Source: an optimization exercise on an open RTL-to-GDS flow (aim: small area). Production flows keep margins and buffers that such runs may drop.
Function was checked by simulation only, so behaviour that the tests miss may differ from the original.
Not every run is shown, and edits may drop behaviour that the tests do not exercise.

--- flow/design.v: outline only ---
// module cluster_clock_gating: 9 lines
// module mchan_arb_primitive_ipa: 28 lines
// module mchan_arbiter_ipa: 131 lines
// module mchan_fifo_ipa: 168 lines
// module mchan_rr_flag_req_ipa: 20 lines
// module address_decoder_ipa: 491 lines
// module cmd_counter_ipa: 185 lines
// module core_if_ipa: 208 lines
// module synch_unit_ipa: 221 lines
// module trans_allocator_ipa: 253 lines
// module trans_queue_ipa: 221 lines
// module trans_arbiter_wrap_ipa: 70 lines
// module trans_unpack_ipa: 323 lines
// module twd_trans_queue_ipa: 109 lines
// module twd_trans_splitter_ipa: 245 lines
// module ctrl_unit_ipa: 551 lines
// module ext_ar_buffer_ipa: 56 lines
// module ext_aw_buffer_ipa: 56 lines
// module ext_b_buffer_ipa: 39 lines
// module ext_buffer_ipa: 77 lines
// module ext_opc_buf_ipa: 65 lines
// module ext_r_buffer_ipa: 45 lines
// module ext_rx_if_ipa: 176 lines
// module ext_tid_gen_ipa: 245 lines
// module ext_tx_if_ipa: 238 lines
// module ext_w_buffer_ipa: 42 lines
// module ext_unit_ipa: 528 lines
// module tcdm_cmd_unpack_ipa: 195 lines
// module tcdm_rx_if_ipa: 55 lines
// module tcdm_synch_ipa: 41 lines
// module tcdm_tx_if_ipa: 169 lines
// module tcdm_unit_ipa: 275 lines
// module trans_aligner_ipa: 535 lines
// module trans_buffers_ipa: 86 lines
// module trans_unit_ipa: 172 lines
// module mchanipa: 356 lines
module mchanipa
  #(
    parameter NB_CORES                 = 4,   
    parameter NB_TRANSFERS             = 8,   
    parameter CORE_TRANS_QUEUE_DEPTH   = 2,   
    parameter GLOBAL_TRANS_QUEUE_DEPTH = 2,   
    parameter TCDM_ADD_WIDTH           = 16,  
    parameter EXT_ADD_WIDTH            = 32,  
    parameter NB_OUTSND_TRANS          = 8,   
    parameter MCHAN_BURST_LENGTH       = 64,  
    parameter AXI_ADDR_WIDTH           = 32,
    parameter AXI_DATA_WIDTH           = 64,
    parameter AXI_USER_WIDTH           = 6,
    parameter AXI_ID_WIDTH             = 4,
    parameter AXI_STRB_WIDTH           = AXI_DATA_WIDTH/8
    )
   (
    input  logic                      clk_i,
    input  logic                      rst_ni,
    input logic                       test_mode_i,
    input  logic [NB_CORES-1:0]       ctrl_targ_req_i,
    input  logic [NB_CORES-1:0]       ctrl_targ_type_i,
    input  logic [NB_CORES-1:0][3:0]  ctrl_targ_be_i,
    input  logic [NB_CORES-1:0][31:0] ctrl_targ_add_i,
    input  logic [NB_CORES-1:0][31:0] ctrl_targ_data_i,
    input  logic [NB_CORES-1:0][4:0]  ctrl_targ_id_i,
    output logic [NB_CORES-1:0]       ctrl_targ_gnt_o,    
    output logic [NB_CORES-1:0]       ctrl_targ_r_valid_o,
    output logic [NB_CORES-1:0][31:0] ctrl_targ_r_data_o,
    output logic [NB_CORES-1:0][4:0]  ctrl_targ_r_id_o,
    output logic [3:0]                tcdm_init_req_o,
    output logic [3:0][31:0]          tcdm_init_add_o,
  // ...
==> flow/run.sh <==
#!/bin/bash
# synth_recipe.tcl (not shown) runs the flow's synth.tcl, then flattens the netlist and writes it again
# the make line also repeats each setting of config.mk as NAME=value (left out here)
make -C /OpenROAD-flow-scripts/flow DESIGN_CONFIG=/design/flow/config.mk WORK_HOME=/design/flow/orfs CLKGATE_MAP_FILE= SYNTH_SCRIPT=/design/flow/synth_recipe.tcl finish
==> flow/config.mk <==
export PLATFORM = sky130hd
export DESIGN_NAME = mchanipa
export DESIGN_NICKNAME = mchanipa
export VERILOG_FILES = /design/flow/design.v
export SDC_FILE = /design/flow/constraint.sdc
export NUM_CORES = 8
export LEC_CHECK = 0
export CAP_MARGIN = 20
export CORE_MARGIN = 2
export CORE_UTILIZATION = 40
export SLEW_MARGIN = 20
==> flow/constraint.sdc <==
create_clock -name core_clock -period 16.0 [get_ports {clk_i}]
set_input_delay 3.2000 -clock core_clock [delete_from_list [all_inputs] [get_ports {clk_i}]]
set_output_delay 3.2000 -clock core_clock [all_outputs]
set_load 0.01 [all_outputs]
Fig. 1: run 1, signal wires on met1
Scale bar: 200 um. Supply wires on this layer in grey. Cells faint in the background.
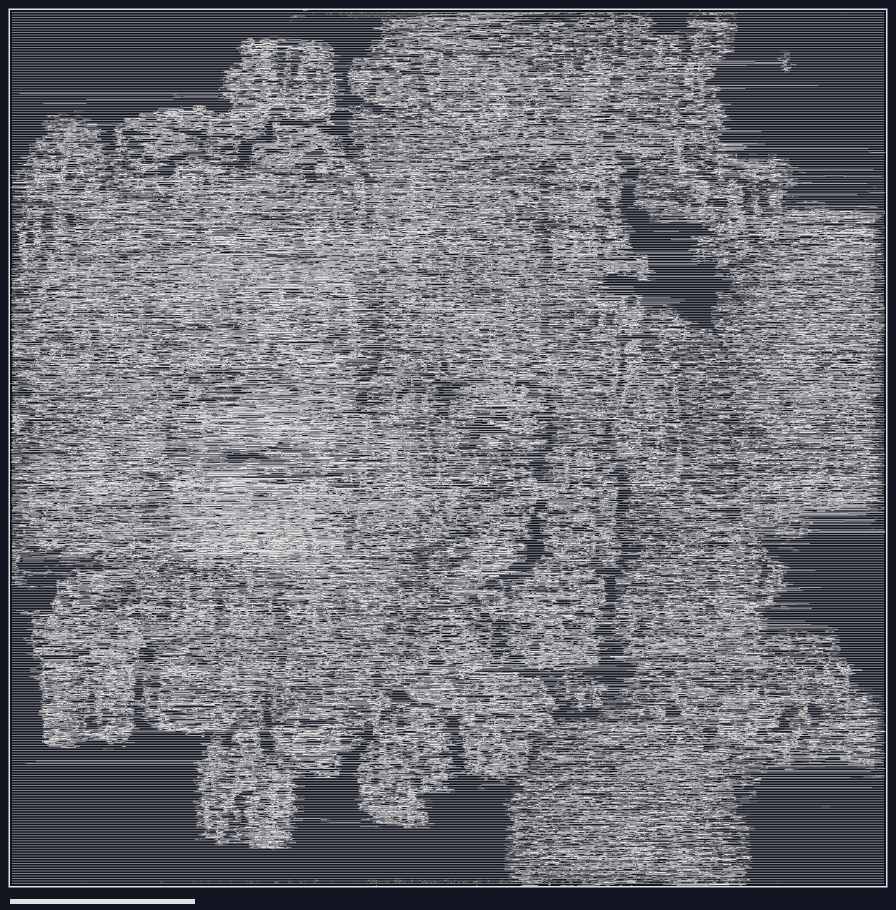
39,558 nets have wire on it. The layer carries 567 mm of wire. The wires run mostly horizontal.
via count: 309,000
GR Util met1: 38.4%
drt total wl: 1360 mm

Fig. 2: run 1, a small window of the routed layout
Window x 462 to 487, y 462 to 487 um. Cells in grey, sequential cells in the stronger grey; small squares are vias.
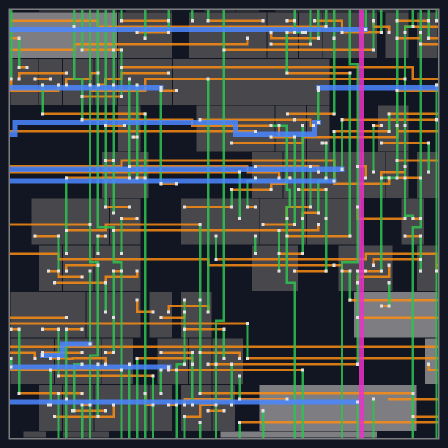
Key: met1 = orange; met4 = magenta; met3 = blue; met2 = green
Sequential cells in the window: 3. 57 logic cells have their middle in the window. Most frequent: a21oi_1 (13), xnor2_1 (7).

Fig. 3: run 1, cell outlines without signal wires
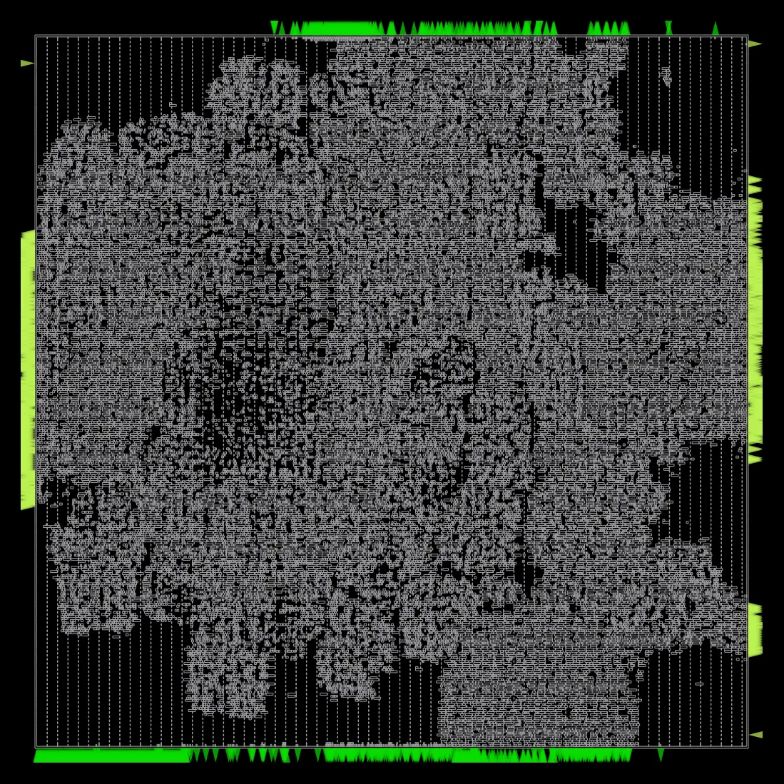
final core utilization: 44.9%
Row Count: 347
fillers: 85,600
Floorplan Core Area: 892,000 sq um
register share of the cell area: 33.3%

==> impl_metrics.yaml, run 1 <==
sta:
  grt_setup_unrepaired: "false"
  finalClockSkew_ns: 0.0913
  post-route-period-util_pct: 85.6
  tns_ns: 0
  slew_headroom_pct: 3.66
  worst_slew_pin_slew_ns: 1.44
  setup_violations: 0
  max_freq_mhz: 73.0
finish:
  nMultiInputCombCells: 30400
  final_cell_mix: "nand2_1 (5,335), dfrtp_1 (5,283), o21ai_0 (3,315)"
  largest_class: "multi-input combinational cells"
  nNetsFinal: 42200
  buf_share_pct: 3.38
  mostFrequentLayoutCell: "nand2_1"
  seqCellArea_sq_um: 133000
  seq_cells: 5330
  n_all_buffers: 1495
  multi_input_area_share_pct: 52.2
  drive_gt1_share_pct: 11.3
setup_path:
  crit_buf_inv: 3
  r2r_slack_ns: 2.30
  cp_slowest_stage_delay_ns: 0.80
  crit_cells: 47
  crit_path_top_delay_cell: "or4b_2"
  ff2ff_path_depth: 47
yosys:
  ys_ff_latch: 5330
  ys_warn_count: 72
  synth_top_area_share_pct: 37.2
  yosys-top-cells-area: "dfrtp_1 (37%), ha_1 (6.5%), nand2_1 (5.6%)"
  synthCells: 40000
  synth_mux_area_share_pct: 11.8
  synthDistinctLibCells: 135
  synth_common_cells: "nand2_1 (5,377), dfrtp_1 (5,314), o21ai_0 (3,339), nor2_1 (2,826), a21oi_1 (2,503)"
  synth_area_per_cell_sq_um: 8.94
  synth_top_family_by_area: "compound AO/OA/AOI/OAI gates"
  syn_area_sq_um: 357000
  synth_compound_area_share_pct: 17.8
clock_network:
  cts_num_sinks: 5330
  clockBufferDepth: 4
  cts_buffers: 625
  htree_num_levels: 6
  clock_latency_ns: 1.20
  post_cts_resized: 0
  cts_tree: "done"
routing:
  drc: 0
  drt_iter0_drc: 30800
  route.antenna.remaining_nets: 0
  drt-pass1-iter-count: 10
  wl_met1_mm: 567
  vias_per_cell: 5.93
  route.top_layer_used: "met5"
  met2_length_mm: 583
  met3_length_mm: 118
global_routing:
  grt_max_degree: 185
  grt_pass1_vias: 294000
  grt_most_used_layer: "met2"
  grt_antenna_before_repair: 157
  grt_overflow: 0
floorplan:
  taps: 11900
  die_height_um: 949
placement:
  place_ws_ns: 2.50
  placed_cell_area_sq_um: 378000
  gp_congestion: 1.02
outcome:
  status: "finished clean"
Fig. 4: run 1, signal wires by layer
Scale bar: 200 um.
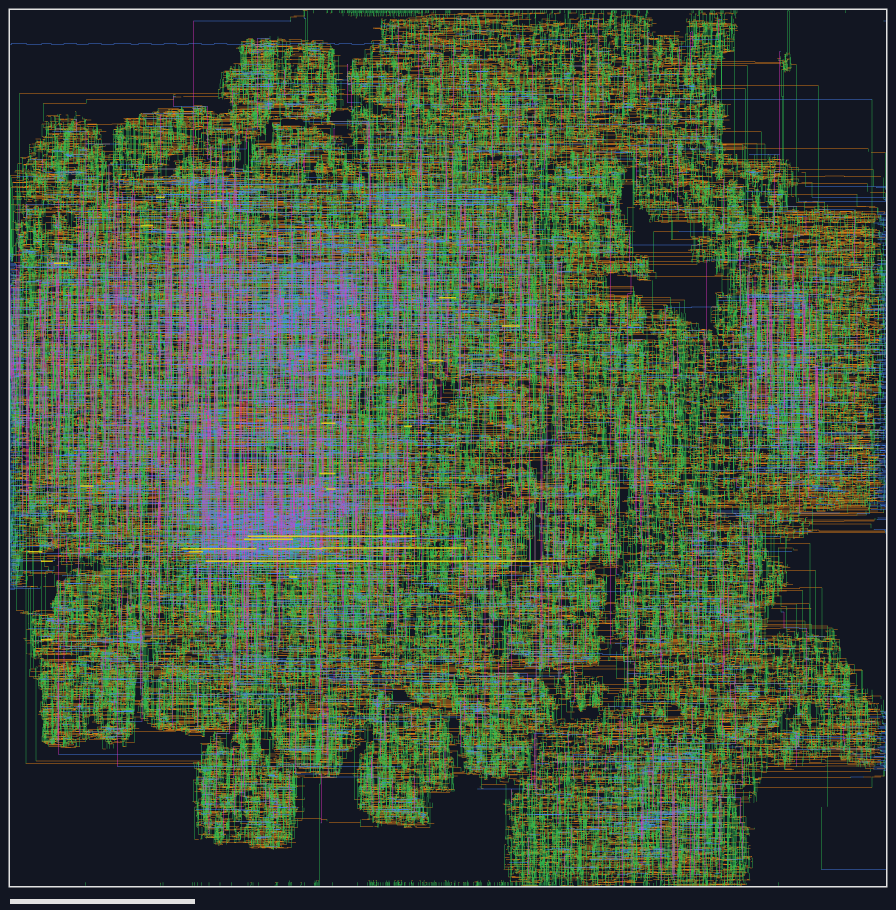

==> run 1 -> run 2 <==
--- a/flow/design.v
+++ b/flow/design.v
@@ -867,74 +867,57 @@
     );
-   enum 				  logic [1:0]  { TRANS_IDLE, TRANS_RUN } CS, NS;
-   logic [MCHAN_LEN_WIDTH-1:0] 		s_mchan_rem_len, s_mchan_cur_len, s_mchan_first_len, s_mchan_init_rem_len, s_mchan_init_rem_len_plus;
-   logic                                s_trans_complete,s_ext_add_burst_crossed,s_ext_add_burst_aligned,s_end_add_burst_aligned ;
-   logic [TWD_COUNT_WIDTH-1:0] 		s_cmd_count;
-   logic [TWD_STRIDE_WIDTH-1:0] 	s_cmd_stride;
-   logic                                s_cmd_twd;
-   logic [EXT_ADD_WIDTH-1:0] 		s_mchan_ext_add;
+   localparam BW = $clog2(MCHAN_BURST_LENGTH);
+   logic [TWD_COUNT_WIDTH-1:0] s_cmd_count;
+   logic [BW-1:0]              s_cmd_stride;
+   logic                       s_cmd_twd;
+   logic [MCHAN_LEN_WIDTH-1:0] s_rem_len, s_cur_len;
+   logic [BW-1:0]              s_ext_add;
+   logic                       s_run;
+   logic                       s_complete;
+   logic [MCHAN_LEN_WIDTH:0]   s_end;
    always_ff @ (posedge clk_i, negedge rst_ni)
      begin
-	if (rst_ni == 1'b0)
-	  begin
-	     s_cmd_count  <= 0;
-	     s_cmd_stride <= 0;
-	     s_cmd_twd    <= 0;
-	  end
-	else
-	  begin
-	     if ( cmd_req_i == 1'b1 )  
-	       begin
-		  s_cmd_count  <= cmd_count_i;
-		  s_cmd_stride <= cmd_stride_i;
-		  s_cmd_twd    <= cmd_twd_i;
-	       end
-	  end
+        if (rst_ni == 1'b0)
+          begin
+             s_cmd_count  <= '0;
+             s_cmd_stride <= '0;
+             s_cmd_twd    <= 1'b0;
+          end
+        else if (cmd_req_i)
+          begin
+             s_cmd_count  <= cmd_count_i;
+             s_cmd_stride <= cmd_stride_i[BW-1:0];
+             s_cmd_twd    <= cmd_twd_i;
+          end
      end
+   assign s_complete = ({1'b0,s_rem_len} <= s_cmd_count);
    always_ff @ (posedge clk_i, negedge rst_ni)
      begin
-	if (rst_ni == 1'b0)
-	  begin
-	     s_mchan_cur_len <= '0;   
-	     s_mchan_rem_len <= '0;   
-	  end
-	else
-	  begin
-	     if ( cmd_req_i == 1 )  
-	       begin
-		  if ( ( cmd_len_i <= cmd_count_i ) || ( cmd_twd_i == 0 ) )
-		    begin
-		       s_mchan_cur_len <= cmd_len_i;
-		       s_mchan_rem_len <= 0;
-		    end
-		  else
-		    begin
-		       s_mchan_cur_len <= cmd_count_i;
-		       s_mchan_rem_len <= cmd_len_i;
-		    end
-	       end
-	     else
-	       begin
-		  if ( (s_mchan_rem_len <= s_cmd_count) )
-		    begin
-		       s_mchan_cur_len  <= s_mchan_rem_len;
-		       s_mchan_rem_len  <= 0;
-		    end
-		  else
-		    begin
-		       s_mchan_cur_len  <= s_cmd_count;
-		       s_mchan_rem_len  <= s_mchan_rem_len - (s_cmd_count+1);
-		    end
-	       end
-	  end
-     end
-   always_comb
-     begin
-	if ( ( s_mchan_rem_len <= s_cmd_count ) )
-	  begin
-	     s_trans_complete = 1;
-	  end
-	else
-	  begin
-	     s_trans_complete = 0;
-	  end
+        if (rst_ni == 1'b0)
+          begin
+             s_cur_len <= '0;
+             s_rem_len <= '0;
+          end
+        else if (cmd_req_i)
+          begin
+             if ( ( {1'b0,cmd_len_i} <= cmd_count_i ) || ( cmd_twd_i == 1'b0 ) )
+               begin
+                  s_cur_len <= cmd_len_i;
+                  s_rem_len <= '0;
+               end
+             else
+               begin
+                  s_cur_len <= cmd_count_i[MCHAN_LEN_WIDTH-1:0];
+                  s_rem_len <= cmd_len_i;
+               end
+          end
+        else if (s_complete)
+          begin
+             s_cur_len <= s_rem_len;
+             s_rem_len <= '0;
+          end
+        else
+          begin
+             s_cur_len <= s_cmd_count[MCHAN_LEN_WIDTH-1:0];
+             s_rem_len <= s_rem_len + ~s_cmd_count[MCHAN_LEN_WIDTH-1:0];
+          end
      end
@@ -942,91 +925,21 @@
      begin
-	if (rst_ni == 1'b0)
-	  begin
-	     s_mchan_ext_add <= '0;
-	  end
-	else
-	  begin
-	     if ( cmd_req_i == 1'b1 )  
-	       begin
-		  s_mchan_ext_add <= ext_add_i;
-	       end
-	     else
-	       begin
-		  if ( cmd_req_o == 1 )
-		    begin
-		       s_mchan_ext_add <= s_mchan_ext_add + (s_cmd_stride + 1);
-		    end
-	       end
-	  end
-     end
-   always_ff @(posedge clk_i, negedge rst_ni)
-     begin
-	if(rst_ni == 1'b0)
-	  CS <= TRANS_IDLE;
-	else
-	  CS <= NS;
-     end
-   always_comb
-     begin
-	cmd_req_o = 0;
-	case(CS)
-	  TRANS_IDLE:
-	    begin
-	       cmd_req_o = 0;
-	       if ( cmd_req_i == 1'b1 )
-		 NS = TRANS_RUN;
-	       else
-		 NS = TRANS_IDLE;
-	    end
-	  TRANS_RUN:
-	    begin
-	       cmd_req_o = 1;
-	       if ( s_trans_complete == 1'b1 || s_cmd_twd == 1'b0 )
-		 begin
-		    NS = TRANS_IDLE;
-		 end
-	       else
-		 begin
-		    NS =  TRANS_RUN;
-		 end
-	    end
-	  default:
-	    begin
-	       NS = TRANS_IDLE;
-	    end
-	endcase
-     end
-   always_comb
-     begin
-	if ( s_mchan_ext_add[EXT_ADD_WIDTH-1:$clog2(MCHAN_BURST_LENGTH)] != ( ( ( s_mchan_ext_add + ( s_mchan_cur_len + 1 ) ) -1 ) >>  $clog2(MCHAN_BURST_LENGTH) ) )
-	  s_ext_add_burst_crossed = 1'b1;
-	else
-	  s_ext_add_burst_crossed = 1'b0;
+        if (rst_ni == 1'b0)
+          s_ext_add <= '0;
+        else if (cmd_req_i)
+          s_ext_add <= ext_add_i[BW-1:0];
+        else if (s_run)
+          s_ext_add <= s_ext_add + s_cmd_stride + 1'b1;
      end
-   always_comb
-     begin
-	if ( s_ext_add_burst_crossed == 1'b0  )
-	  s_mchan_first_len = s_mchan_cur_len;  
-	else
-	  s_mchan_first_len = MCHAN_BURST_LENGTH - 1 - s_mchan_ext_add[$clog2(MCHAN_BURST_LENGTH)-1:0];  
-     end
-   assign s_mchan_init_rem_len      = s_mchan_cur_len - (s_mchan_first_len + 1);
-   assign s_mchan_init_rem_len_plus = s_mchan_init_rem_len + 1;
-   always_comb
-     begin
-	if ( s_mchan_init_rem_len_plus[$clog2(MCHAN_BURST_LENGTH)-1:0] == 0 )
-	  s_end_add_burst_aligned = 1'b1;
-	else
-	  s_end_add_burst_aligned = 1'b0;
-     end
-   always_comb
+   always_ff @ (posedge clk_i, negedge rst_ni)
      begin
-	if ( s_ext_add_burst_crossed == 1'b0 )
-	  cmd_nb_o = 1;
-	else
-	  if ( s_end_add_burst_aligned == 1'b1 )
-	    cmd_nb_o = ( s_mchan_init_rem_len_plus >> $clog2(MCHAN_BURST_LENGTH) ) + 1;
-	  else
-	    cmd_nb_o = ( s_mchan_init_rem_len_plus >> $clog2(MCHAN_BURST_LENGTH) ) + 2;
-     end
+        if (rst_ni == 1'b0)
+          s_run <= 1'b0;
+        else if (s_run)
+          s_run <= ~(s_complete | ~s_cmd_twd);
+        else
+          s_run <= cmd_req_i;
+     end
+   assign cmd_req_o = s_run;
+   assign s_end    = s_cur_len + s_ext_add;
+   assign cmd_nb_o = s_end[MCHAN_LEN_WIDTH:BW] + 1'b1;
 endmodule
@@ -1277,22 +1190,19 @@
     );
-   logic [TWD_COUNT_WIDTH-1:0] 			      s_twd_count;
-   logic [TWD_STRIDE_WIDTH-1:0] 		      s_twd_stride;
-   logic [MCHAN_LEN_WIDTH-1:0] 			      s_cmd_nb, s_tcdm_cmd_nb, s_ext_cmd_nb;
-   logic 					      s_cmd_req, s_tcdm_tx_synch_req, s_tcdm_rx_synch_req, s_ext_tx_synch_req, s_ext_rx_synch_req;
-   logic 					      s_pending_transfer,s_pending_transfer_reg;
-   logic 					      s_trans_status, s_trans_status_reg;
-   logic [13:0] 				      s_trans_cells_nb;
-   integer 					      s_loop1;
-   always_comb
-     begin
-	s_twd_count  = 0;
-	s_twd_stride = 0;
-	for ( s_loop1 = 0; s_loop1 < NB_CORES; s_loop1++ )
-	  begin
-	     if ( ( twd_req_i[s_loop1] == 1'b1  ) && ( twd_sid_i[s_loop1] ==  TRANS_SID ) )
-	       begin
-		  s_twd_count  = twd_dat_i[s_loop1][TWD_COUNT_WIDTH-1:0];
-		  s_twd_stride = twd_dat_i[s_loop1][TWD_STRIDE_WIDTH+TWD_COUNT_WIDTH-1:TWD_COUNT_WIDTH];
-	       end
-	  end
+   logic [TWD_COUNT_WIDTH-1:0]  s_twd_count;
+   logic [TWD_STRIDE_WIDTH-1:0] s_twd_stride;
+   logic [MCHAN_LEN_WIDTH-1:0]  s_cmd_nb, s_tcdm_cmd_nb, s_ext_cmd_nb, s_inc;
+   logic                        s_cmd_req, s_tcdm_tx_synch_req, s_tcdm_rx_synch_req, s_ext_tx_synch_req, s_ext_rx_synch_req;
+   logic                        s_pending_transfer, s_pending_transfer_reg;
+   logic                        s_trans_status, s_trans_status_reg;
+   integer                      s_loop1;
+   always_comb
+     begin
+        s_twd_count  = 0;
+        s_twd_stride = 0;
+        for ( s_loop1 = 0; s_loop1 < NB_CORES; s_loop1++ )
+          if ( ( twd_req_i[s_loop1] == 1'b1 ) && ( twd_sid_i[s_loop1] == TRANS_SID ) )
+            begin
+               s_twd_count  = twd_dat_i[s_loop1][TWD_COUNT_WIDTH-1:0];
+               s_twd_stride = twd_dat_i[s_loop1][TWD_STRIDE_WIDTH+TWD_COUNT_WIDTH-1:TWD_COUNT_WIDTH];
+            end
      end
@@ -1319,143 +1229,37 @@
       );
-   assign s_tcdm_tx_synch_req = ( ( tcdm_tx_synch_req_i == 1'b1 ) && ( tcdm_tx_synch_sid_i == TRANS_SID ) );
-   assign s_tcdm_rx_synch_req = ( ( tcdm_rx_synch_req_i == 1'b1 ) && ( tcdm_rx_synch_sid_i == TRANS_SID ) );
-   assign s_ext_tx_synch_req  = ( ( ext_tx_synch_req_i  == 1'b1 ) && ( ext_tx_synch_sid_i  == TRANS_SID ) );
-   assign s_ext_rx_synch_req  = ( ( ext_rx_synch_req_i  == 1'b1 ) && ( ext_rx_synch_sid_i  == TRANS_SID ) );
+   assign s_tcdm_tx_synch_req = ( tcdm_tx_synch_req_i && ( tcdm_tx_synch_sid_i == TRANS_SID ) );
+   assign s_tcdm_rx_synch_req = ( tcdm_rx_synch_req_i && ( tcdm_rx_synch_sid_i == TRANS_SID ) );
+   assign s_ext_tx_synch_req  = ( ext_tx_synch_req_i  && ( ext_tx_synch_sid_i  == TRANS_SID ) );
+   assign s_ext_rx_synch_req  = ( ext_rx_synch_req_i  && ( ext_rx_synch_sid_i  == TRANS_SID ) );
+   assign s_inc = s_cmd_req ? s_cmd_nb : '0;
    always_ff @ (posedge clk_i, negedge rst_ni)
      begin
-	if (rst_ni == 1'b0)
-	  begin
-	     s_tcdm_cmd_nb <= 10'b0;
-	  end
-	else
-	  begin
-	     case({s_cmd_req,s_tcdm_tx_synch_req,s_tcdm_rx_synch_req})
-	       3'b000 :
-		 begin
-		    s_tcdm_cmd_nb <= s_tcdm_cmd_nb;
-		 end
-	       3'b001 :
-		 begin
-		    s_tcdm_cmd_nb <= s_tcdm_cmd_nb - 1;
-		 end
-	       3'b010 :
-		 begin
-		    s_tcdm_cmd_nb <= s_tcdm_cmd_nb - 1;
-		 end
-	       3'b011 :
-		 begin
-		    s_tcdm_cmd_nb <= s_tcdm_cmd_nb - 2;
-		 end
-	       3'b100 :
-		 begin
-		    s_tcdm_cmd_nb <= s_tcdm_cmd_nb + s_cmd_nb;
-		 end
-	       3'b101 :
-		 begin
-		    s_tcdm_cmd_nb <= s_tcdm_cmd_nb + s_cmd_nb - 1;
-		 end
-	       3'b110 :
-		 begin
-		    s_tcdm_cmd_nb <= s_tcdm_cmd_nb + s_cmd_nb - 1;
-		 end
-	       3'b111 :
-		 begin
-		    s_tcdm_cmd_nb <= s_tcdm_cmd_nb + s_cmd_nb - 2;
-		 end
-	     endcase
-	  end
+        if (rst_ni == 1'b0)
+          begin
+             s_tcdm_cmd_nb <= '0;
+             s_ext_cmd_nb  <= '0;
+          end
+        else
+          begin
+             s_tcdm_cmd_nb <= s_tcdm_cmd_nb + s_inc - s_tcdm_tx_synch_req - s_tcdm_rx_synch_req;
+             s_ext_cmd_nb  <= s_ext_cmd_nb  + s_inc - s_ext_tx_synch_req  - s_ext_rx_synch_req;
+          end
      end
+   assign s_pending_transfer = ( s_ext_cmd_nb > s_tcdm_cmd_nb ) ? ( | s_ext_cmd_nb[9:0] ) : ( | s_tcdm_cmd_nb[9:0] );
+   assign s_trans_status     = ( | s_ext_cmd_nb ) | ( | s_tcdm_cmd_nb );
    always_ff @ (posedge clk_i, negedge rst_ni)
      begin
-	if (rst_ni == 1'b0)
-	  begin
-	     s_ext_cmd_nb <= 10'b0;
-	  end
-	else
-	  begin
-	     case({s_cmd_req,s_ext_tx_synch_req,s_ext_rx_synch_req})
-	       3'b000 :
-		 begin
-		    s_ext_cmd_nb <= s_ext_cmd_nb;
-		 end
-	       3'b001 :
-		 begin
-		    s_ext_cmd_nb <= s_ext_cmd_nb - 1;
-		 end
-	       3'b010 :
-		 begin
-		    s_ext_cmd_nb <= s_ext_cmd_nb - 1;
-		 end
-	       3'b011 :
-		 begin
-		    s_ext_cmd_nb <= s_ext_cmd_nb - 2;
-		 end
-	       3'b100 :
-		 begin
-		    s_ext_cmd_nb <= s_ext_cmd_nb + s_cmd_nb;
-		 end
-	       3'b101 :
-		 begin
-		    s_ext_cmd_nb <= s_ext_cmd_nb + s_cmd_nb - 1;
-		 end
-	       3'b110 :
-		 begin
-		    s_ext_cmd_nb <= s_ext_cmd_nb + s_cmd_nb - 1;
-		 end
-	       3'b111 :
-		 begin
-		    s_ext_cmd_nb <= s_ext_cmd_nb + s_cmd_nb - 2;
-		 end
-	     endcase
-	  end
-     end
-   always_comb
-     begin
-	if ( s_ext_cmd_nb > s_tcdm_cmd_nb )
-	  s_trans_cells_nb = {s_ext_cmd_nb,4'b0};
-	else
-	  s_trans_cells_nb = {s_tcdm_cmd_nb,4'b0};
-     end
-   always_comb 
-     begin
-	if ( s_trans_cells_nb == 14'b0 )
-	  s_pending_transfer = 1'b0;
-	else
-	  s_pending_transfer = 1'b1;
-     end
-   always_ff @ (posedge clk_i, negedge rst_ni)
-     begin
-	if (rst_ni == 1'b0)
-	  s_pending_transfer_reg <= 1'b0;
-	else
-	  s_pending_transfer_reg <= s_pending_transfer;
-     end
-   always_comb
-     begin
-	if ( ( s_pending_transfer == 1'b0 ) && ( s_pending_transfer_reg == 1'b1 ) )
-	  term_sig_o = 1'b1;
-	else
-	  term_sig_o = 1'b0;
-     end
-   always_comb
-     begin
-	if ( ( s_ext_cmd_nb == 0 ) && ( s_tcdm_cmd_nb == 0 ) )
-	  s_trans_status = 1'b0;
-	else
-	  s_trans_status = 1'b1;
-     end
-   always_ff @ (posedge clk_i, negedge rst_ni)
-     begin
-	if (rst_ni == 1'b0)
-	  s_trans_status_reg <= 1'b0;
-	else
-	  s_trans_status_reg <= s_trans_status;
-     end
-   always_comb
-     begin
-	if ( s_trans_status == 1'b1 || s_trans_status_reg == 1'b1 )
-	  trans_status_o = 1'b1;
-	else
-	  trans_status_o = 1'b0;
+        if (rst_ni == 1'b0)
+          begin
+             s_pending_transfer_reg <= 1'b0;
+             s_trans_status_reg     <= 1'b0;
+          end
+        else
+          begin
+             s_pending_transfer_reg <= s_pending_transfer;
+             s_trans_status_reg     <= s_trans_status;
+          end
      end
+   assign term_sig_o     = ~s_pending_transfer & s_pending_transfer_reg;
+   assign trans_status_o = s_trans_status | s_trans_status_reg;
 endmodule
--- a/flow/config.mk
+++ b/flow/config.mk
@@ -7,5 +7,6 @@
 export LEC_CHECK = 0
+export ABC_AREA = 1
 export CAP_MARGIN = 20
 export CORE_MARGIN = 2
-export CORE_UTILIZATION = 40
+export CORE_UTILIZATION = 60
 export SLEW_MARGIN = 20
Fig. 5: run 2, signal wires by layer
Scale bar: 200 um.
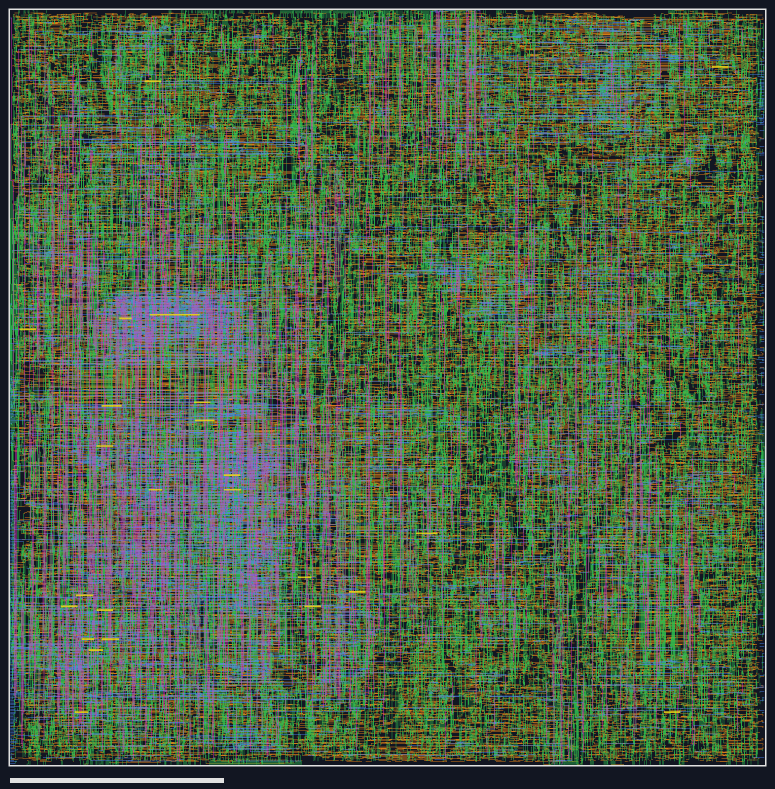
Key: met3 = blue [wire length 93.0 mm]; met1 = orange [wire length 399 mm]; met4 = magenta [wire length 83.5 mm]; met5 = yellow [wire length 359 um]; met2 = green [wire length 447 mm]
drt total wl: 1020 mm
Tot GR Track Use: 40.2%
via count: 265,000

Fig. 6: run 2, a small window of the routed layout
Window x 340 to 365, y 340 to 365 um. Cells in grey, sequential cells in the stronger grey; small squares are vias.
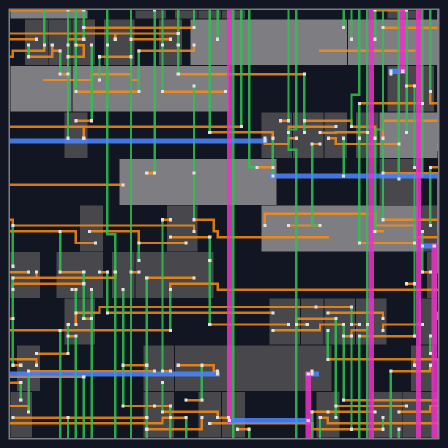
Key: met4 = magenta; met1 = orange; met2 = green; met3 = blue
39 logic cells have their middle in the window. Most frequent: nand2_1 (11), o21ai_0 (8), dfrtp_1 (5). Sequential cells in the window: 5.

Fig. 7: run 2, cell outlines without signal wires
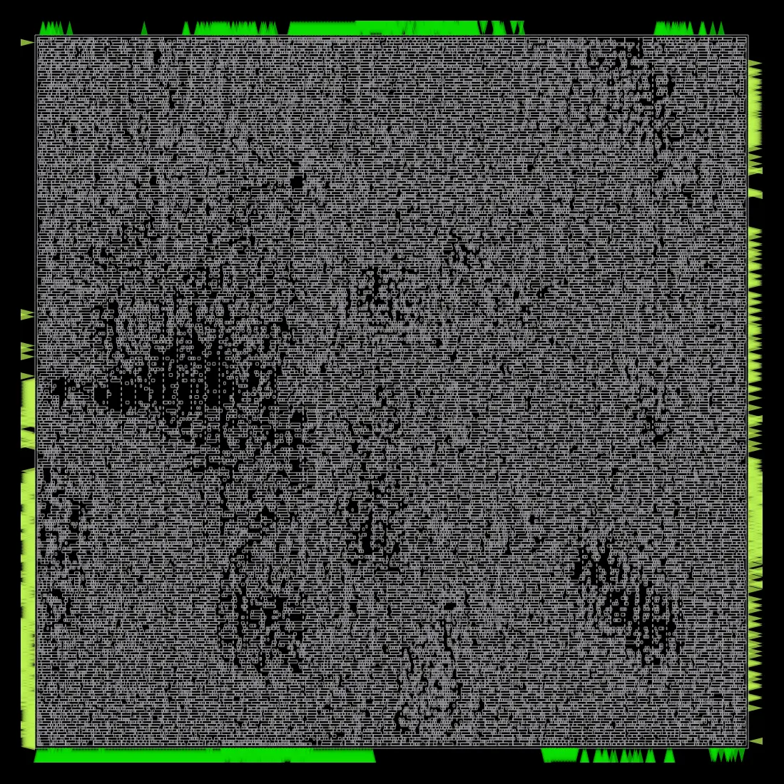
fillers: 41,400
fin cells: 44,200
register share of the cell area: 38.8%
Tapcells: 6,475

==> run 2 against run 1 <==
  * Synthesized area decreased by 18%
  * Via count decreased by 14%
  * Worst setup slack improved by 3.3 ns
  * Non-clock buffer count decreased by 281
  * Sequential share of layout area increased by 5.4 points
  * Core utilization increased by 22 points
  * Clock skew increased by 0.014 ns
  * Flip-flop and latch count decreased by 280
  * First-iteration DRC count decreased by 5.0%
  * Largest cell class unchanged
==> impl_metrics.yaml, run 2 <==
setup_path:
  ff2ff_path_depth: 48
  r2r_slack_ns: 6.73
  crit_path_top_delay_cell: "o2111ai_1"
  cp_slowest_stage_delay_ns: 0.95
  crit_buf_inv: 3
global_routing:
  grt_max_degree: 176
  grt_overflow: 0
  grt_antenna_before_repair: 59
  grt.met1_usage_pct: 51.4
yosys:
  synth_area_per_cell_sq_um: 7.91
  ys_ff_latch: 5050
  syn_area_sq_um: 294000
  synthCells: 37200
  synth_mux_area_share_pct: 1.71
  synthDistinctLibCells: 93
  synth_top_area_share_pct: 42.8
  ys_warn_count: 72
  yosys-top-cells-area: "dfrtp_1 (43%), nand2_1 (11%), o21ai_0 (9.4%)"
sta:
  slew_headroom_pct: 13.5
  post-route-period-util_pct: 65.0
  worst_slew_pin_slew_ns: 1.29
  setup_violations: 0
outcome:
  status: "finished clean"
clock_network:
  htree_num_levels: 6
  clockBufferDepth: 4
finish:
  buf_share_pct: 3.46
  mostFrequentLayoutCell: "nand2_1"
  nMultiInputCombCells: 25700
  drive_gt1_share_pct: 6.24
  largest_class: "multi-input combinational cells"
  final_cell_mix: "nand2_1 (8,880), o21ai_0 (5,473), dfrtp_1 (5,018)"
  final_util_pct: 66.7
routing:
  drc: 0
  vias_per_cell: 5.99
  met3_length_mm: 93.0
  wl_met1_mm: 399
  drt-pass1-iter-count: 10
placement:
  place_ws_ns: 4.93
  placed_cell_area_sq_um: 306000
Fig. 8: run 2, signal wires on met1
Scale bar: 200 um. Supply wires on this layer in grey. Cells faint in the background.
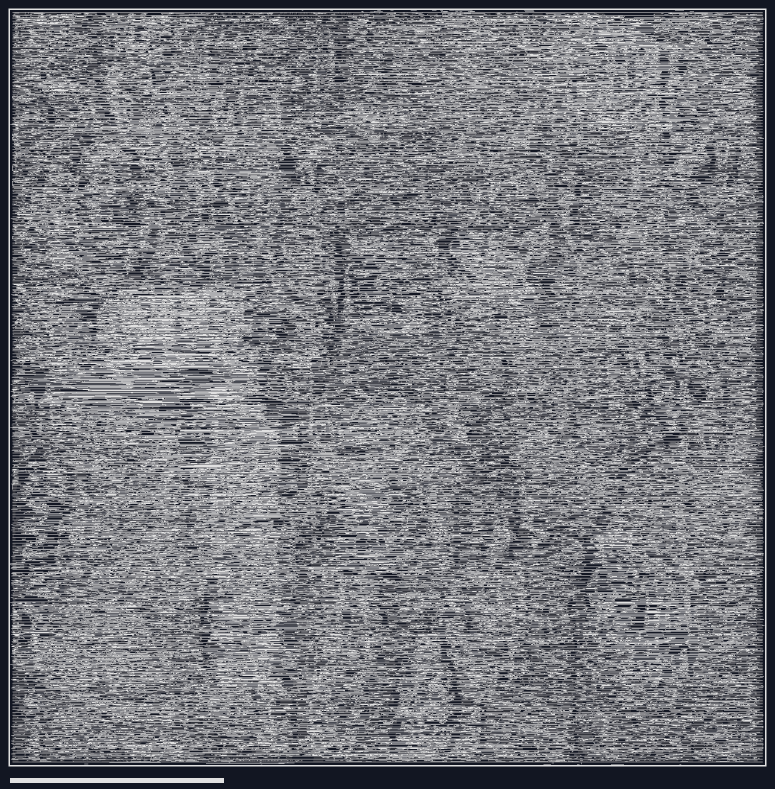

--- run 3: outline of the changes from run 2 ---
flow/design.v: 6488 -> 5301 lines; modules unchanged: 15
  mchan_fifo_ipa: edited, 168 -> 66 lines
  address_decoder_ipa: edited, 491 -> 305 lines
  core_if_ipa: edited, 208 -> 211 lines
  synch_unit_ipa: edited, 112 -> 103 lines
  trans_allocator_ipa: edited, 253 -> 145 lines
  trans_queue_ipa: edited, 221 -> 89 lines
  trans_unpack_ipa: edited, 323 -> 115 lines
  twd_trans_splitter_ipa: edited, 245 -> 101 lines
  ctrl_unit_ipa: edited, 551 -> 573 lines
  ext_buffer_ipa: edited, 77 -> 34 lines
  ext_tid_gen_ipa: edited, 245 -> 35 lines
  ext_tx_if_ipa: edited, 238 -> 238 lines
  ext_unit_ipa: edited, 528 -> 530 lines
  tcdm_cmd_unpack_ipa: edited, 195 -> 195 lines
  tcdm_synch_ipa: edited, 41 -> 42 lines
  tcdm_tx_if_ipa: edited, 169 -> 158 lines
  tcdm_unit_ipa: edited, 275 -> 270 lines
  tcdm_beat_queue_pair_ipa: new, 54 lines
  trans_aligner_ipa: edited, 535 -> 518 lines
  trans_buffers_ipa: edited, 86 -> 87 lines
  trans_unit_ipa: edited, 172 -> 175 lines
  removed: cmd_counter_ipa
==> module tcdm_tx_if_ipa as of run 3 <==
module tcdm_tx_if_ipa
#(
    parameter TRANS_SID_WIDTH = 2,
    parameter TCDM_ADD_WIDTH  = 12
)
(
    input  logic                       clk_i,
    input  logic                       rst_ni,
    input  logic                       beat_eop_i,
    input  logic [TRANS_SID_WIDTH-1:0] beat_sid_i,
    input  logic [TCDM_ADD_WIDTH-1:0]  beat_add_i,
    input  logic                       beat_we_ni,
    input  logic                       beat_req_i,
    output logic                       beat_gnt_o,
    output logic                       synch_req_o,
    output logic [TRANS_SID_WIDTH-1:0] synch_sid_o,
    output logic [31:0]                tx_data_dat_o,
    output logic                       tx_data_req_o,
    input  logic                       tx_data_gnt_i,
    output logic                       tcdm_req_o,
    output logic [31:0]                tcdm_add_o,
    output logic                       tcdm_we_o,
    output logic [31:0]                tcdm_wdata_o,
    output logic [3:0]                 tcdm_be_o,
    input  logic                       tcdm_gnt_i,
    input  logic [31:0]                tcdm_r_rdata_i,
    input  logic                       tcdm_r_valid_i
);
   logic [31:0]                        s_tcdm_r_rdata;
   logic [TRANS_SID_WIDTH-1:0]         s_beat_sid;
   logic                               s_beat_eop;
   logic                               s_push_req,s_pop_req;
   logic                               s_trans_stalled;
   logic                               s_sample_tx_data, s_forward_tx_data;
   enum                logic [1:0]  { TRANS_RUN, TRANS_STALLED } CS, NS;
   always_ff @ (posedge clk_i)
     if ( s_sample_tx_data == 1'b1 )
       s_tcdm_r_rdata <= tcdm_r_rdata_i;
   always_comb
   begin
         if ( s_forward_tx_data == 1'b1 )
         begin
            tx_data_dat_o  = s_tcdm_r_rdata;
         end
         else
         begin
            tx_data_dat_o  = tcdm_r_rdata_i;
         end
   end
   always_comb
   begin
      tcdm_req_o       = '0;
      beat_gnt_o       = '0;
      s_push_req       = '0;
      if ( beat_req_i == 1'b1 && beat_we_ni == 1'b1 && s_trans_stalled == 1'b0 )  
      begin
            tcdm_req_o = 1'b1;
             if ( tcdm_gnt_i == 1'b1 )  
             begin
                  beat_gnt_o  = 1'b1;
                  s_push_req  = 1'b1;
             end
      end
   end
   initial 
   begin
      $display("tcdm_tx_cmd_queue_i.DATA_WIDTH = %d", TRANS_SID_WIDTH+1 );
      $display("tcdm_tx_cmd_queue_i.DATA_DEPTH = %d", 2);
   end
    mchan_fifo_ipa
    #(
      .DATA_WIDTH    ( TRANS_SID_WIDTH+1         ),
      .DATA_DEPTH    ( 2                         )
    )
    tcdm_tx_cmd_queue_ipa_i
    (
        .clk_i       ( clk_i                    ),
        .rst_ni      ( rst_ni                   ),
        .push_dat_i  ( {beat_sid_i,beat_eop_i}  ),
        .push_req_i  ( s_push_req               ),
        .push_gnt_o  (                          ),
        .pop_dat_o   ( {s_beat_sid,s_beat_eop}  ),
        .pop_req_i   ( s_pop_req                ),
        .pop_gnt_o   (                          )
    );
   always_ff @(posedge clk_i, negedge  rst_ni)
     begin : UPDATE_STATE
  if(rst_ni == 1'b0)
    CS <= TRANS_RUN;
  else
    CS <= NS;
     end
   always_comb
     begin : COMPUTE_STATE
  tx_data_req_o     = '0;
  synch_req_o       = '0;
  synch_sid_o       = '0;
  s_pop_req         = '0;
  s_sample_tx_data  = '0;
  s_forward_tx_data = '0;
  s_trans_stalled   = '0;
  case(CS)
    TRANS_RUN:
      begin
         s_sample_tx_data  = 1'b1;
         if ( tcdm_r_valid_i == 1'b1 )
     begin
        if ( tx_data_gnt_i == 1'b1 )
          begin
       s_pop_req = 1'b1;
       tx_data_req_o = 1'b1;
       NS = TRANS_RUN;
       if ( s_beat_eop == 1'b1)
         begin
            synch_req_o = 1'b1;
            synch_sid_o = s_beat_sid;
         end
          end
        else
          begin
       s_trans_stalled = 1'b1;
       NS              = TRANS_STALLED;
          end
     end
         else
     begin
        NS = TRANS_RUN;
     end
      end
    TRANS_STALLED:
      begin
         s_forward_tx_data = 1'b1;
         s_trans_stalled   = 1'b1;
         if ( tx_data_gnt_i == 1'b1 )
     begin
        s_pop_req = 1'b1;
        tx_data_req_o = 1'b1;
        NS = TRANS_RUN;
        if ( s_beat_eop == 1'b1)
          begin
       synch_req_o = 1'b1;
       synch_sid_o = s_beat_sid;
          end
     end
         else
     begin
        NS = TRANS_STALLED;
     end
      end
    default:
      NS = TRANS_RUN;
  endcase
     end
   assign tcdm_add_o   = 32'd0 | beat_add_i;
   assign tcdm_be_o    = 4'b1111;
   assign tcdm_we_o    = beat_we_ni;
   assign tcdm_wdata_o = '0;
endmodule
==> module tcdm_beat_queue_pair_ipa as of run 3 <==
module tcdm_beat_queue_pair_ipa
  #(
    parameter DATA_WIDTH = 1
    )
   (
    input  logic                       clk_i,
    input  logic                       rst_ni,
    input  logic [DATA_WIDTH-1:0]      push_dat_i,
    input  logic [1:0]                 push_req_i,
    output logic [1:0]                 push_gnt_o,
    output logic [1:0][DATA_WIDTH-1:0] pop_dat_o,
    input  logic [1:0]                 pop_req_i,
    output logic [1:0]                 pop_gnt_o
    );
   logic                  s_wp;
   logic [1:0]            s_rp, s_full, s_pop;
   logic                  s_push;
   logic [DATA_WIDTH-1:0] s_reg0, s_reg1;
   assign s_push = push_req_i[0] & ~s_full[0];
   always_ff @(posedge clk_i, negedge rst_ni)
     begin
        if (rst_ni == 1'b0)
          s_wp <= 1'b0;
        else
          s_wp <= s_wp ^ s_push;
     end
   generate
      for (genvar i = 0; i < 2; i++)
        begin : side
           assign push_gnt_o[i] = ~s_full[i];
           assign pop_gnt_o[i]  = s_full[i] | (s_wp ^ s_rp[i]);
           assign s_pop[i]      = pop_req_i[i] & pop_gnt_o[i];
           always_ff @(posedge clk_i, negedge rst_ni)
             begin
                if (rst_ni == 1'b0)
                  begin
                     s_rp[i]   <= 1'b0;
                     s_full[i] <= 1'b0;
                  end
                else
                  begin
                     s_rp[i]   <= s_rp[i] ^ s_pop[i];
                     s_full[i] <= s_full[i] ? ~pop_req_i[i] : ( (s_wp ^ s_rp[i]) & push_req_i[i] & ~pop_req_i[i] );
                  end
             end
           assign pop_dat_o[i] = s_rp[i] ? s_reg1 : s_reg0;
        end
   endgenerate
   always_ff @(posedge clk_i)
     begin
        if (s_push & ~s_wp) s_reg0 <= push_dat_i;
        if (s_push &  s_wp) s_reg1 <= push_dat_i;
     end
endmodule
==> module trans_allocator_ipa as of run 3 <==
module trans_allocator_ipa
  #(
    parameter NB_CORES           = 1,
    parameter NB_TRANSFERS       = 1,
    parameter TRANS_SID_WIDTH    = 1,
    parameter TRANS_CID_WIDTH    = 1
    )
   (
    input  logic                                     clk_i,
    input  logic                                     rst_ni,
    input  logic [NB_CORES-1:0]                      trans_req_i,
    output logic [NB_CORES-1:0]                      trans_gnt_o,
    output logic [NB_CORES-1:0][TRANS_SID_WIDTH-1:0] trans_sid_o,
    input  logic [NB_CORES-1:0][NB_TRANSFERS-1:0]    trans_sid_i,
    output logic [NB_CORES-1:0][NB_TRANSFERS-1:0]    trans_status_o,
    input  logic                                     cmd_req_i,
    input  logic                                     cmd_gnt_i,
    input  logic [TRANS_SID_WIDTH-1:0]               cmd_sid_i,
    input  logic [TRANS_CID_WIDTH-1:0]               cmd_cid_i,
    input  logic                                     cmd_ele_i,
    input  logic                                     cmd_ile_i,
    input  logic                                     cmd_ble_i,
    input  logic [NB_TRANSFERS-1:0]                  term_sig_i,
    output logic [NB_CORES-1:0]                      term_evt_o,
    output logic [NB_CORES-1:0]                      term_int_o
    );
   logic                                         s_trans_req;
   logic                                         s_trans_gnt;
   logic [TRANS_CID_WIDTH-1:0]                   s_trans_cid;
   logic [NB_TRANSFERS-1:0]                      s_busy;
   logic [TRANS_SID_WIDTH-1:0]                   s_trans_sid;
   logic [NB_TRANSFERS-1:0]                      s_clear_sid;
   logic [NB_TRANSFERS-1:0][TRANS_CID_WIDTH-1:0] s_cid,s_cid_buf;
   logic [NB_TRANSFERS-1:0]                      s_ele,s_ele_buf;
   logic [NB_TRANSFERS-1:0]                      s_ile,s_ile_buf;
   logic [NB_TRANSFERS-1:0]                      s_ble,s_ble_buf;
   logic [TRANS_SID_WIDTH-1:0]                   s_term_id_buf;
   logic [NB_TRANSFERS-1:0]                      s_term_sig_buf;
   mchan_arbiter_ipa
     #(
       .DATA_WIDTH(0),
       .N_MASTER(NB_CORES),
       .LOG_MASTER(TRANS_CID_WIDTH)
       )
   trans_manager_arbiter_ipa_i
     (
      .clk     ( clk_i       ),
      .rst_n   ( rst_ni      ),
      .data_i  ( '0          ),
      .req_i   ( trans_req_i ),
      .gnt_o   ( trans_gnt_o ),
      .req_o   ( s_trans_req ),
      .gnt_i   ( s_trans_gnt ),
      .id_o    ( s_trans_cid ),
      .data_o  (             )
      );
   always_comb
     begin
        s_trans_sid = '0;
        for (int i = NB_TRANSFERS-1; i >= 0; i--)
          if (s_busy[i] == 1'b0)
            s_trans_sid = i;
     end
   assign s_trans_gnt = ~(&s_busy);
   always_comb
     for (int c = 0; c < NB_CORES; c++)
       trans_sid_o[c] = s_trans_gnt ? s_trans_sid : '0;
   always_comb
     begin
        s_clear_sid = '0;
        for (int c = 0; c < NB_CORES; c++)
          s_clear_sid = s_clear_sid | trans_sid_i[c];
     end
   always @(posedge clk_i or negedge rst_ni)
     begin
        if (rst_ni == 1'b0)
          s_busy <= '0;
        else
          for (int i = 0; i < NB_TRANSFERS; i++)
            if (s_clear_sid[i])
              s_busy[i] <= 1'b0;
            else if (s_trans_req && s_trans_gnt && (s_trans_sid == i))
              s_busy[i] <= 1'b1;
     end
   always @(posedge clk_i or negedge rst_ni)
     if (rst_ni == 1'b0)
       begin
          s_cid <= '0;
          s_ele <= '0;
          s_ile <= '0;
          s_ble <= '0;
       end
     else if (cmd_req_i && cmd_gnt_i)
       begin
          s_cid[cmd_sid_i] <= cmd_cid_i;
          s_ele[cmd_sid_i] <= cmd_ele_i;
          s_ile[cmd_sid_i] <= cmd_ile_i;
          s_ble[cmd_sid_i] <= cmd_ble_i;
       end
   always_comb
     begin
        s_term_id_buf = '0;
        for (int i = 0; i < NB_TRANSFERS; i++)
          if (s_term_sig_buf[i])
            s_term_id_buf = i;
     end
   always @(posedge clk_i or negedge rst_ni)
     begin
        if (rst_ni == 1'b0)
          begin
             s_term_sig_buf <= '0;
             s_cid_buf      <= '0;
             s_ele_buf      <= '0;
             s_ile_buf      <= '0;
             s_ble_buf      <= '0;
          end
        else
          for (int i = 0; i < NB_TRANSFERS; i++)
            if (term_sig_i[i])
              begin
                 s_term_sig_buf[i] <= 1'b1;
                 s_cid_buf[i]      <= s_cid[i];
                 s_ele_buf[i]      <= s_ele[i];
                 s_ile_buf[i]      <= s_ile[i];
                 s_ble_buf[i]      <= s_ble[i];
              end
            else if (s_term_id_buf == i)
              begin
                 s_term_sig_buf[i] <= 1'b0;
                 s_cid_buf[i]      <= '0;
                 s_ele_buf[i]      <= 1'b0;
                 s_ile_buf[i]      <= 1'b0;
                 s_ble_buf[i]      <= 1'b0;
              end
     end
   always_comb
     for (int c = 0; c < NB_CORES; c++)
       begin
          term_int_o[c] = s_ile_buf[s_term_id_buf] & ( s_ble_buf[s_term_id_buf] | ( s_cid_buf[s_term_id_buf] == c ) );
          term_evt_o[c] = s_ele_buf[s_term_id_buf] & ( s_ble_buf[s_term_id_buf] | ( s_cid_buf[s_term_id_buf] == c ) );
       end
   always_comb
     for (int c = 0; c < NB_CORES; c++)
       trans_status_o[c] = s_busy;
endmodule
==> module trans_buffers_ipa as of run 3 <==
module trans_buffers_ipa
#(
    parameter TX_BUFFER_DEPTH = 2,
    parameter RX_BUFFER_DEPTH = 2
)
(
    input  logic             clk_i,
    input  logic             rst_ni,
    input  logic [1:0][31:0] tx_data_push_dat_i,
    input  logic [1:0]       tx_data_push_req_i,
    output logic [1:0]       tx_data_push_gnt_o,
    output logic [1:0][31:0] rx_data_pop_dat_o,
    output logic [1:0][3:0]  rx_data_pop_strb_o,
    input  logic [1:0]       rx_data_pop_req_i,
    output logic [1:0]       rx_data_pop_gnt_o,
    output logic [63:0]      tx_data_pop_dat_o,
    input  logic             tx_data_pop_req_i,
    output logic             tx_data_pop_gnt_o,
    input  logic [63:0]      rx_data_push_dat_i,
    input  logic [7:0]       rx_data_push_strb_i,
    input  logic             rx_data_push_req_i,
    output logic             rx_data_push_gnt_o
);
   logic [1:0][31:0]       s_tx_data_pop_dat;
   logic [1:0]             s_tx_data_pop_req;
   logic [1:0]             s_tx_data_pop_gnt;
   logic [1:0][31:0]       s_rx_data_push_dat;
   logic [1:0][3:0]        s_rx_data_push_strb;
   logic [1:0]             s_rx_data_push_req;
   logic [1:0]             s_rx_data_push_gnt;
   genvar          i;
   generate
      for (i=0; i<2; i++)
	begin : tx_buffer
           mchan_fifo_ipa
             #(
               .DATA_WIDTH(32),
               .DATA_DEPTH(TX_BUFFER_DEPTH)
               )
           tx_buffer_ipa_i
             (
              .clk_i(clk_i),
              .rst_ni(rst_ni),
              .push_dat_i(tx_data_push_dat_i[i]),
              .push_req_i(tx_data_push_req_i[i]),
              .push_gnt_o(tx_data_push_gnt_o[i]),
              .pop_dat_o(s_tx_data_pop_dat[i]),
              .pop_req_i(s_tx_data_pop_req[i]),
              .pop_gnt_o(s_tx_data_pop_gnt[i])
              );
	end
   endgenerate
   generate
      for (i=0; i<2; i++)
	begin : rx_buffer
           mchan_fifo_ipa
             #(
       .RESET_DATA(0),  
               .DATA_WIDTH(36),
               .DATA_DEPTH(RX_BUFFER_DEPTH)
               )
           rx_buffer_ipa_i
             (
              .clk_i(clk_i),
              .rst_ni(rst_ni),
              .push_dat_i({s_rx_data_push_strb[i],s_rx_data_push_dat[i]}),
              .push_req_i(s_rx_data_push_req[i]),
              .push_gnt_o(s_rx_data_push_gnt[i]),
              .pop_dat_o({rx_data_pop_strb_o[i],rx_data_pop_dat_o[i]}),
              .pop_req_i(rx_data_pop_req_i[i]),
              .pop_gnt_o(rx_data_pop_gnt_o[i])
              );
	end
   endgenerate
   assign tx_data_pop_gnt_o        = s_tx_data_pop_gnt[0] & s_tx_data_pop_gnt[1];
   assign rx_data_push_gnt_o       = s_rx_data_push_gnt[0] & s_rx_data_push_gnt[1];
   assign s_tx_data_pop_req[0]     = tx_data_pop_req_i & s_tx_data_pop_gnt[0] & s_tx_data_pop_gnt[1];
   assign s_tx_data_pop_req[1]     = tx_data_pop_req_i & s_tx_data_pop_gnt[0] & s_tx_data_pop_gnt[1];
   assign s_rx_data_push_req[0]    = rx_data_push_req_i & s_rx_data_push_gnt[0] & s_rx_data_push_gnt[1];
   assign s_rx_data_push_req[1]    = rx_data_push_req_i & s_rx_data_push_gnt[0] & s_rx_data_push_gnt[1];
   assign tx_data_pop_dat_o[31:0]  = s_tx_data_pop_dat[0];
   assign tx_data_pop_dat_o[63:32] = s_tx_data_pop_dat[1];
   assign s_rx_data_push_dat[0]    = rx_data_push_dat_i[31:0];
   assign s_rx_data_push_dat[1]    = rx_data_push_dat_i[63:32];
   assign s_rx_data_push_strb[0]   = rx_data_push_strb_i[3:0];
   assign s_rx_data_push_strb[1]   = rx_data_push_strb_i[7:4];
endmodule
==> module ext_tid_gen_ipa as of run 3 <==
module ext_tid_gen_ipa
  #(
    parameter EXT_TID_WIDTH = 4
    )
   (
    input   logic                       clk_i,
    input   logic                       rst_ni,
    output  logic                       valid_tid_o,
    output  logic [EXT_TID_WIDTH-1:0]   tid_o,
    input   logic                       incr_i,
    input   logic [EXT_TID_WIDTH-1:0]   tid_i,
    input   logic                       release_tid_i
    );
   localparam NB_OUTSND_TRANS = 2**EXT_TID_WIDTH;
   logic [NB_OUTSND_TRANS-1:0] tid_table;
   always_comb
     begin
        tid_o = '0;
        for (int i = NB_OUTSND_TRANS-1; i >= 0; i--)
          if (tid_table[i] == 1'b0)
            tid_o = i;
     end
   assign valid_tid_o = ~(&tid_table);
   always_ff @(posedge clk_i, negedge rst_ni)
     begin
        if(rst_ni == 1'b0)
          tid_table <= '0;
        else
          for (int i = 0; i < NB_OUTSND_TRANS; i++)
            if ( incr_i && valid_tid_o && ( tid_o == i ) )
              tid_table[i] <= 1'b1;
            else if ( release_tid_i && ( tid_i == i ) )
              tid_table[i] <= 1'b0;
     end
endmodule
==> module ext_buffer_ipa as of run 3 <==
module ext_buffer_ipa
  #(
    parameter DATA_WIDTH = 32,
    parameter BUFFER_DEPTH = 2,
    parameter LOG_BUFFER_DEPTH = $clog2(BUFFER_DEPTH)
    )
   (
    input  logic                    clk_i,
    input  logic                    rst_ni,
    output logic [DATA_WIDTH-1 : 0] data_o,
    output logic                    valid_o,
    input  logic                    ready_i,
    input  logic                    valid_i,
    input  logic [DATA_WIDTH-1 : 0] data_i,
    output logic                    ready_o
    );
   mchan_fifo_ipa
     #(
       .DATA_WIDTH(DATA_WIDTH),
       .DATA_DEPTH(2),
       .RESET_DATA(0)
       )
   fifo_i
     (
      .clk_i(clk_i),
      .rst_ni(rst_ni),
      .push_dat_i(data_i),
      .push_req_i(valid_i),
      .push_gnt_o(ready_o),
      .pop_dat_o(data_o),
      .pop_gnt_o(valid_o),
      .pop_req_i(ready_i)
      );
endmodule
--- a/flow/config.mk
+++ b/flow/config.mk
@@ -6,7 +6,8 @@
 export NUM_CORES = 8
 export LEC_CHECK = 0
-export ABC_AREA = 1
 export CAP_MARGIN = 20
 export CORE_MARGIN = 2
-export CORE_UTILIZATION = 60
+export CORE_UTILIZATION = 65
+export CTS_CLUSTER_DIAMETER = 80
+export CTS_CLUSTER_SIZE = 25
 export SLEW_MARGIN = 20
Fig. 9: run 3, signal wires on met1
Scale bar: 200 um. Supply wires on this layer in grey. Cells faint in the background.
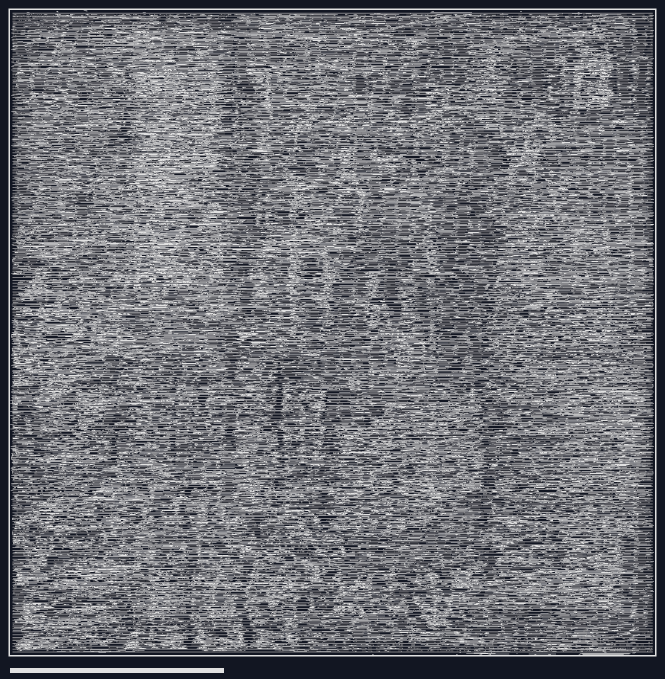
The layer holds 40% of the routed length. The wires run mostly horizontal. The layer carries 247 mm of wire. 20,843 nets have wire on it.

Fig. 10: run 3, a small window of the routed layout
Window x 290 to 315, y 290 to 315 um. Cells in grey, sequential cells in the stronger grey; small squares are vias.
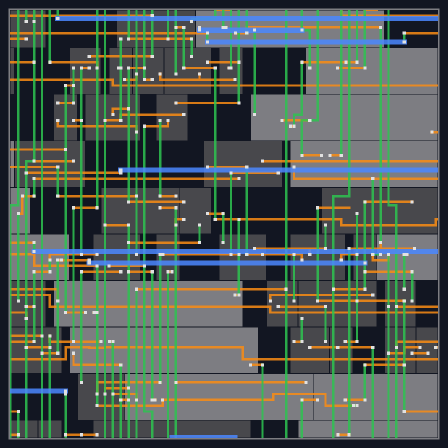
Key: met3 = blue; met1 = orange; met2 = green
Most frequent: edfxtp_1 (8), o21ai_0 (5). 38 logic cells have their middle in the window. Sequential cells in the window: 8.

==> run 3 against run 2 <==
  * Clock skew down 0.032 ns
  * Worst setup slack worse by 1.3 ns
  * Clock-buffer cell count down 455
  * Cell count down 42%
  * Synthesized cell count down 46%
  * First-iteration DRC count down 45%
  * Die area down 26%
  * Register-to-register slack worse by 0.76 ns
  * Maximum frequency down 11%
  * Via count down 41%
  * Largest cell class is now sequential cells
==> impl_metrics.yaml, run 3 <==
routing:
  wl_per_cell_um: 24.3
  drc: 0
  drt-pass1-iter-count: 7
  postRouteWirelength_mm: 619
  met3_length_mm: 53.0
  via_count: 157000
  wl_met1_mm: 247
  vias_per_cell: 6.18
global_routing:
  grt_antenna_before_repair: 44
  grt.total_usage_pct: 33.4
  grt_pass1_wl_mm: 926
  grt.met1_usage_pct: 44.3
  grt_max_degree: 184
  grt_overflow: 0
yosys:
  ys_ff_latch: 4604
  syn_area_sq_um: 234000
  synth_top_cell_by_area: "edfxtp_1"
  synth_mux_area_share_pct: 10.3
  synthCells: 20100
  yosys-top-cells-area: "edfxtp_1 (38%), dfrtp_1 (17%), ha_1 (5.9%)"
  ys_warn_count: 58
  synthDistinctLibCells: 97
  synth_area_per_cell_sq_um: 11.6
  synth_common_cells: "edfxtp_1 (2,988), dfrtp_1 (1,596), nand2_1 (1,547), nor2_1 (1,503), a21oi_1 (1,450)"
  synth_top_area_share_pct: 38.3
setup_path:
  crit_buf_inv: 4
  r2r_slack_ns: 5.97
  cp_slowest_stage_delay_ns: 0.82
  ff2ff_path_depth: 25
  crit_path_top_delay_cell: "a311o_2"
  crit_type: "in -> reg"
  crit_fanout: 147
  crit_cells: 26
placement:
  gp_congestion: 0.964
  placed_cell_area_sq_um: 246000
  place_ws_ns: 3.45
finish:
  mostFrequentLayoutCell: "edfxtp_1"
  fillerInstances: 26100
  nMultiInputCombCells: 13200
  final_cell_mix: "edfxtp_1 (2,988), dfrtp_1 (1,576), nand2_1 (1,530)"
  largest_class: "sequential cells"
  drive_gt1_share_pct: 8.48
  final_util_pct: 70.5
  finalNonFillerCells: 25400
  buf_share_pct: 3.75
sta:
  setup_violations: 0
  post-route-period-util_pct: 73.4
  slew_headroom_pct: 16.2
  worst_slew_pin_slew_ns: 1.26
  finalClockSkew_ns: 0.0735
min_path:
  worstHoldPathType: "reg -> reg"
clock_network:
  clkTransAtPathRegs_ns: 0.10
  htree_num_levels: 4
  clockBufferDepth: 4
outcome:
  status: "finished clean"
floorplan:
  taps: 4773
Fig. 11: run 3, cell outlines without signal wires
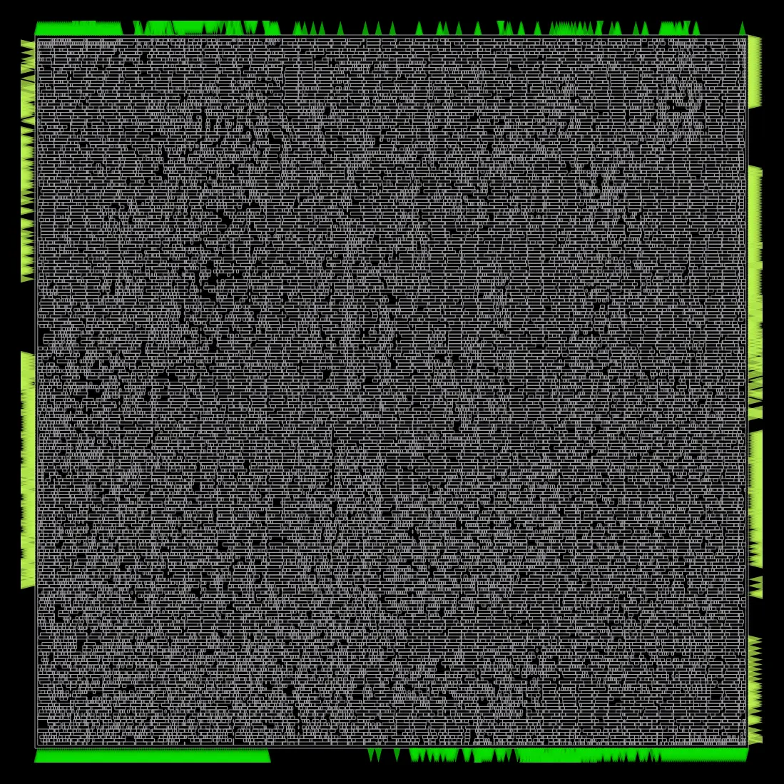
register share of the cell area: 51.4%
final sequential cell count: 4,604

Fig. 12: run 3, signal wires by layer
Scale bar: 200 um.
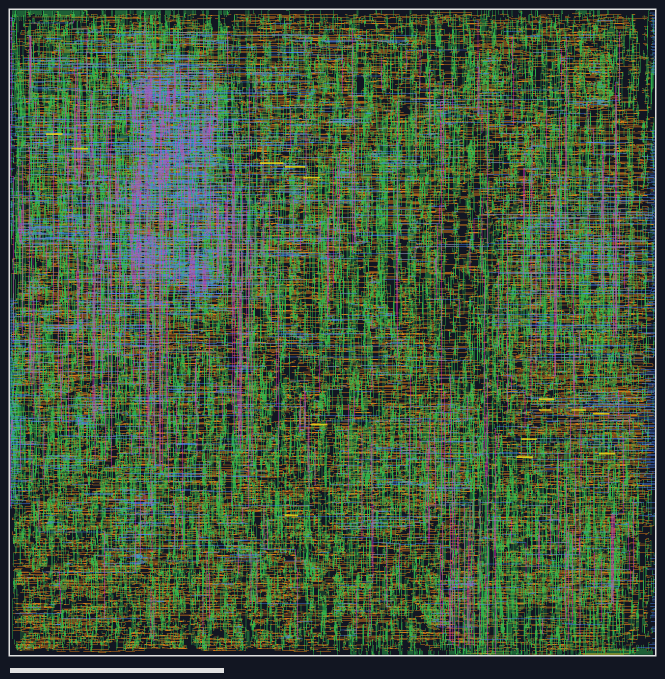

==> run 3 -> run 4 <==
--- a/flow/config.mk
+++ b/flow/config.mk
@@ -9,5 +9,3 @@
 export CORE_MARGIN = 2
-export CORE_UTILIZATION = 65
-export CTS_CLUSTER_DIAMETER = 80
-export CTS_CLUSTER_SIZE = 25
+export CORE_UTILIZATION = 60
 export SLEW_MARGIN = 20
Fig. 13: run 4, signal wires by layer
Scale bar: 200 um.
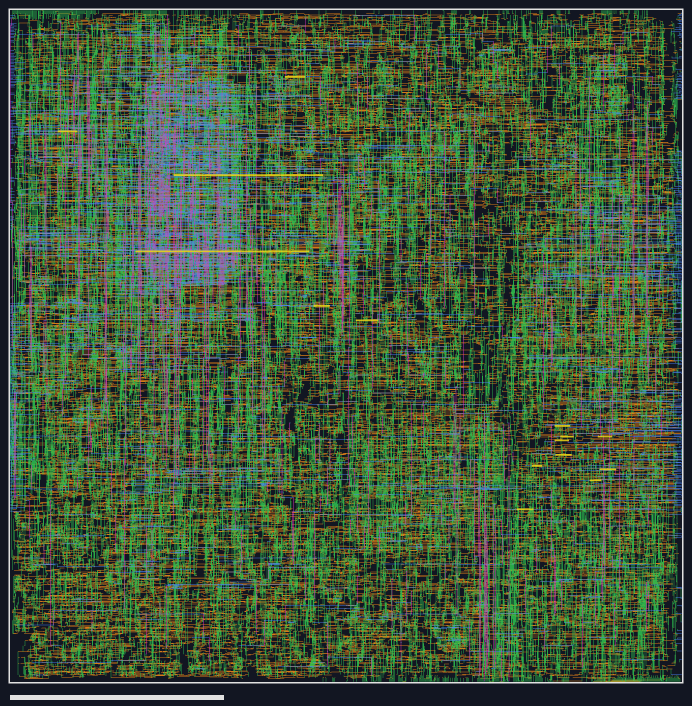
Key: met4 = magenta [wire length 26.8 mm]; met5 = yellow [wire length 473 um]; met1 = orange [wire length 259 mm]; met3 = blue [wire length 49.6 mm]; met2 = green [wire length 297 mm]

Fig. 14: run 4, signal wires on met1
Scale bar: 200 um. Supply wires on this layer in grey. Cells faint in the background.
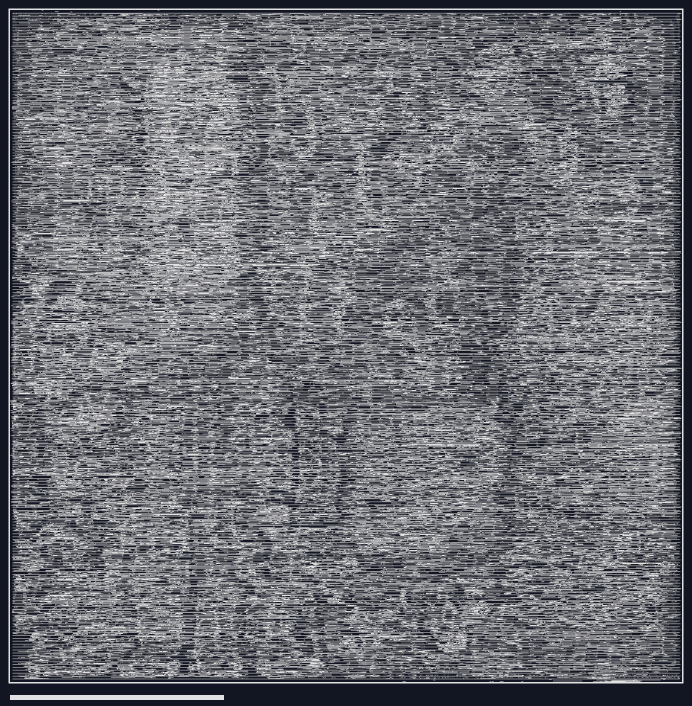
The layer carries 259 mm of wire. 21,110 nets have wire on it. The wires run mostly horizontal. The longest straight run is 166 um.

==> run 4 against run 3 <==
  * Still clean
  * Core utilization is 3.0 points lower
  * Critical path depth is 1 higher
==> impl_metrics.yaml, run 4 <==
clock_network:
  clkTransAtPathRegs_ns: 0.06
  clockBufferDepth: 4
  htree_num_levels: 5
yosys:
  ys_ff_latch: 4604
  ys_warn_count: 58
  synth_mux_area_share_pct: 10.3
  synth_top_cell_by_area: "edfxtp_1"
  synth_top_area_share_pct: 38.3
  yosys-top-cells-area: "edfxtp_1 (38%), dfrtp_1 (17%), ha_1 (5.9%)"
  synthCells: 20100
  synthDistinctLibCells: 97
  synth_area_per_cell_sq_um: 11.6
finish:
  buf_share_pct: 3.67
  largest_class: "sequential cells"
  drive_gt1_share_pct: 10.2
  seq_area_share_pct: 49.6
  final_util_pct: 67.5
  mostFrequentLayoutCell: "edfxtp_1"
  finalNonFillerCells: 26400
global_routing:
  grt.total_usage_pct: 31.5
  grt_overflow: 0
  grt.met1_usage_pct: 42.1
  grt_pass1_wl_mm: 949
  grt_max_degree: 157
routing:
  drt-pass1-iter-count: 9
  wl_met1_mm: 259
  met3_length_mm: 49.6
  drc: 0
  wl_per_cell_um: 24.0
sta:
  finalClockSkew_ns: 0.0646
  worst_slew_pin_slew_ns: 1.35
  post-route-period-util_pct: 73.2
  slew_headroom_pct: 9.90
setup_path:
  crit_cells: 27
  cp_slowest_stage_delay_ns: 0.85
  r2r_slack_ns: 6.23
  ff2ff_path_depth: 26
outcome:
  status: "finished clean"
placement:
  gp_congestion: 0.936
  place_ws_ns: 3.46
Fig. 15: run 4, a small window of the routed layout
Window x 302 to 327, y 302 to 327 um. Cells in grey, sequential cells in the stronger grey; small squares are vias.
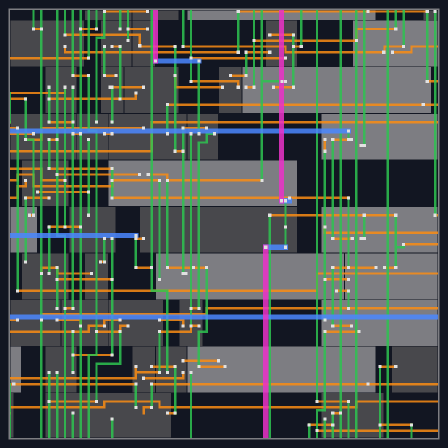
Key: met3 = blue; met4 = magenta; met2 = green; met1 = orange
Sequential cells in the window: 7. Most frequent: edfxtp_1 (7), o21ai_0 (5), ha_1 (4). 33 logic cells have their middle in the window.

Fig. 16: run 4, cell outlines without signal wires
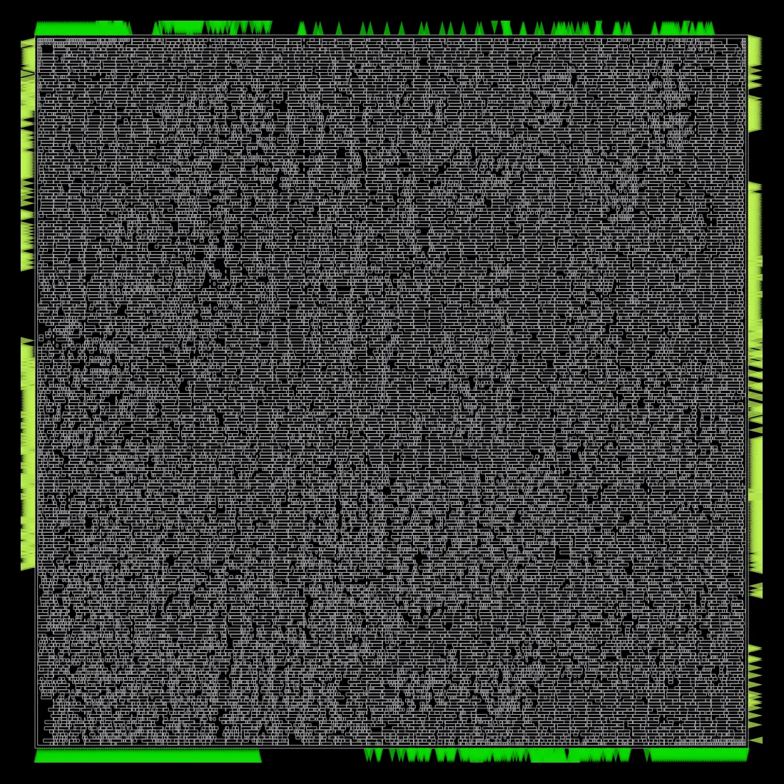

==> run 4 -> run 5 <==
--- a/flow/design.v
+++ b/flow/design.v
@@ -840,2 +840,7 @@
    assign s_inc    = s_run ? s_cmd_nb : '0;
+   logic [1:0] s_tcdm_dec, s_ext_dec;
+   assign s_tcdm_dec = ( tcdm_tx_synch_req_i && ( tcdm_tx_synch_sid_i == TRANS_SID ) )
+                     + ( tcdm_rx_synch_req_i && ( tcdm_rx_synch_sid_i == TRANS_SID ) );
+   assign s_ext_dec  = ( ext_tx_synch_req_i  && ( ext_tx_synch_sid_i  == TRANS_SID ) )
+                     + ( ext_rx_synch_req_i  && ( ext_rx_synch_sid_i  == TRANS_SID ) );
    always_ff @ (posedge clk_i, negedge rst_ni)
@@ -849,6 +854,4 @@
           begin
-             s_tcdm_cmd_nb <= s_tcdm_cmd_nb + s_inc - ( tcdm_tx_synch_req_i && ( tcdm_tx_synch_sid_i == TRANS_SID ) )
-                                                    - ( tcdm_rx_synch_req_i && ( tcdm_rx_synch_sid_i == TRANS_SID ) );
-             s_ext_cmd_nb  <= s_ext_cmd_nb  + s_inc - ( ext_tx_synch_req_i  && ( ext_tx_synch_sid_i  == TRANS_SID ) )
-                                                    - ( ext_rx_synch_req_i  && ( ext_rx_synch_sid_i  == TRANS_SID ) );
+             s_tcdm_cmd_nb <= s_tcdm_cmd_nb + ( s_inc - s_tcdm_dec );
+             s_ext_cmd_nb  <= s_ext_cmd_nb  + ( s_inc - s_ext_dec );
           end
@@ -1099,4 +1102,6 @@
    always @(posedge clk_i)
-     if (s_push)
-       s_buffer[s_pointer_in] <= dat_i;
+     begin
+        if (s_push & ~s_pointer_in) s_buffer[0] <= dat_i;
+        if (s_push &  s_pointer_in) s_buffer[1] <= dat_i;
+     end
    assign tx_dat_o = s_buffer[s_table_tx[s_pointer_out_tx]];
@@ -4719,2 +4724,3 @@
              #(
+       .RESET_DATA(0),  
                .DATA_WIDTH(32),
@@ -4854,2 +4860,3 @@
      #(
+       .RESET_DATA(0),  
        .DATA_WIDTH(64),
--- a/flow/config.mk
+++ b/flow/config.mk
@@ -9,3 +9,5 @@
 export CORE_MARGIN = 2
-export CORE_UTILIZATION = 60
+export CORE_UTILIZATION = 65
+export CTS_CLUSTER_DIAMETER = 80
+export CTS_CLUSTER_SIZE = 25
 export SLEW_MARGIN = 20
Fig. 17: run 5, cell outlines without signal wires
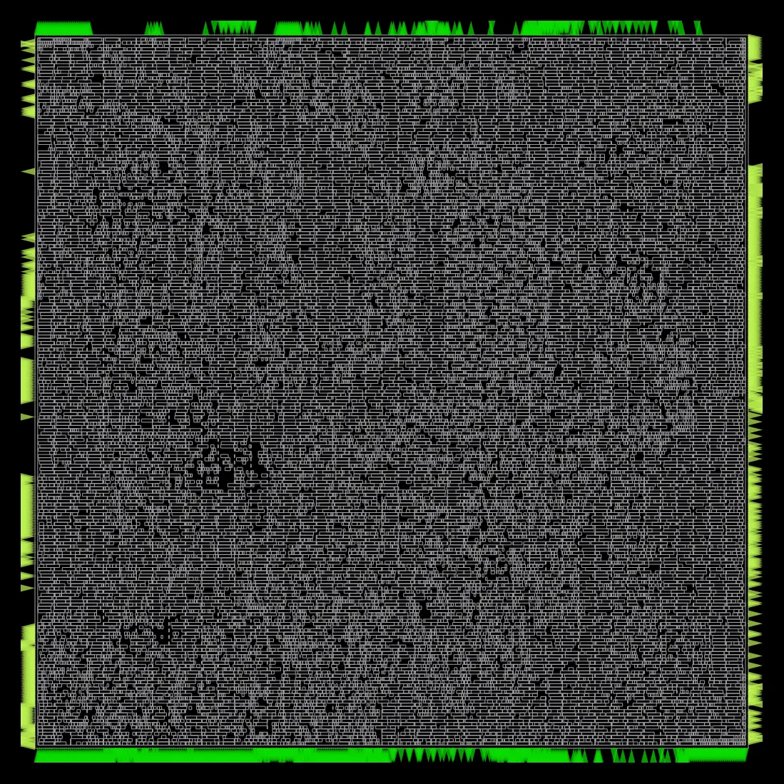
register share of the cell area: 52.4%
final core utilization: 70.6%
Floorplan Core Area: 355,000 sq um
fin cells: 24,600

Fig. 18: run 5, a small window of the routed layout
Window x 288 to 313, y 288 to 313 um. Cells in grey, sequential cells in the stronger grey; small squares are vias.
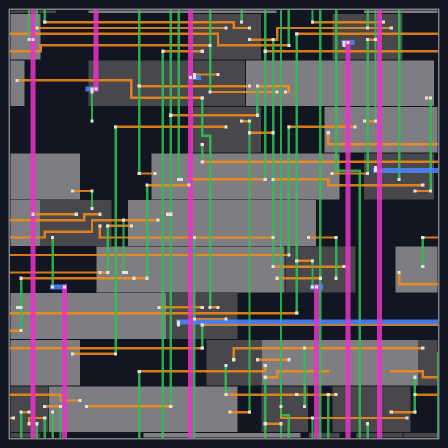
Key: met4 = magenta; met1 = orange; met2 = green; met3 = blue
Sequential cells in the window: 8. Most frequent: mux2_2 (7), edfxtp_1 (7). 20 logic cells have their middle in the window.

Fig. 19: run 5, signal wires by layer
Scale bar: 200 um.
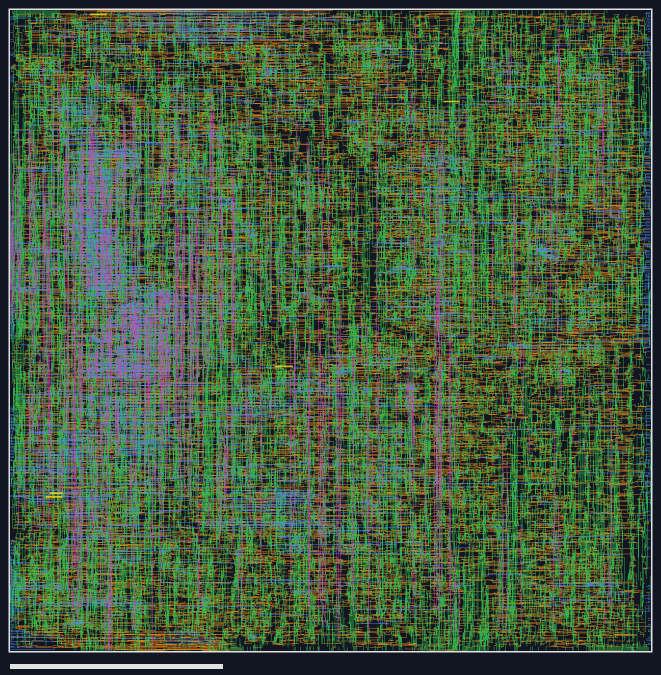
Key: met4 = magenta [wire length 39.7 mm]; met5 = yellow [wire length 67.2 um]; met1 = orange [wire length 257 mm]; met2 = green [wire length 298 mm]; met3 = blue [wire length 53.7 mm]
Tot GR Track Use: 35.2%
DR WL/cell: 26.3 um
via count: 155,000
drt total wl: 648 mm

==> run 5 against run 4 <==
  * The layout now fails its checks (antenna violations)
  * Die area fell by 8.7%
==> impl_metrics.yaml, run 5 <==
yosys:
  async_reset_ff_share_pct: 29.1
  synth_edf_count: 3244
  synth_area_per_cell_sq_um: 12.0
  synth_common_cells: "edfxtp_1 (3,244), nand2_1 (1,454), dfrtp_1 (1,340), a21oi_1 (1,327), nor2_1 (1,299)"
  syn_area_sq_um: 232000
  yosysMostFrequentCell: "edfxtp_1"
  synth_mux_area_share_pct: 10.4
  synthFlopType: "edfxtp_1"
  ys_ff_latch: 4604
  synth_top_area_share_pct: 42.1
  synthCells: 19200
  synth_top_cell_by_area: "edfxtp_1"
  synth-adder-area-share_pct: 5.60
  ys_warn_count: 57
  synth-simple-area-share_pct: 8.75
  synthDistinctLibCells: 99
  synth_xor_xnor_area_share_pct: 3.94
  yosys-top-cells-area: "edfxtp_1 (42%), dfrtp_1 (14%), ha_1 (5.0%)"
  synth_top_family_by_area: "compound AO/OA/AOI/OAI gates"
  seq_area_frac_synth_pct: 56.7
floorplan:
  die_height_um: 601
  io-pin-count: 1204
  taps: 4751
  dieArea_sq_um: 361000
setup_path:
  crit_path_top_delay_cell: "buf_4"
  crit_arrival_ns: 12.39
  ff2ff_path_depth: 24
  end_kind: "flip-flop"
  crit_buf_inv: 3
  crit_fanout: 84
  cp.required_ns: 16.66
  critPathLaunchType: "input port"
  r2r_slack_ns: 6.34
  crit_family: "compound AO/OA/AOI/OAI gates"
  crit_cells: 25
  cp_slowest_stage_delay_ns: 0.95
sta:
  grt_setup_unrepaired: "false"
  whs_ns: 0.442
  finalClockSkew_ns: 0.0526
  max_freq_mhz: 85.3
  worst_slew_pin_slew_ns: 1.26
  hold_viol: 0
  setup_slack_ns: 4.28
  tns_ns: 0
  post-route-period-util_pct: 73.3
  slew_headroom_pct: 15.8
  timing.final.crit_period_ns: 11.72
  slew_viol_final: 0
global_routing:
  met2_usage_pct: 55.4
  grt_most_used_layer: "met2"
  grt_pass1_wl_mm: 952
  grt_pass1_vias: 147000
  grt_overflow: 0
  grt_max_degree: 168
  grt.met1_usage_pct: 47.4
routing:
  route.top_layer_used: "met5"
  met3_length_mm: 53.7
  wl_met1_mm: 257
  drc: 0
  drt-pass1-iter-count: 6
  route.antenna.remaining_nets: 1
clock_network:
  clockBufferDepth: 4
  htree_num_levels: 4
  cts_setup_buffers: 0
  post_cts_resized: 0
  clock_latency_ns: 0.99
  postCtsHoldBufs: 0
  cts_tree: "done"
  cts_buffers: 223
  clkTransAtPathRegs_ns: 0.10
finish:
  nNetsFinal: 21200
  clock_area_share_pct: 2.79
  nClkBuffers: 351
  mostFrequentLayoutCell: "edfxtp_1"
  multi_input_area_share_pct: 37.1
  areaGrowthSynthToFinish_pct: 8.26
  drive_gt1_share_pct: 9.64
  fillerInstances: 25500
  multi_input_area_sq_um: 93000
  seqCellArea_sq_um: 131000
  buf_share_pct: 3.85
  n_all_buffers: 1031
  largest_class: "sequential cells"
  seq_cells: 4604
min_path:
  hold_depth: 0
outcome:
  status: "finished with violations"
  violations: "antenna violations"
placement:
  dp.cells: 24100
  placed_cell_area_sq_um: 243000
  place_ws_ns: 3.44
  portBuffers: 709
  gp_congestion: 0.964
flow_run:
  drv_cap: 0
Fig. 20: run 5, signal wires on met1
Scale bar: 200 um. Supply wires on this layer in grey. Cells faint in the background.
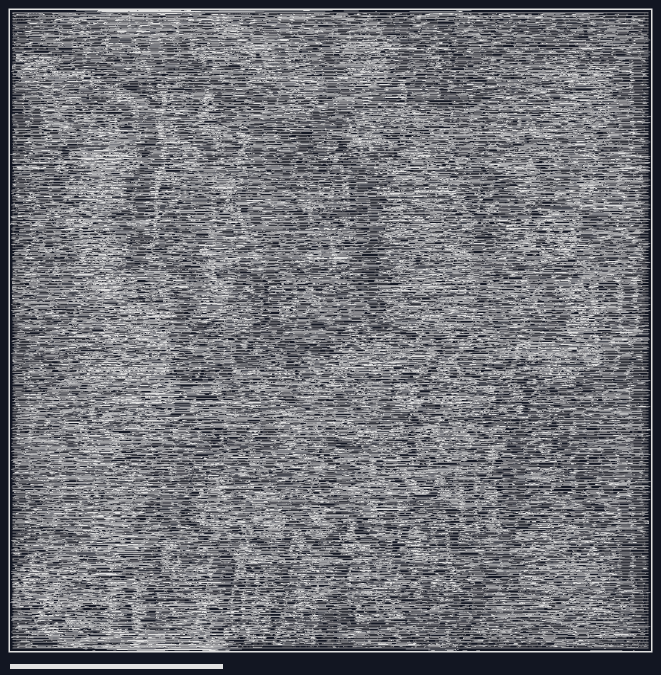

==> run 5 -> run 6 <==
==> flow/flow/run.sh (new file) <==
#!/bin/bash
# Layout flow: the standard ORFS flow (standard.sh, unchanged synthesis and
# steps) with two settings that ORFS reads from the environment:
#  - clock tree: larger sink clusters and no dummy loads (the clock slew limit
#    is still met);
#  - port buffers: the smallest buffer cell.
# Each tool's full output stays in orfs/logs; the make output goes to flow.log.
set -euo pipefail
export CTS_ARGS="-sink_clustering_enable -repair_clock_nets -sink_clustering_size 25 -sink_clustering_max_diameter 80 -dont_use_dummy_load"
export BUFFER_PORTS_ARGS="-buffer_cell sky130_fd_sc_hd__buf_1"
bash standard.sh > flow.log 2>&1
==> flow/standard.sh (new file) <==
#!/bin/bash
# synth_recipe.tcl (not shown) runs the flow's synth.tcl, then flattens the netlist and writes it again
# the make line also repeats each setting of config.mk as NAME=value (left out here)
make -C /OpenROAD-flow-scripts/flow DESIGN_CONFIG=/design/flow/config.mk WORK_HOME=/design/flow/orfs CLKGATE_MAP_FILE= SYNTH_SCRIPT=/design/flow/synth_recipe.tcl "${@:-finish}"
--- a/flow/config.mk
+++ b/flow/config.mk
@@ -10,4 +10,2 @@
 export CORE_UTILIZATION = 65
-export CTS_CLUSTER_DIAMETER = 80
-export CTS_CLUSTER_SIZE = 25
 export SLEW_MARGIN = 20
removed: flow/run.sh
Fig. 21: run 6, signal wires on met1
Scale bar: 200 um. Supply wires on this layer in grey. Cells faint in the background.
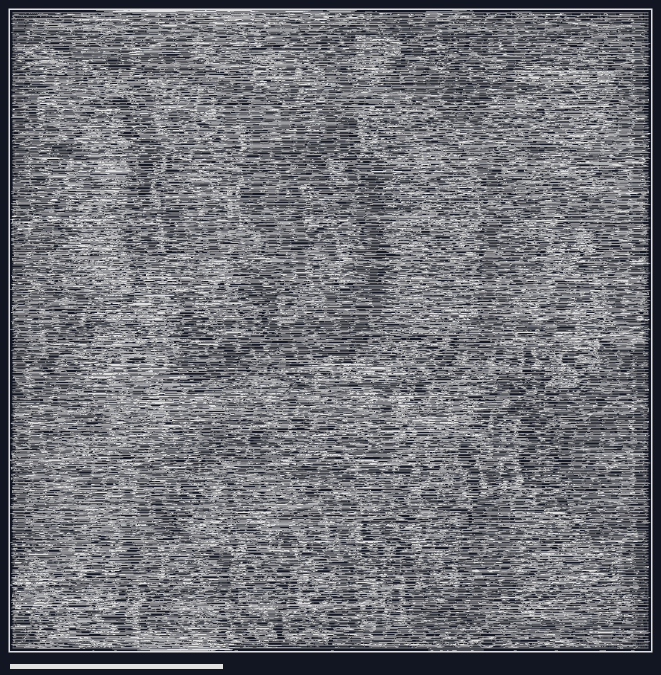
19,820 nets have wire on it. The longest straight run is 104 um. The layer carries 254 mm of wire. The wires run mostly horizontal. The layer holds 40% of the routed length.

Fig. 22: run 6, a small window of the routed layout
Window x 288 to 313, y 288 to 313 um. Cells in grey, sequential cells in the stronger grey; small squares are vias.
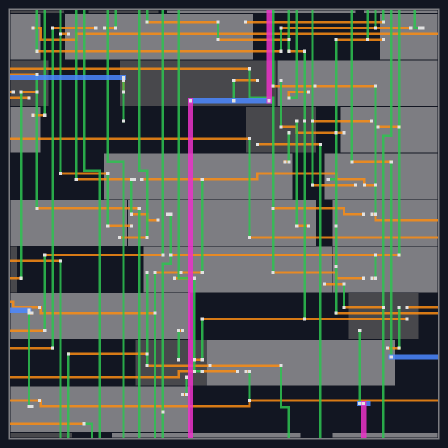
Key: met1 = orange; met3 = blue; met2 = green; met4 = magenta
18 logic cells have their middle in the window. Sequential cells in the window: 13. Most frequent: edfxtp_1 (13), mux2_2 (4), clkbuf_16 (1).

Fig. 23: run 6, cell outlines without signal wires
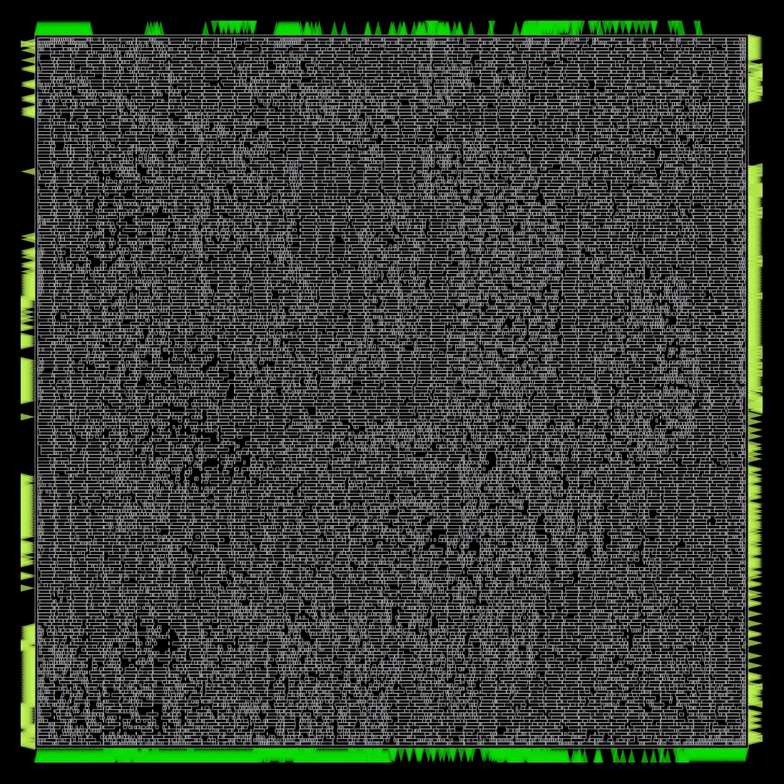
final core utilization: 69.0%
register share of the cell area: 53.6%

==> run 6 against run 5 <==
  * First-iteration DRC count decreased by 1.7%
  * The run now finishes clean
  * Largest cell class unchanged
  * Non-clock buffer count up 10
  * Clock-buffer cell count fell by 126
==> impl_metrics.yaml, run 6 <==
finish:
  fillerInstances: 26200
  largest_class: "sequential cells"
  multi_input_area_share_pct: 37.9
  multi_input_area_sq_um: 92900
  nClkBuffers: 225
  areaGrowthSynthToFinish_pct: 5.76
  nNetsFinal: 21200
  drive_gt1_share_pct: 9.40
  buf_share_pct: 2.16
  seq_cells: 4604
sta:
  whs_ns: 0.440
  setup_slack_ns: 3.94
  slew_headroom_pct: 14.9
  timing.final.crit_period_ns: 12.06
  grt_setup_unrepaired: "false"
  tns_ns: 0
  finalClockSkew_ns: 0.0963
placement:
  place_ws_ns: 3.32
  portBuffers: 709
clock_network:
  post_cts_resized: 0
  clock_latency_ns: 1.00
yosys:
  synth_area_per_cell_sq_um: 12.0
  synth_xor_xnor_area_share_pct: 3.94
  yosys-top-cells-area: "edfxtp_1 (42%), dfrtp_1 (14%), ha_1 (5.0%)"
  ys_warn_count: 57
  synth_top_area_share_pct: 42.1
  synth_edf_count: 3244
  synth-adder-area-share_pct: 5.60
  synth_top_cell_by_area: "edfxtp_1"
outcome:
  status: "finished clean"
global_routing:
  grt_overflow: 0
  grt_most_used_layer: "met2"
setup_path:
  end_kind: "flip-flop"
  crit_buf_inv: 4
floorplan:
  io-pin-count: 1204
routing:
  met3_length_mm: 52.1
  drc: 0
  route.top_layer_used: "met5"

[afterwards: timing with drivers on the ports]
The flow's constraints put no driver on any port. The routed layouts listed below were extracted and timed again, unchanged, in two steps.
Step 1 assumes that a clkbuf_16 drives the clock port and a buf_2 every other input.
Step 2 times the ports against the registers' clock, not the clock port: input delays grow and output delays shrink by t, the midpoint of the rising clock arrivals with the driver on.
Three values: no drivers, after step 1, after step 2; two values: the first two.
| run | t, ns | setup WS [ns] | worst setup path at the end | worst slew at a driven data input, ns |
|---|---|---|---|---|
| run 1 | 1.313 | 2.300 / 2.300 / 2.300 | register to register | 0.31 |
| run 2 | 1.250 | 5.598 / 5.561 / 4.616 | input to register | 0.17 |
| run 3 | 1.115 | 4.260 / 4.363 / 3.248 | input to register | 0.24 |
| run 4 | 1.131 | 4.286 / 4.381 / 3.249 | input to register | 0.23 |
| run 5 | 1.083 | 4.275 / 4.370 / 3.287 | input to register | 0.16 |
| run 6 | 1.082 | 3.936 / 4.034 / 2.952 | input to register | 0.21 |
For run 4, which loses most, drivers alone change the setup slack by +0.095 ns; drivers and shift together by -1.037 ns.
